Source: an optimization exercise on an open RTL-to-GDS flow (aim: small area). Production flows keep margins and buffers that such runs may drop. Where RTL was checked, it was by simulation tests only, not by an equivalence proof against the original. The series may have gaps, and a smaller design here may also do less where the tests do not look. No functional check of the RTL was part of run 2.

==> design/flow/design.v <==
module cpu(
        input wire clk,
        input wire reset,
        output wire overflow_o,
        output wire zero_o,
        output wire if_id_flush_o,
        output wire stop_flag_o,
        output wire [31:0] instr_mem_address_o,
        output wire if_id_en_o,
        input wire [31:0] instr_mem_read_i,
        output wire [3:0] data_mem_we_o,
        output wire [31:0] data_mem_address_o,
        output wire [31:0] data_mem_write_o,
        input wire [31:0] data_mem_read_i
    );
    wire mem_to_reg_s;
    wire [4:0]alu_op_s;
    wire alu_src_b_s;
    wire rd_we_s;
    wire pc_next_sel_s;
    wire pc_operand_s;
    wire [1:0] alu_inverters_s;
    wire [31:0] instruction_s;
    wire branch_condition_s;
    wire [1:0] alu_forward_a_s;
    wire [1:0] alu_forward_b_s;
    wire branch_forward_a_s;
    wire branch_forward_b_s;
    wire if_id_flush_s;
    wire pc_en_s;
    wire if_id_en_s;
    wire jalr_operand_s;
    wire stop_flag_s;
    assign if_id_en_o = if_id_en_s;
    assign if_id_flush_o = if_id_flush_s;
    assign stop_flag_o = stop_flag_s;
    data_path d_path( 
    .clk(clk),
    .rst(reset),
    .mem_to_reg_i(mem_to_reg_s),
    .alu_op_i(alu_op_s),
    .alu_src_b_i(alu_src_b_s),
    .rd_we_i(rd_we_s),
    .pc_next_sel_i(pc_next_sel_s),
    .pc_operand_i(pc_operand_s),
    .jalr_operand_i(jalr_operand_s),
    .alu_inverters_i(alu_inverters_s),
    .stop_flag_i(stop_flag_s),
    .instruction_o(instruction_s),
    .branch_condition_o(branch_condition_s),
    .instr_mem_address_o(instr_mem_address_o),
	.instr_mem_read_i(instr_mem_read_i),
	.data_mem_address_o(data_mem_address_o),
	.data_mem_write_o(data_mem_write_o),
	.data_mem_read_i(data_mem_read_i),
    .alu_forward_a_i(alu_forward_a_s),
    .alu_forward_b_i(alu_forward_b_s),
    .branch_forward_a_i(branch_forward_a_s),
    .branch_forward_b_i(branch_forward_b_s),
    .overflow_o(overflow_o),
    .zero_o(zero_o),
    .if_id_flush_i(if_id_flush_s),
    .pc_en_i(pc_en_s),
    .if_id_en_i(if_id_en_s)
    );
    control_path c_path(
    .clk(clk),
    .rst_n(reset),
    .instruction_i(instruction_s),
    .branch_condition_i(branch_condition_s),  
    .mem_to_reg_o(mem_to_reg_s),
    .alu_op_o(alu_op_s),
    .alu_src_b_o(alu_src_b_s),
    .rd_we_o(rd_we_s),
    .pc_next_sel_o(pc_next_sel_s),
    .data_mem_we_o(data_mem_we_o),
    .pc_operand_o(pc_operand_s),
    .jalr_operand_o(jalr_operand_s),
    .alu_inverters_o(alu_inverters_s),
    .stop_flag_o(stop_flag_s),
    .alu_forward_a_o(alu_forward_a_s),
    .alu_forward_b_o(alu_forward_b_s),
    .branch_forward_a_o(branch_forward_a_s),
    .branch_forward_b_o(branch_forward_b_s),
    .if_id_flush_o(if_id_flush_s),
    .pc_en_o(pc_en_s),
    .if_id_en_o(if_id_en_s)
    );
endmodule
module data_path(
    input wire clk,
    input wire rst,
    input wire mem_to_reg_i,
    input wire[4:0] alu_op_i,
    input wire alu_src_b_i,
    input wire rd_we_i,
    input wire pc_next_sel_i,
    input wire pc_operand_i,
    input wire jalr_operand_i,
    input wire [1:0] alu_inverters_i,
    input wire stop_flag_i,
    output wire [31:0] instruction_o,
    output wire branch_condition_o,
    output wire [31:0] instr_mem_address_o,
	input wire [31:0] instr_mem_read_i,
	output wire [31:0] data_mem_address_o,
	output wire [31:0] data_mem_write_o,
	input wire [31:0] data_mem_read_i,
    input wire[1:0] alu_forward_a_i,
    input wire[1:0] alu_forward_b_i,
    input wire branch_forward_a_i,
    input wire branch_forward_b_i,
    output wire overflow_o,
    output wire zero_o,
    input wire if_id_flush_i,
    input wire pc_en_i,
    input wire if_id_en_i
);
    reg [31:0] if_id_reg;
    reg [31:0] pc_o;
    reg [31:0] mux_sel_o;
    reg [31:0] jump_address;
    wire [31:0] pc_inc_o;
    wire [31:0] instr_mem_o;
    always @*
    begin
        if(pc_next_sel_i == 1'b0) begin
            mux_sel_o = pc_inc_o;
        end
        else begin
            mux_sel_o = jump_address;
        end
    end
    assign pc_inc_o = pc_o + 4;  
    always @(posedge clk) 
    begin
        if (rst == 1'b1) begin
            pc_o <= 32'b0;
        end
        else begin
            if (stop_flag_i == 0) begin
                if(pc_en_i == 1'b1) begin
                    pc_o <= mux_sel_o;
                end
            end
        end
    end
    assign instr_mem_address_o = pc_o;
    assign instr_mem_o = instr_mem_read_i;
    always @(posedge clk) 
    begin
        if(rst == 1'b1) begin
            if_id_reg <= 64'b0;
        end
        else begin
            if (if_id_en_i == 1'b1) begin
                if (if_id_flush_i == 1'b1) begin
                    if_id_reg <= 32'b0;
                end
                else begin
                    if_id_reg <= pc_o;     
                end
            end
        end
    end
    reg [132:0] id_ex_reg;
    wire [4:0] rd_address_s;
    reg [31:0] rd_data_s;
    wire [31:0] rs1_data_s;
    wire [31:0] rs2_data_s;
    wire [31:0] imm_o;
    reg_file register_file (
        .clk(clk),
        .rst(rst),
        .rs1_address_i(instr_mem_o[19:15]),
        .rs1_data_o(rs1_data_s),
        .rs2_address_i(instr_mem_o[24:20]),
        .rs2_data_o(rs2_data_s),
        .rd_we_i(rd_we_i),
        .rd_address_i(rd_address_s),
        .rd_data_i(rd_data_s)
    );
    immediate imm(
        .instruction_i(instr_mem_o),
        .immediate_extended_o(imm_o)
    );
    reg [31:0] mux_a_res;
    reg [31:0] mux_b_res;
    wire [31:0] mem_fwd_s;
    assign instruction_o = instr_mem_o;
    always @*
    begin
        if(branch_forward_a_i == 1'b1)
        begin
            mux_a_res = mem_fwd_s;
        end
        else begin
            mux_a_res = rs1_data_s;
        end
        if(branch_forward_b_i == 1'b1)
        begin
            mux_b_res = mem_fwd_s;
        end
        else begin
            mux_b_res = rs2_data_s;
        end
    end
    always @*
    begin
        if (jalr_operand_i == 1'b0) begin
            jump_address = (imm_o + if_id_reg);
        end
        else begin
            jump_address = (imm_o + rs1_data_s);     
        end
    end
    branch_module branch(
        .operand1(mux_a_res),
        .operand2(mux_b_res),
        .opcode_i(instr_mem_o[6:0]),
        .funct3_i(instr_mem_o[14:12]),
        .branch_condition_o(branch_condition_o)
    );
    always @(posedge clk) 
    begin
        if(rst == 1'b1) begin
            id_ex_reg <= 132'b0;
        end
        else begin
            id_ex_reg[31:0] <= rs1_data_s;
            id_ex_reg[63:32] <= rs2_data_s;
            id_ex_reg[95:64] <= imm_o;
            id_ex_reg[100:96] <= instr_mem_o[11:7];
            id_ex_reg[132:101] <= if_id_reg;
        end
    end
    reg [68:0] ex_mem_reg;
    reg [31:0] alu_input_a, alu_input_b;  
    reg [31:0] alu_a_tmp, alu_b_tmp;
    reg [31:0] alu_a_inv, alu_b_inv;
    wire [31:0] alu_out_s;  
    always @*
    begin
        case(alu_forward_a_i)
            2'b00: alu_a_tmp = id_ex_reg[31:0];
            2'b01: alu_a_tmp = rd_data_s;
            2'b10: alu_a_tmp = mem_fwd_s;
            default: alu_a_tmp = 0;
        endcase
        case(alu_forward_b_i)
            2'b00: alu_b_tmp = id_ex_reg[63:32];
            2'b01: alu_b_tmp = rd_data_s;
            2'b10: alu_b_tmp = mem_fwd_s;
            default: alu_b_tmp = 0;
        endcase
    end
    always @*
    begin
        if(pc_operand_i == 1'b1)
        begin
            alu_a_inv = id_ex_reg[132:101];
        end
        else begin 
            alu_a_inv = alu_a_tmp;
        end
        if(alu_src_b_i == 1'b1)
        begin
            alu_b_inv = id_ex_reg[95:64];
        end
        else begin 
            alu_b_inv = alu_b_tmp;
        end
    end
    always @*
    begin
        case(alu_inverters_i)
            2'b00: begin
                alu_input_a = alu_a_inv;
                alu_input_b = alu_b_inv;
            end
            2'b01: begin
                alu_input_a = ~alu_a_inv;
                alu_input_b = alu_b_inv;
            end
            2'b10: begin
                alu_input_a = alu_a_inv;
                alu_input_b = ~alu_b_inv;
            end
            default: begin
                alu_input_a = ~alu_a_inv;
                alu_input_b = alu_b_inv;
            end
        endcase
    end
    alu alu_module(
     .a_i(alu_input_a),
     .b_i(alu_input_b),
     .op_i(alu_op_i),
     .res_o(alu_out_s),
     .zero_o(zero_o),
     .of_o(overflow_o),
     .clk(clk)
    );
    always @(posedge clk) 
    begin
        if(rst == 1'b1) begin
            ex_mem_reg <= 68'b0;
        end
        else begin
            ex_mem_reg[31:0] <= alu_out_s;
            ex_mem_reg[63:32] <= id_ex_reg[63:32];
            ex_mem_reg[68:64] <= id_ex_reg[100:96];
        end
    end
    reg [36:0] mem_wb_reg;
    wire [31:0] data_mem_o;
    assign data_mem_address_o = ex_mem_reg[31:0];
	assign data_mem_write_o = ex_mem_reg[63:32];
    assign data_mem_o = data_mem_read_i;
    assign mem_fwd_s = ex_mem_reg[31:0];
    always @(posedge clk) 
    begin
        if(rst == 1'b1) begin
            mem_wb_reg <= 36'b0;
        end
        else begin
            mem_wb_reg[31:0] <= ex_mem_reg[31:0];
            mem_wb_reg[36:32] <= ex_mem_reg[68:64];
        end
    end
    always @*
    begin
        if (mem_to_reg_i) begin
            rd_data_s = data_mem_o;
        end
        else begin
            rd_data_s = mem_wb_reg[31:0];
        end
    end
    assign rd_address_s = mem_wb_reg[36:32];
endmodule
module control_path(
    input wire clk,
    input wire rst_n,
    input wire[31:0] instruction_i,
    input wire branch_condition_i,  
    output wire mem_to_reg_o,
    output wire[4:0] alu_op_o,
    output wire alu_src_b_o,
    output wire rd_we_o,
    output wire pc_next_sel_o,
    output reg[3:0] data_mem_we_o,
    output wire pc_operand_o,
    output wire jalr_operand_o,
    output wire [1:0]alu_inverters_o,
    output wire stop_flag_o,
    output wire[1:0] alu_forward_a_o,
    output wire[1:0] alu_forward_b_o,
    output wire branch_forward_a_o,
    output wire branch_forward_b_o,
    output wire if_id_flush_o,
    output wire pc_en_o,
    output wire if_id_en_o
);
    reg[37:0] id_ex_reg;
    wire mem_to_reg_s;
    wire[1:0] data_mem_we_s;
    wire rd_we_s;
    wire alu_src_b_s;
    wire branch_s;
    wire[1:0] alu_2bit_op_s;
    wire rs1_in_use_s;
    wire rs2_in_use_s;
    wire pc_operand_s;
    wire stop_flag_s;
    wire stop_dec_s;
    reg stop_seen_s;
    wire control_pass_s;
    control_decoder cntrl_dec(
        .reset(rst_n),
        .opcode_i(instruction_i[6:0]),
        .funct3_i(instruction_i[14:12]),
        .mem_to_reg_o(mem_to_reg_s),
        .data_mem_we_o(data_mem_we_s),
        .rd_we_o(rd_we_s),
        .alu_src_b_o(alu_src_b_s),
        .branch_o(branch_s),
        .alu_2bit_op_o(alu_2bit_op_s),
        .rs1_in_use_o(rs1_in_use_s),
        .rs2_in_use_o(rs2_in_use_s),
        .pc_operand_o(pc_operand_s),
        .stop_flag_o(stop_dec_s)
    );
    always @(posedge clk)
    begin
        if(rst_n == 1'b1) begin
            stop_seen_s <= 1'b0;
        end
        else if(stop_dec_s == 1'b1) begin
            stop_seen_s <= 1'b1;
        end
    end
    assign stop_flag_s = (stop_dec_s | stop_seen_s) & (~rst_n);
    always @(posedge clk) 
    begin
        if(rst_n == 1'b1) begin
            id_ex_reg <= 38'b00000000000000000000000000000000000000;
        end
        else begin
            if(control_pass_s == 1'b1) begin
                id_ex_reg[0] <= control_pass_s;
                id_ex_reg[1] <= mem_to_reg_s;
                id_ex_reg[3:2] <= data_mem_we_s;
                id_ex_reg[4] <= rd_we_s;
                id_ex_reg[5] <= alu_src_b_s;
                id_ex_reg[6] <= branch_s;
                id_ex_reg[8:7] <= alu_2bit_op_s;
                id_ex_reg[9] <= rs1_in_use_s;
                id_ex_reg[10] <= rs2_in_use_s;
                id_ex_reg[11] <= pc_operand_s;
                id_ex_reg[14:12] <= instruction_i[14:12];  
                id_ex_reg[21:15] <= instruction_i[31:25];  
                id_ex_reg[26:22] <= instruction_i[11:7];  
                id_ex_reg[31:27] <= instruction_i[19:15];  
                id_ex_reg[36:32] <= instruction_i[24:20];  
                id_ex_reg[37] <= stop_flag_s;
            end
            else
            begin
                id_ex_reg <= 38'b00000000000000000000000000000000000000;  
            end
        end
    end
    assign jalr_operand_o = pc_operand_s;
    assign alu_src_b_o = id_ex_reg[5];
    assign pc_operand_o = id_ex_reg[11];
    assign pc_next_sel_o = branch_condition_i & branch_s;
    assign if_id_flush_o = branch_condition_i & branch_s;
    reg[9:0] ex_mem_reg;
    forwarding_unit fwd_unit(
        .rs1_address_id_i(instruction_i[19:15]),
        .rs2_address_id_i(instruction_i[24:20]),
        .rs1_address_ex_i(id_ex_reg[31:27]),
        .rs2_address_ex_i(id_ex_reg[36:32]),
        .rd_we_mem_i(ex_mem_reg[3]),
        .rd_address_mem_i(ex_mem_reg[8:4]),
        .rd_we_wb_i(mem_wb_reg[6]),
        .rd_address_wb_i(mem_wb_reg[5:1]),
        .alu_forward_a_o(alu_forward_a_o),
        .alu_forward_b_o(alu_forward_b_o),
        .branch_forward_a_o(branch_forward_a_o),
        .branch_forward_b_o(branch_forward_b_o)
    );
    alu_decoder alu_dcd(
        .alu_2bit_op_i(id_ex_reg[8:7]),
        .funct3_i(id_ex_reg[14:12]),
        .funct7_i(id_ex_reg[21:15]),
        .rs_2_i(id_ex_reg[36:32]),
        .alu_op_o(alu_op_o),
        .alu_inverters(alu_inverters_o)
    );
    always @(posedge clk) 
    begin
        if(rst_n == 1'b1) begin
            ex_mem_reg <= 10'b0000000000;
        end
        else begin
            ex_mem_reg[0] <= id_ex_reg[1];  
            ex_mem_reg[2:1] <= id_ex_reg[3:2];  
            ex_mem_reg[3] <= id_ex_reg[4];  
            ex_mem_reg[8:4] <= id_ex_reg[26:22];  
            ex_mem_reg[9] <= id_ex_reg[37];  
        end
    end
    reg[7:0] mem_wb_reg;
    always @(posedge clk) 
    begin
        if(rst_n == 1'b1) begin
            mem_wb_reg <= 8'b00000000;
        end
        else begin
            mem_wb_reg[0] <= ex_mem_reg[0];  
            mem_wb_reg[5:1] <= ex_mem_reg[8:4];  
            mem_wb_reg[6] <= ex_mem_reg[3];  
            mem_wb_reg[7] <= ex_mem_reg[9];  
        end
    end
    always @* begin
        case(ex_mem_reg[2:1])
            2'b00: data_mem_we_o = 4'b0000;
            2'b01: data_mem_we_o = 4'b0001;  
            2'b10: data_mem_we_o = 4'b0011;  
            2'b11: data_mem_we_o = 4'b1111;  
            default: data_mem_we_o = 4'b0000;
        endcase
    end
    assign rd_we_o = mem_wb_reg[6];
    assign mem_to_reg_o = mem_wb_reg[0];
    assign stop_flag_o = mem_wb_reg[7];
    hazard_unit hzrd_unit(
        .rs1_address_id_i(instruction_i[19:15]),
        .rs2_address_id_i(instruction_i[24:20]),
        .rs1_in_use_i(rs1_in_use_s),
        .rs2_in_use_i(rs2_in_use_s),
        .branch_id_i(branch_s),
        .rd_address_ex_i(id_ex_reg[26:22]),
        .mem_to_reg_ex_i(id_ex_reg[1]),
        .rd_we_ex_i(id_ex_reg[4]),
        .rd_address_mem_i(ex_mem_reg[8:4]),
        .mem_to_reg_mem_i(ex_mem_reg[0]),
        .pc_en_o(pc_en_o),
        .if_id_en_o(if_id_en_o),
        .control_pass_o(control_pass_s)
    );
endmodule
module control_decoder(
        input wire[6:0] opcode_i,  
        input wire[2:0] funct3_i,  
        input wire reset,
        output reg mem_to_reg_o,  
        output reg[3:0] data_mem_we_o,  
        output reg rd_we_o,  
        output reg alu_src_b_o,  
        output reg branch_o,  
        output reg[1:0] alu_2bit_op_o,  
        output reg rs1_in_use_o,  
        output reg rs2_in_use_o,  
        output reg stop_flag_o,  
        output reg pc_operand_o  
    );
    always @*
    begin
        case(opcode_i)
        7'b0110011:  
            begin
                mem_to_reg_o = 1'b0;
                data_mem_we_o = 4'b0000;
                rd_we_o = 1'b1;
                alu_src_b_o = 1'b0;
                branch_o = 1'b0;
                alu_2bit_op_o = 2'b10;
                rs1_in_use_o = 1'b1;
                rs2_in_use_o = 1'b1;
                pc_operand_o  = 1'b0;
            end
        7'b0010011:  
            begin
                mem_to_reg_o = 1'b0;
                data_mem_we_o = 4'b0000;
                rd_we_o = 1'b1;
                alu_src_b_o = 1'b1;  
                branch_o = 1'b0;
                alu_2bit_op_o = 2'b11;
                rs1_in_use_o = 1'b1;
                rs2_in_use_o = 1'b0;
                pc_operand_o  = 1'b0; 
            end 
        7'b0000011:  
            begin
                mem_to_reg_o = 1'b1;
                data_mem_we_o = 4'b0000;
                rd_we_o = 1'b1;
                alu_src_b_o = 1'b1;  
                branch_o = 1'b0;
                alu_2bit_op_o = 2'b00;
                rs1_in_use_o = 1'b1;
                rs2_in_use_o = 1'b0;
                pc_operand_o  = 1'b0; 
            end
        7'b1100011:  
            begin
                mem_to_reg_o = 1'b0;
                data_mem_we_o = 4'b0000;
                rd_we_o = 1'b0;
                alu_src_b_o = 1'b1;  
                branch_o = 1'b1;
                alu_2bit_op_o = 2'b01;
                rs1_in_use_o = 1'b1;
                rs2_in_use_o = 1'b1;
                pc_operand_o  = 1'b0; 
            end
        7'b0100011:  
            begin
                mem_to_reg_o = 1'b0;
                case(funct3_i)
                    3'b000: data_mem_we_o = 4'b0001;  
                    3'b001: data_mem_we_o = 4'b0011;  
                    3'b010: data_mem_we_o = 4'b1111;  
                    default: data_mem_we_o = 4'b0000;
                endcase
                rd_we_o = 1'b0;
                alu_src_b_o = 1'b1;  
                branch_o = 1'b0;
                alu_2bit_op_o = 2'b00;
                rs1_in_use_o = 1'b1;
                rs2_in_use_o = 1'b1;
                pc_operand_o  = 1'b0; 
            end
        7'b1100111:  
            begin
                mem_to_reg_o = 1'b0;
                data_mem_we_o = 4'b0000;
                rd_we_o = 1'b1;
                alu_src_b_o = 1'b1;  
                branch_o = 1'b1;
                alu_2bit_op_o = 2'b00;
                rs1_in_use_o = 1'b1;
                rs2_in_use_o = 1'b0;
                pc_operand_o  = 1'b1; 
            end
        7'b1101111:  
            begin
                mem_to_reg_o = 1'b0;
                data_mem_we_o = 4'b0000;
                rd_we_o = 1'b1;
                alu_src_b_o = 1'b1;  
                branch_o = 1'b1;
                alu_2bit_op_o = 2'b00;
                rs1_in_use_o = 1'b0;
                rs2_in_use_o = 1'b0;
                pc_operand_o  = 1'b0;
            end
        7'b0010111:  
            begin
                mem_to_reg_o = 1'b0;
                data_mem_we_o = 4'b0000;
                rd_we_o = 1'b1;
                alu_src_b_o = 1'b1;  
                branch_o = 1'b0;
                alu_2bit_op_o = 2'b00;
                rs1_in_use_o = 1'b0;
                rs2_in_use_o = 1'b0;
                pc_operand_o  = 1'b1;  
            end
        7'b0110111:  
            begin
                mem_to_reg_o = 1'b0;
                data_mem_we_o = 4'b0000;
                rd_we_o = 1'b1;
                alu_src_b_o = 1'b1;  
                branch_o = 1'b0;
                alu_2bit_op_o = 2'b00;
                rs1_in_use_o = 1'b0;
                rs2_in_use_o = 1'b0;
                pc_operand_o  = 1'b0;   
            end
        7'b1110011:  
            begin
                mem_to_reg_o = 1'b0;
                data_mem_we_o = 4'b0000;
                rd_we_o = 1'b0;
                alu_src_b_o = 1'b0;
                branch_o = 1'b0;
                alu_2bit_op_o = 2'b00;
                rs1_in_use_o = 1'b0;
                rs2_in_use_o = 1'b0;
                pc_operand_o  = 1'b0;
            end
        default:
            begin
                mem_to_reg_o = 1'b0;
                data_mem_we_o = 4'b0000;
                rd_we_o = 1'b0;
                alu_src_b_o = 1'b0;
                branch_o = 1'b0;
                alu_2bit_op_o = 2'b00;
                rs1_in_use_o = 1'b0;
                rs2_in_use_o = 1'b0;
                pc_operand_o  = 1'b0;
            end
        endcase
        stop_flag_o = (opcode_i == 7'b1110011) & (~reset);
    end
endmodule
module alu_decoder (
    input [1:0] alu_2bit_op_i,
    input [2:0] funct3_i,
    input [6:0] funct7_i,
    input [4:0] rs_2_i,
    output reg[1:0] alu_inverters,  
    output reg[4:0] alu_op_o  
);
    always @*
    begin
        alu_op_o = 5'b00000;
        alu_inverters = 2'b00; 
        if (alu_2bit_op_i == 2'b00) begin
            alu_op_o = 5'b00000;  
        end 
        else if (alu_2bit_op_i == 2'b01) begin
            alu_op_o = 5'b00001;  
        end 
        else if (alu_2bit_op_i == 2'b10) begin  
            case(funct7_i)
            7'b0000000:
                case(funct3_i)
                    3'b000: alu_op_o = 5'b00000;  
                    3'b001: alu_op_o = 5'b00010;  
                    3'b010: alu_op_o = 5'b00011;  
                    3'b011: alu_op_o = 5'b00100;  
                    3'b100: alu_op_o = 5'b00101;  
                    3'b101: alu_op_o = 5'b00110;  
                    3'b110: alu_op_o = 5'b00111;  
                    3'b111: alu_op_o = 5'b01000; 
                    default: alu_op_o = 5'b00000;
                endcase
            7'b0100000:
                case(funct3_i) 
                    3'b111: begin alu_op_o = 5'b01000; alu_inverters = 2'b10; end 
                    3'b110: begin alu_op_o = 5'b00111; alu_inverters = 2'b10; end  
                    3'b100: begin alu_op_o = 5'b00101; alu_inverters = 2'b11; end 
                    3'b000: alu_op_o = 5'b00001;  
                    3'b101: alu_op_o = 5'b01001; 
                default: alu_op_o = 5'b00000; 
                endcase
            7'b0000001:  
                case(funct3_i)
                    3'b000: alu_op_o = 5'b01010; 
                    3'b001: alu_op_o = 5'b01011; 
                    3'b010: alu_op_o = 5'b01100; 
                    3'b011: alu_op_o = 5'b01101; 
                    3'b100: alu_op_o = 5'b01110; 
                    3'b101: alu_op_o = 5'b01111; 
                    3'b110: alu_op_o = 5'b10000; 
                    3'b111: alu_op_o = 5'b10001; 
                default: alu_op_o = 5'b00000;
                endcase
            7'b0110000:  
                case(funct3_i)
                    3'b001: alu_op_o = 5'b10010; 
                    3'b101: alu_op_o = 5'b10011; 
                endcase
            7'b0000101:  
                case(funct3_i)
                    3'b110: alu_op_o = 5'b10100;  
                    3'b100: alu_op_o = 5'b10101;  
                    3'b101: alu_op_o = 5'b10110;  
                    3'b111: alu_op_o = 5'b10111;  
                    default:  alu_op_o = 5'b00000;
                endcase    
            7'b0000100:
                    if(rs_2_i == 5'b00000 && funct3_i == 3'b100) begin
                        alu_op_o = 5'b11111;  
                    end else begin
                        alu_op_o = 5'b00000;
                    end
            default:  alu_op_o = 5'b00000;
            endcase
        end 
        else if (alu_2bit_op_i == 2'b11) begin  
            case(funct7_i)
                7'b0110000:
                    if(funct3_i == 3'b001) begin
                        case(rs_2_i)
                            5'b00000: alu_op_o = 5'b11100;  
                            5'b00001: alu_op_o = 5'b11011;  
                            5'b00010: alu_op_o = 5'b11010;  
                            5'b00100: alu_op_o = 5'b11101;  
                            5'b00101: alu_op_o = 5'b11110;  
                            default: alu_op_o = 5'b00000;
                        endcase
                    end else begin
                        alu_op_o = 5'b00000;
                    end
                7'b0110100:
                    if(rs_2_i == 5'b11000 && funct3_i == 3'b101) begin
                        alu_op_o = 5'b11000;  
                    end else begin
                         alu_op_o = 5'b00000;
                    end
                7'b0010100:
                    if(rs_2_i == 5'b00111 && funct3_i == 3'b101) begin
                        alu_op_o = 5'b11001;  
                    end else begin
                        alu_op_o = 5'b00000;
                    end
                default:
                        case(funct3_i) 
                            3'b000: alu_op_o = 5'b00000;  
                            3'b001: alu_op_o = 5'b00010;  
                            3'b010: alu_op_o = 5'b00011;  
                            3'b011: alu_op_o = 5'b00100;  
                            3'b100: alu_op_o = 5'b00101;  
                            3'b101: alu_op_o = 5'b00110;  
                            3'b110: alu_op_o = 5'b00111;  
                            3'b111: alu_op_o = 5'b01000;  
                            default: alu_op_o = 5'b00000;
                        endcase
            endcase
        end 
        else 
            begin
                alu_op_o = 5'b00000;  
            end
    end
endmodule
module hazard_unit(
    input wire[4:0] rs1_address_id_i,
    input wire[4:0] rs2_address_id_i,
    input wire rs1_in_use_i,
    input wire rs2_in_use_i,
    input wire branch_id_i,
    input wire[4:0] rd_address_ex_i,
    input wire mem_to_reg_ex_i,
    input wire rd_we_ex_i,
    input wire[4:0] rd_address_mem_i,
    input wire mem_to_reg_mem_i,
    output reg pc_en_o,
    output reg if_id_en_o,
    output reg control_pass_o
);
    always @* begin
        pc_en_o = 1'b1;
        if_id_en_o = 1'b1;
        control_pass_o = 1'b1;
        if (branch_id_i == 1'b0) begin
            if (((rs1_address_id_i == rd_address_ex_i && rs1_in_use_i == 1'b1) || (rs2_address_id_i == rd_address_ex_i && rs2_in_use_i == 1'b1)) && mem_to_reg_ex_i == 1'b1 && rd_we_ex_i == 1'b1) begin
                pc_en_o = 1'b0;
                if_id_en_o = 1'b0;
                control_pass_o = 1'b0;
            end
        end
        else if (branch_id_i == 1'b1) begin
            if ((rs1_address_id_i == rd_address_ex_i || rs2_address_id_i == rd_address_ex_i) && rd_we_ex_i == 1'b1) begin
                pc_en_o = 1'b0;
                if_id_en_o = 1'b0;
                control_pass_o = 1'b0;
            end
            else if ((rs1_address_id_i == rd_address_mem_i || rs2_address_id_i == rd_address_mem_i) && mem_to_reg_mem_i == 1'b1) begin
                pc_en_o = 1'b0;
                if_id_en_o = 1'b0;
                control_pass_o = 1'b0;
            end
        end
    end
endmodule
module forwarding_unit(
    input wire[4:0] rs1_address_id_i,
    input wire[4:0] rs2_address_id_i,
    input wire[4:0] rs1_address_ex_i,
    input wire[4:0] rs2_address_ex_i,
    input wire rd_we_mem_i,
    input wire[4:0] rd_address_mem_i,
    input wire rd_we_wb_i,
    input wire[4:0] rd_address_wb_i,
    output wire[1:0] alu_forward_a_o,
    output wire[1:0] alu_forward_b_o,
    output wire branch_forward_a_o,
    output wire branch_forward_b_o
);
    reg [1:0] alu_forward_a_s;
    reg [1:0] alu_forward_b_s;
    reg branch_forward_a_s;
    reg branch_forward_b_s;
    assign alu_forward_a_o = alu_forward_a_s;
    assign alu_forward_b_o = alu_forward_b_s;
    assign branch_forward_a_o = branch_forward_a_s;
    assign branch_forward_b_o = branch_forward_b_s;
    always @*
    begin
        alu_forward_a_s = 2'b00;
        alu_forward_b_s = 2'b00;
        if (rd_we_wb_i && rd_address_wb_i != 5'b0) begin
            if (rs1_address_ex_i == rd_address_wb_i) begin
                alu_forward_a_s = 2'b01;
            end
            if (rs2_address_ex_i == rd_address_wb_i) begin
                alu_forward_b_s = 2'b01;
            end
        end
        if (rd_we_mem_i && rd_address_mem_i != 5'b0) begin
            if (rs1_address_ex_i == rd_address_mem_i) begin
                alu_forward_a_s = 2'b10;
            end
            if (rs2_address_ex_i == rd_address_mem_i) begin
                alu_forward_b_s = 2'b10;
            end
        end
    end
    always @*
    begin
        branch_forward_a_s = 1'b0;
        branch_forward_b_s = 1'b0;
        if (rd_we_mem_i && rd_address_mem_i != 5'b0) begin
            if (rs1_address_id_i == rd_address_mem_i) begin
                branch_forward_a_s = 1'b1;
            end
            if (rs2_address_id_i == rd_address_mem_i) begin
                branch_forward_b_s = 1'b1;
            end
        end
    end
endmodule
module branch_module(
        input wire [31:0] operand1,
        input wire [31:0] operand2,
        input wire [6:0] opcode_i,
        input wire [2:0] funct3_i,
        output wire branch_condition_o
    );
    reg branch_o;
    wire signed [31:0] op1_s, op2_s;
    wire [31:0] op1_i, op2_u;
    assign op1_s = operand1;
    assign op2_s = operand2;
    assign op1_u = operand1;
    assign op2_u = operand2;
    always @(operand1, operand2, funct3_i, opcode_i)
    begin
           if(opcode_i == 7'b1100011) begin
                case(funct3_i)
                3'b000:  
                    if(operand1 == operand2) begin
                        branch_o = 1'b1;
                    end
                    else begin
                        branch_o = 1'b0;
                    end
                3'b001:  
                    if(operand1 != operand2) begin
                        branch_o = 1'b1;
                    end
                    else begin
                        branch_o = 1'b0;
                    end
                3'b100:  
                    if(op1_s < op2_s) begin
                        branch_o = 1'b1;
                    end
                    else begin
                        branch_o = 1'b0;
                    end
                3'b101:  
                    if(op1_s >= op2_s) begin
                        branch_o = 1'b1;
                    end
                    else begin
                        branch_o = 1'b0;
                    end
                3'b110:  
                    if(op1_u < op2_u) begin
                        branch_o = 1'b1;
                    end
                    else begin
                        branch_o = 1'b0;
                    end
                3'b111:  
                    if(op1_u > op2_u) begin
                        branch_o = 1'b1;
                    end
                    else begin
                        branch_o = 1'b0;
                    end
                default:
                    branch_o = 1'b0;
                endcase
           end
           else if(opcode_i == 7'b1100111 || opcode_i == 7'b1101111)
           begin
                branch_o = 1'b1;
           end 
           else begin          
                branch_o = 1'b0;
           end
    end
    assign branch_condition_o = branch_o;
endmodule
module immediate (
    input [31:0] instruction_i,
    output reg[31:0] immediate_extended_o
);
    always @(*)
    begin
        case (instruction_i[6:0])    
            7'b0000011, 7'b0010011, 7'b1100111:  
                begin
                    if(instruction_i[31] == 1'b0) begin
                        immediate_extended_o = {20'b00000000000000000000, instruction_i[31:20]};
                    end 
                    else begin
                        immediate_extended_o = {20'b11111111111111111111, instruction_i[31:20]};
                    end
                end
            7'b1100011:  
                begin
                    if(instruction_i[31] == 1'b0) begin
                        immediate_extended_o = {19'b0000000000000000000, instruction_i[31], instruction_i[7], instruction_i[30:25], instruction_i[11:8], 1'b0};
                    end 
                    else begin
                        immediate_extended_o = {19'b1111111111111111111, instruction_i[31], instruction_i[7], instruction_i[30:25], instruction_i[11:8], 1'b0};
                    end
                end
            7'b0100011:  
                begin
                    if(instruction_i[31] == 1'b0) begin
                        immediate_extended_o = {20'b00000000000000000000, instruction_i[31:25], instruction_i[11:7]};
                    end 
                    else begin
                        immediate_extended_o = {20'b11111111111111111111, instruction_i[31:25], instruction_i[11:7]};
                    end
                end
            7'b0110111:  
                immediate_extended_o = {instruction_i[31:12],12'b000000000000};
            7'b1101111:  
                begin
                    if(instruction_i[31] == 1'b0) begin
                        immediate_extended_o = {11'b00000000000, instruction_i[31], instruction_i[19:12], instruction_i[20], instruction_i[30:21], 1'b0};
                    end 
                    else begin
                        immediate_extended_o = {11'b11111111111, instruction_i[31], instruction_i[19:12], instruction_i[20], instruction_i[30:21], 1'b0};
                    end
                end
            default:
                immediate_extended_o = 32'b00000000000000000000000000000000;
        endcase
    end
endmodule
module reg_file #(
    parameter NUMBER_OF_REGISTERS = 32,
    parameter DATA_WIDTH = 32
) (
    input clk,
    input rst,
    input [$clog2(NUMBER_OF_REGISTERS)-1:0] rs1_address_i,
    output wire[DATA_WIDTH-1:0] rs1_data_o,
    input [$clog2(NUMBER_OF_REGISTERS)-1:0] rs2_address_i,
    output wire[DATA_WIDTH-1:0] rs2_data_o,
    input rd_we_i,
    input [$clog2(NUMBER_OF_REGISTERS)-1:0] rd_address_i,
    input [DATA_WIDTH-1:0] rd_data_i
);
    reg [DATA_WIDTH-1:0] mem [0:NUMBER_OF_REGISTERS-1];
    integer i;  
    wire rs1_bypass = rd_we_i && (rd_address_i != 5'b0) && (rd_address_i == rs1_address_i);
    wire rs2_bypass = rd_we_i && (rd_address_i != 5'b0) && (rd_address_i == rs2_address_i);
    assign rs1_data_o = rs1_bypass ? rd_data_i : mem[rs1_address_i];
    assign rs2_data_o = rs2_bypass ? rd_data_i : mem[rs2_address_i];
    always @(posedge clk) begin
        if (rst == 1'b1) begin
            for (i = 0; i < NUMBER_OF_REGISTERS; i = i + 1) begin
                mem[i] <= {(DATA_WIDTH){1'b0}};  
            end
        end
        else if (rd_we_i == 1'b1) begin
            if(rd_address_i != 5'b0) begin
                mem[rd_address_i] <= rd_data_i;
            end
        end
    end
endmodule
module alu #(
    parameter DATA_WIDTH = 32
) (
    input [DATA_WIDTH-1:0] a_i,
    input [DATA_WIDTH-1:0] b_i,
    input [4:0] op_i,
    input clk,
    output reg[DATA_WIDTH-1:0] res_o,
    output zero_o,
    output of_o
);
    wire signed [DATA_WIDTH-1:0] a_signed;
    wire signed [DATA_WIDTH-1:0] b_signed;
    wire [DATA_WIDTH-1:0] reversed_input;
    wire [DATA_WIDTH-1:0] cpop_o;
    wire [5:0] clz_o;
    wire [5:0] ctz_o;
    reg [7:0] byte0;
    reg [7:0] byte1;
    reg [7:0] byte2;
    reg [7:0] byte3;
    reg [7:0] LSB;
    reg [15:0] LSH;
    reg [2*DATA_WIDTH-1:0] tmp2Xlen;
    wire [63:0] mul_res_s;
    assign a_signed = a_i;
    assign b_signed = b_i;
    generate
        genvar i;
        for (i = 0; i < 32; i = i + 1) begin
            assign reversed_input[i] = a_i[DATA_WIDTH-1 - i];
        end
    endgenerate
    always @* begin
        byte0 = 8'b0;
        byte1 = 8'b0;
        byte2 = 8'b0;
        byte3 = 8'b0;
        LSB = 8'b0;
        LSH = 16'b0;
        case (op_i)
            5'b00000:    
                begin
                    res_o = a_signed + b_signed;
                end 
            5'b00001:    
                begin
                    res_o = a_signed - b_signed;
                end 
            5'b00010:    
                begin
                    res_o = a_i << b_i;
                end
            5'b00011:    
                begin
                    if (a_signed < b_signed) begin
                        res_o = {31'b0, 1'b1};
                    end
                    else begin
                        res_o = 32'b0;
                    end
                end
            5'b00100:    
                begin
                    if (a_i < b_i) begin
                        res_o = {31'b0, 1'b1};
                    end
                    else begin
                        res_o = 32'b0;
                    end
                end
            5'b00101:    
                begin
                    res_o = a_i ^ b_i;
                end
            5'b00110:    
                begin
                    res_o = a_i >> b_i;
                end
            5'b00111:    
                begin
                    res_o = a_i | b_i;
                end
            5'b01000:    
                begin
                    res_o = a_i & b_i;
                end
            5'b01001:    
                begin
                    res_o = a_i >>> b_i;
                end
            5'b01010:    
                begin
                    res_o = mul_res_s[31:0];
                end
            5'b01011:    
                begin
                    res_o = mul_res_s[63:32];
                end
            5'b01100:    
                begin
                    res_o = mul_res_s[63:32];
                end
            5'b01101:    
                begin
                    res_o = mul_res_s[63:32];
                end
            5'b10010:    
                begin
                    res_o = (a_i << b_i[4:0]) | (a_i >> ((DATA_WIDTH - b_i[4:0])));  
                end
            5'b10011:    
                begin
                    res_o = (a_i >> b_i[4:0]) | (a_i << ((DATA_WIDTH - b_i[4:0])));  
                end
            5'b10100:    
                begin
                    if (a_signed > b_signed) begin
                        res_o = a_i;
                    end
                    else begin
                        res_o = b_i;
                    end
                end
            5'b10111:    
                begin
                    if (a_i > b_i) begin
                        res_o = a_i;
                    end
                    else begin
                        res_o = b_i;
                    end
                end
            5'b10101:    
                begin
                    if (a_signed < b_signed) begin
                        res_o = a_i;
                    end
                    else begin
                        res_o = b_i;
                    end
                end
            5'b10110:    
                begin
                    if (a_i < b_i) begin
                        res_o = a_i;
                    end
                    else begin
                        res_o = b_i;
                    end
                end
            5'b11000:    
                begin
                    byte0 = a_i[7:0];
                    byte1 = a_i[15:8];
                    byte2 = a_i[23:16];
                    byte3 = a_i[31:24];
                    res_o = {byte0, byte1, byte2, byte3};
                end
            5'b11001:    
                begin
                    byte0 = (a_i[7:0] != 8'b0) ? 8'b11111111 : 8'b00000000;
                    byte1 = (a_i[15:8] != 8'b0) ? 8'b11111111 : 8'b00000000;
                    byte2 = (a_i[23:16] != 8'b0) ? 8'b11111111 : 8'b00000000;
                    byte3 = (a_i[31:24] != 8'b0) ? 8'b11111111 : 8'b00000000;
                    res_o = {byte3, byte2, byte1, byte0};
                end
            5'b11010:    
                begin
                    res_o = cpop_o;
                end
            5'b11011:    
                begin
                    res_o = {26'b0,ctz_o};
                end
            5'b11100:    
                begin
                   res_o = {26'b0,clz_o};
                end
            5'b11101:    
                begin
                    LSB = a_i[7:0];
                    if (LSB[7] == 1'b1) begin
                        res_o = {{24{1'b1}}, LSB};
                    end 
                    else begin
                        res_o = {{24{1'b0}}, LSB};
                    end
                end
            5'b11110:    
                begin
                    LSH = a_i[15:0];
                    if (LSH[15] == 1'b1) begin
                        res_o = {{16{1'b1}}, LSH};
                    end 
                    else begin
                        res_o = {{16{1'b0}}, LSH};
                    end
                end
            5'b11111:    
                begin
                    res_o = {{16{1'b0}}, a_i[15:0]};
                end
            default: 
                res_o = 32'b0;
        endcase
    end
    assign zero_o = res_o == 32'b0 ? 1'b1 : 1'b0;
    assign of_o = 1'b0;
    clz_encoder #(.WIDTH_IN(DATA_WIDTH)) clz_0 (
                        .in(a_i),
                        .out(clz_o)
                    );
    clz_encoder #(.WIDTH_IN(DATA_WIDTH)) ctz_0 (
                        .in(reversed_input),
                        .out(ctz_o)
                    );
    cpop_module #(.DATA_WIDTH(DATA_WIDTH)) cpop_inst (
                        .in(a_i),
                        .out(cpop_o)
                    );
     signed_mul smul(
        .a_i(a_signed),
        .b_i(b_signed),
        .res_o(mul_res_s),
        .clk(clk)
     );
endmodule
module signed_mul(
        input wire [31:0] a_i,
        input wire [31:0] b_i,
        output wire [63:0] res_o,
        input wire clk
    );
    wire [31:0] abs_a;
    wire [31:0] abs_b;
    wire [63:0] unsigned_product;
    wire sign_a;
    wire sign_b;
    wire product_sign;
    assign sign_a = a_i[31];
    assign sign_b = b_i[31];
    assign abs_a = sign_a ? -a_i : a_i;
    assign abs_b = sign_b ? -b_i : b_i;
    unsigned_mul u_mult (
        .a_i(abs_a),
        .b_i(abs_b),
        .res_o(unsigned_product),
        .clk(clk)
    );
    assign product_sign = sign_a ^ sign_b;
    assign res_o = product_sign ? -unsigned_product : unsigned_product;
endmodule
module unsigned_mul (
    input wire clk,
    input wire [31:0] a_i,
    input wire [31:0] b_i,
    output wire [63:0] res_o
);
	wire [31:0] m1,m2,m3,m4;	
	multiplier mul1(
	   .a(a_i[15:0]),
	   .b(b_i[15:0]),
	   .res(m1),
	   .clk(clk)
	);	
	multiplier mul2(
	   .a(a_i[15:0]),
	   .b(b_i[31:16]),
	   .res(m2),
	   .clk(clk)
	);	
	multiplier mul3(
	   .a(a_i[31:16]),
	   .b(b_i[15:0]),
	   .res(m3),
	   .clk(clk)
	);
	multiplier mul4(
	   .a(a_i[31:16]),
	   .b(b_i[31:16]),
	   .res(m4),
	   .clk(clk)
	);			
    assign res_o = (m4<<32) + ((m2+m3) << 16) + m1;
endmodule
(* use_dsp = "yes" *) module multiplier(
    input wire clk,
    input wire [15:0] a,
    input wire [15:0] b,
    output wire [31:0] res
);
   assign res = a*b;
endmodule
module enc
(
   input [1:0] d,
   output reg [1:0] q
);
   always @* begin
      case (d[1:0])
         2'b00    :  q = 2'b10;
         2'b01    :  q = 2'b01;
         default  :  q = 2'b00;
      endcase
   end
endmodule  
module clzi #
(
   parameter   N = 2,
   parameter   WI = 2 * N,
   parameter   WO = N + 1
)
(
   input [WI-1:0] d,
   output reg [WO-1:0] q
);
   always @* begin
      if (d[N - 1 + N] == 1'b0) begin
         q[WO-1] = (d[N-1+N] & d[N-1]);
         q[WO-2] = 1'b0;
         q[WO-3:0] = d[(2*N)-2 : N];
      end else begin
         q[WO-1] = d[N-1+N] & d[N-1];
         q[WO-2] = ~d[N-1];
         q[WO-3:0] = d[N-2 : 0];
      end
   end
endmodule  
module clz_encoder #(
    parameter WIDTH_IN = 32, 
    parameter WIDTH_OUT = $clog2(WIDTH_IN)+1
) (
    input [WIDTH_IN-1:0] in,
    output [WIDTH_OUT-1:0] out
);
    genvar i;
    wire [31:0] encoder_o;
    wire [23:0] a;
    wire [15:0] b;
    wire [9:0] c;
    generate
        for (i = 0; i < 16; i = i + 1) begin
            enc e1(
                .d(in[i*2+1:i*2]),
                .q(encoder_o[i*2+1:i*2])
            );
        end
        for (i = 0; i < 8; i = i + 1) begin
            clzi #(.N(2)) m1 (
                .d(encoder_o[i*4+3:i*4]),
                .q(a[i*3+2:i*3])
            );
        end
        for (i = 0; i < 4; i = i + 1) begin
            clzi #(.N(3)) m2 (
                .d(a[i*6+5:i*6]),
                .q(b[i*4+3:i*4])
            );
        end
        for (i = 0; i < 2; i = i + 1) begin
            clzi #(.N(4)) m3 (
                .d(b[i*8+7:i*8]),
                .q(c[i*5+4:i*5])
            );
        end
        clzi #(.N(5)) m4 (
                .d(c[9:0]),
                .q(out)
            );
    endgenerate
endmodule
module cpop_module #(
    parameter DATA_WIDTH = 32
) (
    input [DATA_WIDTH-1:0] in,
    output reg [DATA_WIDTH-1:0] out
);
reg [DATA_WIDTH-1:0] tmpOut;
reg [DATA_WIDTH-1:0] tmpIn;
    always @* begin
        tmpIn = in;
        tmpOut = ((tmpIn & 32'hAAAAAAAA) >> 1) + (tmpIn & 32'h55555555);
        tmpIn = ((tmpOut & 32'hCCCCCCCC) >> 2) + (tmpOut & 32'h33333333);
        tmpOut = ((tmpIn & 32'hF0F0F0F0) >> 4) + (tmpIn & 32'h0F0F0F0F);
        tmpIn = ((tmpOut & 32'hFF00FF00) >> 8) + (tmpOut & 32'h00FF00FF);
        tmpOut = (tmpIn >> 16) + (tmpIn & 32'h0000FFFF);
        out = tmpOut;
    end    
endmodule
==> design/flow/run.sh <==
#!/bin/bash
# synth_recipe.tcl (not shown) runs the flow's synth.tcl, then flattens the netlist and writes it again
# the make line also repeats each setting of config.mk as NAME=value (left out here)
make -C /OpenROAD-flow-scripts/flow DESIGN_CONFIG=/design/flow/config.mk WORK_HOME=/design/flow/orfs CLKGATE_MAP_FILE= SYNTH_SCRIPT=/design/flow/synth_recipe.tcl finish
==> design/flow/config.mk <==
export PLATFORM = sky130hd
export DESIGN_NAME = cpu
export DESIGN_NICKNAME = cpu
export VERILOG_FILES = /design/flow/design.v
export SDC_FILE = /design/flow/constraint.sdc
export NUM_CORES = 4
export LEC_CHECK = 0
export CAP_MARGIN = 20
export CORE_MARGIN = 2
export CORE_UTILIZATION = 40
export SLEW_MARGIN = 20
==> design/flow/constraint.sdc <==
create_clock -name core_clock -period 30.0 [get_ports {clk}]
set_input_delay 6.0000 -clock core_clock [delete_from_list [all_inputs] [get_ports {clk}]]
set_output_delay 6.0000 -clock core_clock [all_outputs]
set_load 0.01 [all_outputs]
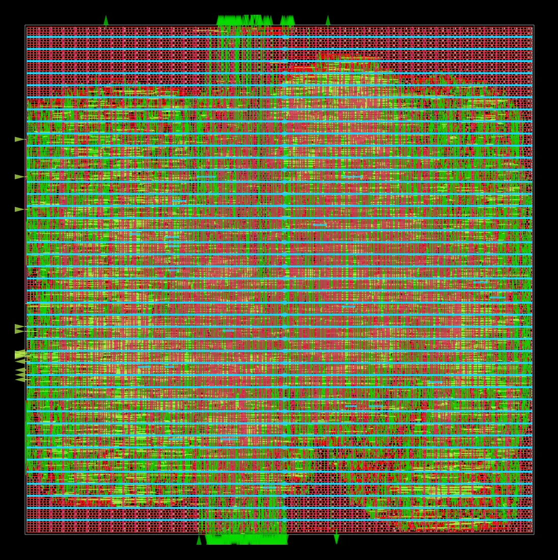
Figure 1: run 1, finished layout with every layer on.
Die ar.: 329,000 um^2
Post-Layout Cell Count: 17.9k
wire length after detailed routing: 663,000 um
area of all placed cells without fillers: 146,000 um^2
overall die height: 574 um

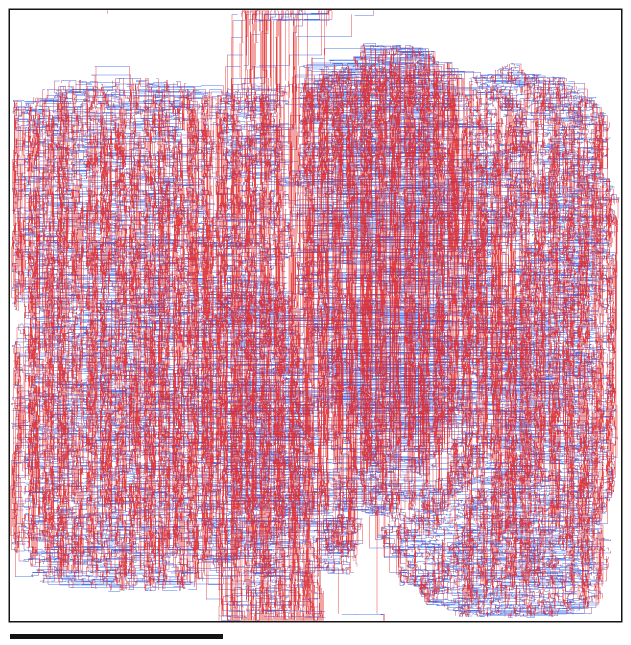
Figure 2: run 1, wiring by layer.
Scale bar: 200 um. Only two layers are drawn.
M2 -> red  # wire length 297 mm
M1 -> blue  # wire length 222 mm
overall track demand over capacity in global routing: 39.7%
DR WL/cell: 37.0 um
vias after detailed routing: 114k

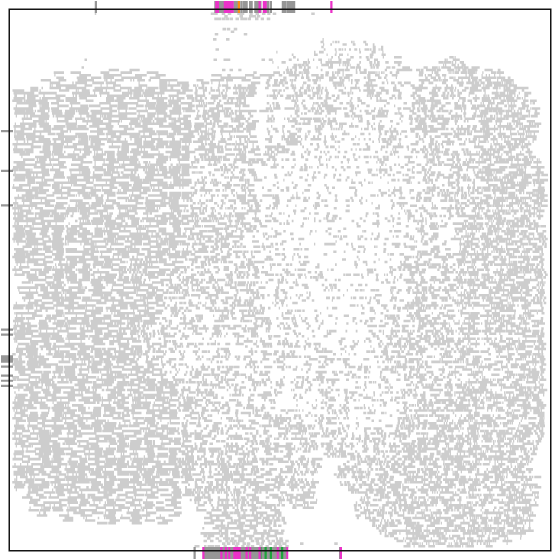
Figure 3: run 1, I/O pins on the die edge.
Pins as bars across the die edge, other pins in gray.
data_mem_we_o -> green  # pins 4, direction output, edge bottom
data_mem_address_o -> magenta  # pins 32, direction output, edge 16 bottom, 16 top
if_id_en_o -> orange  # pins 1, direction output, edge top
all pins by edge = 101 bottom, 56 top, 14 left
die width: 574 um
number of input and output port buffers inserted: 169

==> summary.txt, run 1 <==
====================================================================================================
Proportion of cell area spent on the clock network                                             3.15%
Most common cell after layout, fill and taps aside                                      sky130_fd_sc_hd__nor2_1
# Max-Cap Violations                                                                               0
CORE AREA                                                                               324,000 um^2
Most repeated library cell on the critical path                                         sky130_fd_sc_hd__buf_4
Clock-pin slew reported for the worst setup and hold paths after clock tree synthesis        0.06 ns
Slew at the pin with the worst max-slew slack                                                1.39 ns
Setup total negative slack                                                                      0 ns
Layout cell share with drive strength beyond 1                                                 16.5%
Seq/Total Area, Yosys                                                                          29.3%
Area share of xor/xnor cells in the synthesized design                                         2.54%
Cts bufs inserted                                                                                140
Top library cells by usage in the layout, fill and taps aside                           2,044 x sky130_fd_sc_hd__nor2_1, 1,135 x sky130_fd_sc_hd__inv_1, 1,086 x sky130_fd_sc_hd__nand2_1
Site Rows                                                                                        209
Run status                                                                              complete, no violations
Reg-to-Reg End                                                                          d_path.ex_mem_reg[31]$_SDFF_PP0_
Compound-gate portion of the synthesized area                                                  10.6%
Number of global-route vias before repair                                                       111k
Endpoint class of the critical path                                                      output port
Post-synthesis adder-cell area fraction                                                        21.0%
Global route overflow                                                                              0
Async set or reset register ratio after synthesis                                                 0%
Worst path buffer plus inverter count                                                             16
Cell area after technology mapping                                                      130,000 um^2
Cell depth of the worst flop-to-flop path                                                         65
Number of flip-flops in the largest register                                                   1,024
Via count normalized by instance count                                                          6.33
====================================================================================================
==> run 2: too many edits to list; what changed since run 1 <==
design/flow/design.v: 1440 -> 3363 lines; modules unchanged: 0
  cpu: edited, 89 -> 397 lines
  signed_mul: edited, 25 -> 2826 lines
  cpop_module: edited, 18 -> 140 lines
  removed: data_path, control_path, control_decoder, alu_decoder, hazard_unit, forwarding_unit, branch_module, immediate, reg_file, alu, unsigned_mul, multiplier, enc, clzi, clz_encoder
==> module cpu as of run 2 <==
module cpu(
    input wire clk,
    input wire reset,
    output wire overflow_o,
    output wire zero_o,
    output wire if_id_flush_o,
    output wire stop_flag_o,
    output wire [31:0] instr_mem_address_o,
    output wire if_id_en_o,
    input wire [31:0] instr_mem_read_i,
    output wire [3:0] data_mem_we_o,
    output wire [31:0] data_mem_address_o,
    output wire [31:0] data_mem_write_o,
    input wire [31:0] data_mem_read_i
);
    localparam [3:0] C_R    = 4'd0,
                     C_I    = 4'd1,
                     C_LD   = 4'd2,
                     C_B    = 4'd3,
                     C_S    = 4'd4,
                     C_JALR = 4'd5,
                     C_JAL  = 4'd6,
                     C_AUI  = 4'd7,
                     C_LUI  = 4'd8,
                     C_OTH  = 4'd9,    
                     C_BUB  = 4'd10,   
                     C_RST  = 4'd11;   
    reg  [31:0] pc;
    reg  [31:0] if_id;
    reg         stop_seen;
    reg  [31:0] ex_a;         
    reg  [31:0] ex_b;         
    reg  [31:7] ex_ins;       
    reg  [3:0]  ex_cls;
    reg  [31:0] mem_alu;
    reg  [31:0] mem_sd;
    reg  [4:0]  mem_rd;
    reg         mem_m2r, mem_rdwe, mem_stop;
    reg  [1:0]  mem_we;       
    reg  [31:0] wb_alu;
    reg  [4:0]  wb_rd;
    reg         wb_m2r, wb_rdwe, wb_stop;
    wire [31:0] wd = wb_m2r ? data_mem_read_i : wb_alu;
    wire        wb_wr = wb_rdwe & (wb_rd != 5'd0);
    wire [31:0] ins = instr_mem_read_i;
    wire [6:0]  opc = ins[6:0];
    wire [4:0]  ra1 = ins[19:15];
    wire [4:0]  ra2 = ins[24:20];
    wire [2:0]  f3  = ins[14:12];
    wire op_r    = opc == 7'b0110011;
    wire op_i    = opc == 7'b0010011;
    wire op_ld   = opc == 7'b0000011;
    wire op_b    = opc == 7'b1100011;
    wire op_s    = opc == 7'b0100011;
    wire op_jalr = opc == 7'b1100111;
    wire op_jal  = opc == 7'b1101111;
    wire op_aui  = opc == 7'b0010111;
    wire op_lui  = opc == 7'b0110111;
    wire op_sys  = opc == 7'b1110011;
    wire is_br   = op_b | op_jalr | op_jal;
    wire rs1_use = op_r | op_i | op_ld | op_b | op_s | op_jalr;
    wire rs2_use = op_r | op_b | op_s;
    wire ex_rdwe, ex_m2r;
    wire [4:0] ex_rd = ex_ins[11:7];
    wire h1 = ra1 == ex_rd;
    wire h2 = ra2 == ex_rd;
    wire m1 = ra1 == mem_rd;
    wire m2 = ra2 == mem_rd;
    wire stall = is_br ? (((h1 | h2) & ex_rdwe) | ((m1 | m2) & mem_m2r))
                       : (((h1 & rs1_use) | (h2 & rs2_use)) & ex_m2r);
    wire pass = ~stall;
    wire byp1 = wb_wr & (wb_rd == ra1);
    wire byp2 = wb_wr & (wb_rd == ra2);
    reg  [31:0] rs1d, rs2d;
    wire [32*32-1:0] rfq;
    assign rfq[31:0] = 32'b0;
    genvar g;
    generate
        for (g = 1; g < 32; g = g + 1) begin : rf
            reg [31:0] q;
            always @(posedge clk) begin
                if (reset)
                    q <= 32'b0;
                else if (wb_rdwe && wb_rd == g)
                    q <= wd;
            end
            assign rfq[32*g +: 32] = q;
        end
    endgenerate
    integer k;
    always @* begin
        rs1d = byp1 ? wd : 32'b0;
        rs2d = byp2 ? wd : 32'b0;
        for (k = 1; k < 32; k = k + 1) begin
            rs1d = rs1d | ({32{!byp1 && ra1 == k}} & rfq[32*k +: 32]);
            rs2d = rs2d | ({32{!byp2 && ra2 == k}} & rfq[32*k +: 32]);
        end
    end
    wire mem_fw_ok = mem_rdwe & (mem_rd != 5'd0);
    wire [31:0] bra = (mem_fw_ok && m1) ? mem_alu : rs1d;
    wire [31:0] brb = (mem_fw_ok && m2) ? mem_alu : rs2d;
    wire b_eq  = bra == brb;
    wire b_lt  = $signed(bra) < $signed(brb);
    wire brb_hi_nz = |brb[31:1];
    reg  bcond_b;
    always @* begin
        case (f3)
            3'b000: bcond_b = b_eq;
            3'b001: bcond_b = ~b_eq;
            3'b100: bcond_b = b_lt;
            3'b101: bcond_b = ~b_lt;
            3'b110: bcond_b = brb_hi_nz | (brb[0] & ~bra[0]);    
            3'b111: bcond_b = bra[0] & ~brb_hi_nz & ~brb[0];     
            default: bcond_b = 1'b0;
        endcase
    end
    wire bcond = op_b ? bcond_b : (op_jal | op_jalr);
    wire sgn = ins[31];
    wire [31:0] imm_jb = {{19{sgn}}, sgn, ins[7], ins[30:25], ins[11:8], 1'b0};
    wire [31:0] imm_jj = {{11{sgn}}, sgn, ins[19:12], ins[20], ins[30:21], 1'b0};
    wire [31:0] imm_ji = {{20{sgn}}, ins[31:20]};
    wire [31:0] imm_j  = opc[3] ? imm_jj : (opc[2] ? imm_ji : imm_jb);
    wire [31:0] jbase  = (opc[2] & ~opc[3]) ? rs1d : if_id;
    wire [31:0] jump   = jbase + imm_j;
    reg [3:0] cls;
    always @* begin
        cls = C_OTH;
        if (op_r)    cls = C_R;
        if (op_i)    cls = C_I;
        if (op_ld)   cls = C_LD;
        if (op_b)    cls = C_B;
        if (op_s)    cls = C_S;
        if (op_jalr) cls = C_JALR;
        if (op_jal)  cls = C_JAL;
        if (op_aui)  cls = C_AUI;
        if (op_lui)  cls = C_LUI;
    end
    always @(posedge clk) begin
        if (reset) begin
            pc <= 32'b0;
            if_id <= 32'b0;
            stop_seen <= 1'b0;
        end else begin
            if (!wb_stop && pass)
                pc <= bcond ? jump : pc + 32'd4;
            if (pass)
                if_id <= bcond ? 32'b0 : pc;
            if (op_sys)
                stop_seen <= 1'b1;
        end
    end
    always @(posedge clk) begin
        ex_a   <= (pass && (op_aui || op_jalr)) ? if_id : rs1d;
        ex_b   <= rs2d;
        ex_ins <= ins[31:7];
        if (reset)
            ex_cls <= C_RST;
        else
            ex_cls <= pass ? cls : C_BUB;
    end
    wire ex_valid = (ex_cls != C_BUB) && (ex_cls != C_RST);
    wire ex_pcop  = (ex_cls == C_JALR) || (ex_cls == C_AUI);
    wire ex_srcb  = (ex_cls == C_I) || (ex_cls == C_LD) || (ex_cls == C_B) || (ex_cls == C_S) ||
                    (ex_cls == C_JALR) || (ex_cls == C_JAL) || (ex_cls == C_AUI) || (ex_cls == C_LUI);
    assign ex_m2r  = ex_cls == C_LD;
    assign ex_rdwe = (ex_cls == C_R) || (ex_cls == C_I) || (ex_cls == C_LD) || (ex_cls == C_JALR) ||
                     (ex_cls == C_JAL) || (ex_cls == C_AUI) || (ex_cls == C_LUI);
    wire ex_st = ex_cls == C_S;
    wire [2:0] ef3  = ex_ins[14:12];
    wire [6:0] ef7  = ex_ins[31:25];
    wire [4:0] era1 = ex_ins[19:15];
    wire [4:0] era2 = ex_ins[24:20];
    wire wb_fw_ok = wb_rdwe & (wb_rd != 5'd0);
    wire fa_mem = ex_valid & ~ex_pcop & mem_fw_ok & (era1 == mem_rd);
    wire fa_wb  = ex_valid & ~ex_pcop & wb_fw_ok & (era1 == wb_rd);
    wire fb_mem = ex_valid & mem_fw_ok & (era2 == mem_rd);
    wire fb_wb  = ex_valid & wb_fw_ok & (era2 == wb_rd);
    wire [31:0] a_op  = fa_mem ? mem_alu : (fa_wb ? wd : ex_a);
    wire [31:0] b_tmp = fb_mem ? mem_alu : (fb_wb ? wd : ex_b);
    wire es = ex_ins[31];
    reg [31:0] imm;
    always @* begin
        case (ex_cls)
            C_I, C_LD, C_JALR: imm = {{20{es}}, ex_ins[31:20]};
            C_S:   imm = {{20{es}}, ex_ins[31:25], ex_ins[11:7]};
            C_B:   imm = {{19{es}}, es, ex_ins[7], ex_ins[30:25], ex_ins[11:8], 1'b0};
            C_LUI: imm = {ex_ins[31:12], 12'b0};
            C_JAL: imm = {{11{es}}, es, ex_ins[19:12], ex_ins[20], ex_ins[30:21], 1'b0};
            default: imm = 32'b0;
        endcase
    end
    wire [31:0] b_op = ex_srcb ? imm : b_tmp;
    localparam [4:0] O_ADD = 5'd0, O_SUB = 5'd1, O_SLL = 5'd2, O_SLT = 5'd3, O_SLTU = 5'd4,
                     O_XOR = 5'd5, O_SRL = 5'd6, O_OR = 5'd7, O_AND = 5'd8, O_ANDN = 5'd9,
                     O_ORN = 5'd10, O_XNOR = 5'd11, O_MUL = 5'd12, O_MULH = 5'd13, O_ZERO = 5'd14,
                     O_ROL = 5'd15, O_ROR = 5'd16, O_MAX = 5'd17, O_MIN = 5'd18, O_MAXU = 5'd19,
                     O_MINU = 5'd20, O_REV8 = 5'd21, O_ORCB = 5'd22, O_CPOP = 5'd23, O_CTZ = 5'd24,
                     O_CLZ = 5'd25, O_SEXTB = 5'd26, O_SEXTH = 5'd27, O_ZEXTH = 5'd28;
    reg [4:0] op;
    always @* begin
        op = O_ADD;
        case (ex_cls)
            C_RST: op = O_ZERO;
            C_B:   op = O_SUB;
            C_R: begin
                case (ef7)
                    7'b0000000:
                        case (ef3)
                            3'd0: op = O_ADD;  3'd1: op = O_SLL;  3'd2: op = O_SLT;  3'd3: op = O_SLTU;
                            3'd4: op = O_XOR;  3'd5: op = O_SRL;  3'd6: op = O_OR;   3'd7: op = O_AND;
                        endcase
                    7'b0100000:
                        case (ef3)
                            3'd7: op = O_ANDN; 3'd6: op = O_ORN;  3'd4: op = O_XNOR;
                            3'd0: op = O_SUB;  3'd5: op = O_SRL;  default: op = O_ADD;
                        endcase
                    7'b0000001:
                        case (ef3)
                            3'd0: op = O_MUL;
                            3'd1, 3'd2, 3'd3: op = O_MULH;
                            default: op = O_ZERO;
                        endcase
                    7'b0110000:
                        case (ef3)
                            3'd1: op = O_ROL;  3'd5: op = O_ROR;  default: op = O_ADD;
                        endcase
                    7'b0000101:
                        case (ef3)
                            3'd6: op = O_MAX;  3'd4: op = O_MIN;  3'd5: op = O_MINU; 3'd7: op = O_MAXU;
                            default: op = O_ADD;
                        endcase
                    7'b0000100:
                        op = (era2 == 5'd0 && ef3 == 3'd4) ? O_ZEXTH : O_ADD;
                    default: op = O_ADD;
                endcase
            end
            C_I: begin
                case (ef7)
                    7'b0110000:
                        if (ef3 == 3'd1)
                            case (era2)
                                5'd0: op = O_CLZ;  5'd1: op = O_CTZ;  5'd2: op = O_CPOP;
                                5'd4: op = O_SEXTB; 5'd5: op = O_SEXTH; default: op = O_ADD;
                            endcase
                        else
                            op = O_ADD;
                    7'b0110100: op = (era2 == 5'd24 && ef3 == 3'd5) ? O_REV8 : O_ADD;
                    7'b0010100: op = (era2 == 5'd7 && ef3 == 3'd5) ? O_ORCB : O_ADD;
                    default:
                        case (ef3)
                            3'd0: op = O_ADD;  3'd1: op = O_SLL;  3'd2: op = O_SLT;  3'd3: op = O_SLTU;
                            3'd4: op = O_XOR;  3'd5: op = O_SRL;  3'd6: op = O_OR;   3'd7: op = O_AND;
                        endcase
                endcase
            end
            default: op = O_ADD;
        endcase
    end
    wire is_add  = op == O_ADD;
    wire is_sub  = op == O_SUB;
    wire is_slt  = op == O_SLT;
    wire is_sltu = op == O_SLTU;
    wire is_mm   = (op == O_MAX) || (op == O_MIN) || (op == O_MAXU) || (op == O_MINU);
    wire is_sll  = op == O_SLL;
    wire is_srl  = op == O_SRL;
    wire is_rol  = op == O_ROL;
    wire is_ror  = op == O_ROR;
    wire do_sub = is_sub | is_slt | is_sltu | is_mm;
    wire [31:0] bx = b_op ^ {32{do_sub}};
    wire [32:0] cy;
    wire [31:0] sum;
    assign cy[0] = do_sub;
    generate
        for (g = 0; g < 32; g = g + 1) begin : add
            assign sum[g] = a_op[g] ^ bx[g] ^ cy[g];
            assign cy[g+1] = (a_op[g] & bx[g]) | (cy[g] & (a_op[g] ^ bx[g]));
        end
    endgenerate
    wire lt_u = ~cy[32];
    wire lt_s = (a_op[31] ^ b_op[31]) ? a_op[31] : lt_u;
    reg [3:0] tt;
    always @* begin
        case (op)
            O_AND:  tt = 4'b1000;
            O_OR:   tt = 4'b1110;
            O_XOR:  tt = 4'b0110;
            O_ANDN: tt = 4'b0100;
            O_ORN:  tt = 4'b1101;
            O_XNOR: tt = 4'b1001;
            O_MAX:  tt = lt_s ? 4'b1010 : 4'b1100;
            O_MIN:  tt = lt_s ? 4'b1100 : 4'b1010;
            O_MAXU: tt = lt_u ? 4'b1010 : 4'b1100;
            O_MINU: tt = lt_u ? 4'b1100 : 4'b1010;
            default: tt = 4'b0000;
        endcase
    end
    wire ext_lo  = (op == O_SEXTB) || (op == O_SEXTH) || (op == O_ZEXTH);
    wire ext_mid = (op == O_SEXTH) || (op == O_ZEXTH);
    reg [31:0] logic_r;
    always @* begin
        for (k = 0; k < 32; k = k + 1) begin
            logic_r[k] = tt[{a_op[k], b_op[k]}];
            if (k < 8)
                logic_r[k] = logic_r[k] | (ext_lo & a_op[k]);
            else if (k < 16)
                logic_r[k] = logic_r[k] | (ext_mid & a_op[k]);
        end
    end
    wire [4:0] amt = b_op[4:0];
    wire [4:0] ramt = (is_sll | is_rol) ? (5'd0 - amt) : amt;
    wire [31:0] r0 = ramt[0] ? {a_op[0],    a_op[31:1]}  : a_op;
    wire [31:0] r1 = ramt[1] ? {r0[1:0],    r0[31:2]}    : r0;
    wire [31:0] r2 = ramt[2] ? {r1[3:0],    r1[31:4]}    : r1;
    wire [31:0] r3 = ramt[3] ? {r2[7:0],    r2[31:8]}    : r2;
    wire [31:0] r4 = ramt[4] ? {r3[15:0],   r3[31:16]}   : r3;
    wire amt_small = ~|b_op[31:5];
    reg [31:0] smask;
    always @* begin
        for (k = 0; k < 32; k = k + 1)
            smask[k] = (is_rol | is_ror) |
                       (is_sll & amt_small & (k >= amt)) |
                       (is_srl & amt_small & (k + amt <= 31));
    end
    wire [31:0] shift_r = r4 & smask;
    wire [63:0] prod;
    signed_mul mul_u (.a(a_op), .b(b_tmp), .p(prod));
    wire [31:0] mul_r = (op == O_MUL) ? prod[31:0] : ((op == O_MULH) ? prod[63:32] : 32'b0);
    wire is_ctz = op == O_CTZ;
    reg [31:0] cz_in;
    always @* begin
        for (k = 0; k < 32; k = k + 1)
            cz_in[k] = is_ctz ? a_op[31-k] : a_op[k];
    end
    wire z16 = ~|cz_in[31:16];
    wire [15:0] y16 = z16 ? cz_in[15:0] : cz_in[31:16];
    wire z8 = ~|y16[15:8];
    wire [7:0] y8 = z8 ? y16[7:0] : y16[15:8];
    wire z4 = ~|y8[7:4];
    wire [3:0] y4 = z4 ? y8[3:0] : y8[7:4];
    wire z2 = ~|y4[3:2];
    wire [1:0] y2 = z2 ? y4[1:0] : y4[3:2];
    wire z1 = ~y2[1];
    wire zall = ~|cz_in;
    wire [5:0] clz = zall ? 6'd32 : {1'b0, z16, z8, z4, z2, z1};
    wire [5:0] pop;
    cpop_module pop_u (.x(a_op), .n(pop));
    wire [5:0] cnt = ((op == O_CLZ) || is_ctz) ? clz : ((op == O_CPOP) ? pop : 6'd0);
    wire is_rev8 = op == O_REV8;
    wire is_orcb = op == O_ORCB;
    wire [3:0] orc = {|a_op[31:24], |a_op[23:16], |a_op[15:8], |a_op[7:0]};
    wire [31:0] rev8 = {a_op[7:0], a_op[15:8], a_op[23:16], a_op[31:24]};
    wire sextb = op == O_SEXTB;
    wire sexth = op == O_SEXTH;
    reg [31:0] misc_r;
    always @* begin
        for (k = 0; k < 32; k = k + 1) begin
            misc_r[k] = (is_rev8 & rev8[k]) | (is_orcb & orc[k/8]);
            if (k >= 8)
                misc_r[k] = misc_r[k] | (sextb & a_op[7]);
            if (k >= 16)
                misc_r[k] = misc_r[k] | (sexth & a_op[15]);
        end
    end
    wire [31:0] add_r = (is_add | is_sub) ? sum : 32'b0;
    wire slt_bit = (is_slt & lt_s) | (is_sltu & lt_u);
    wire [31:0] res = add_r | logic_r | shift_r | mul_r | misc_r | {26'b0, cnt} | {31'b0, slt_bit};
    assign zero_o = res == 32'b0;
    assign overflow_o = 1'b0;
    always @(posedge clk) begin
        mem_alu  <= res;
        mem_sd   <= ex_b;
        mem_rd   <= ex_ins[11:7];
        mem_m2r  <= ex_m2r;
        mem_rdwe <= ex_rdwe;
        mem_stop <= ex_valid & stop_seen;
        if (reset)
            mem_we <= 2'b00;
        else begin
            mem_we[0] <= ex_st & (ef3 == 3'd0 || ef3 == 3'd1 || ef3 == 3'd2);
            mem_we[1] <= ex_st & (ef3 == 3'd1 || ef3 == 3'd2);
        end
    end
    always @(posedge clk) begin
        wb_alu  <= mem_alu;
        wb_rd   <= mem_rd;
        wb_m2r  <= mem_m2r;
        wb_rdwe <= mem_rdwe;
        wb_stop <= mem_stop;
    end
    assign instr_mem_address_o = pc;
    assign if_id_en_o = pass;
    assign if_id_flush_o = bcond;
    assign stop_flag_o = wb_stop;
    assign data_mem_we_o = {mem_we[1], mem_we[1], mem_we[1], mem_we[0]};
    assign data_mem_address_o = mem_alu;
    assign data_mem_write_o = mem_sd;
endmodule
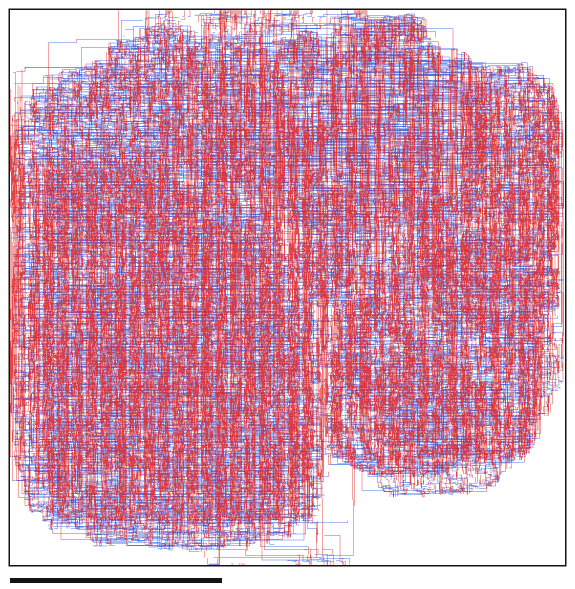
Figure 4: run 2, wiring by layer.
Scale bar: 200 um. Only two layers are drawn.
M1 -> blue  # wire length 237 mm
M2 -> red  # wire length 260 mm
vias after detailed routing: 128k
overall track demand over capacity in global routing: 48.0%
wire length after detailed routing: 683,000 um
DR WL/cell: 40.0 um

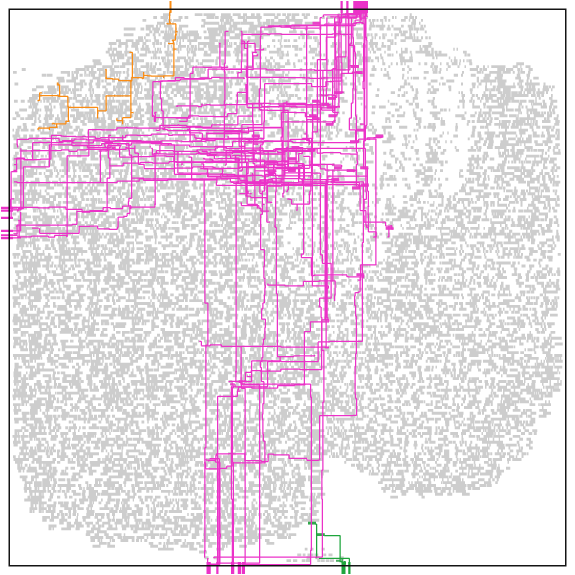
Figure 5: run 2, wires at chosen ports, followed through buffers.
data_mem_address_o -> magenta  # bits 32, direction output, edge 16 top, 10 bottom, 6 left, end cells 32, buffers 51, wire 17,300 um
data_mem_we_o -> green  # bits 4, direction output, edge bottom, end cells 2, buffers 4, wire 130 um
if_id_en_o -> orange  # bits 1, direction output, edge top, end cells 1, buffers 2, wire 463 um

==> run 2 against run 1 <==
Now fails the layout checks on capacitance limit, slew limit. Via count increased by 13%. Cell area is 19% lower. Clock skew increased by 0.0025 ns. Worst hold slack worse by 0.11 ns. Critical path type unchanged. Largest cell class unchanged.
==> summary.txt, run 2 <==
====================================================================================================
List of failed layout checks                                                            capacitance limit, slew limit
Area of all placed cells without fillers                                                119,000 um^2   -19%
Site Rows                                                                                        190   -9.1%
Relative slew margins                                                                         -5.42%
Run status                                                                              finished with violations
Post-synthesis adder-cell area fraction                                                        11.8%   -9.2 points
Seq/Total Area, Yosys                                                                          23.6%   -5.7 points
Overall die height                                                                            522 um   -8.9%
Setup total negative slack                                                                      0 ns   unchanged
Number of placed I/O pins                                                                        171
Most common cell in the netlist                                                         sky130_fd_sc_hd__nor2_1
Proportion of cell area spent on the clock network                                             4.05%   +0.90 points
Met2 routed WL                                                                            260,000 um
Die width                                                                                     522 um   -8.9%
Gate count of the mapped netlist                                                               14.1k
Final-report setup violation count                                                                 0
Number of global-route vias before repair                                                       115k   +3.7%
Number of flip-flops in the largest register                                                     992   -3.1%
Most repeated library cell on the critical path                                         sky130_fd_sc_hd__fa_2
Layout cell share with drive strength beyond 1                                                 10.7%   -5.8 points
Compound-gate portion of the synthesized area                                                  37.4%   +27 points
Slew at the pin with the worst max-slew slack                                                1.57 ns   +0.182 ns
Post-CTS setup buffer count                                                                        1
Endpoint class of the critical path                                                      output port
Worst path buffer plus inverter count                                                              9   -7
Async set or reset register ratio after synthesis                                                 0%   unchanged
Via count normalized by instance count                                                          7.51   +19%
Final-layout fill cell count                                                                   27.5k
Cts bufs inserted                                                                                138   -1.4%
CORE AREA                                                                               268,000 um^2   -17%
Primary flip-flop cell chosen by synthesis mapping                                      sky130_fd_sc_hd__dfxtp_1
Unrepaired setup endpoints after global routing                                                   no
Area share of xor/xnor cells in the synthesized design                                         1.38%   -1.2 points
Number of input and output port buffers inserted                                                 169   unchanged
Die ar.                                                                                 273,000 um^2   -17%
Most common cell after layout, fill and taps aside                                      sky130_fd_sc_hd__nor2_1
Reg-to-Reg End                                                                          mem_alu[9]$_DFF_P_
Cell depth of the worst flop-to-flop path                                                         54   -17%
Tapcell Cnt                                                                                    3,552
Clock-pin slew reported for the worst setup and hold paths after clock tree synthesis        0.06 ns   about the same
Post-Layout Cell Count                                                                         17.1k   -4.7%
Top post-synthesis cells by area                                                        sky130_fd_sc_hd__dfxtp_1 24%, sky130_fd_sc_hd__fa_1 9.3%, sky130_fd_sc_hd__a211oi_1 7.7%
Global route overflow                                                                              0   unchanged
# Max-Cap Violations                                                                               1   +1
Count of pins over their slew limit                                                                3
Top library cells by usage in the layout, fill and taps aside                           1,541 x sky130_fd_sc_hd__nor2_1, 1,266 x sky130_fd_sc_hd__dfxtp_1, 1,093 x sky130_fd_sc_hd__a211oi_1
Cell area after technology mapping                                                      108,000 um^2   -17%
Clock Skews                                                                                0.0345 ns
Top Usage Layer GRT                                                                             met2
====================================================================================================
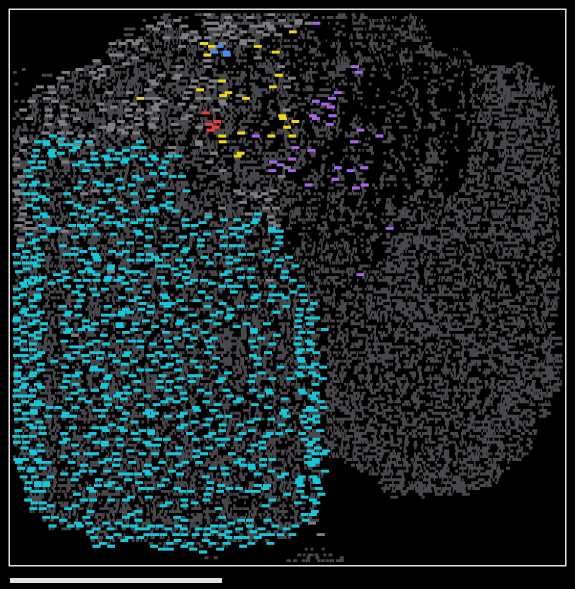
Figure 6: run 2, sequential cells colored by netlist name.
Scale bar: 200 um.
wb_rd -> red  # sequential cells 5
ex_cls -> blue  # sequential cells 4, where top center
rf.q -> cyan  # sequential cells 992
ex_ins -> yellow  # sequential cells 25, where top center
mem_alu -> purple  # sequential cells 32, where top center
not colored = 210
Seq/total area: 21.3%
post-layout util: 44.5%
area taken by flip-flops and latches: 25,400 um^2

-- separate check: timing with driven ports --
The flow's constraints put no driver on any port. The routed layouts listed below were extracted and timed again, unchanged, in two steps. Step 1 assumes that a clkbuf_16 drives the clock port and a buf_2 every other input. Step 2 moves the port delays by t, midway between the first and last clock arrival at a register: inputs arrive t later, outputs are due t later. That takes back most of the time a late clock gives input paths. Three values: ideal, step 1, step 2; two values: the first two.
| run | t (ns) | setup slack, ns | clock arrival spread, ns | cell pins on the clock port's net |
|---|---|---|---|---|
| run 1 | 0.873 | 0.385 / 0.254 / 0.254 | 0.033 / 0.032 | 1 |
| run 2 | 0.917 | 0.375 / 0.348 / 0.348 | 0.036 / 0.037 | 1 |
The setup slack of run 1, which loses most, moves by -0.131 ns with the drivers and by -0.131 ns with both steps.
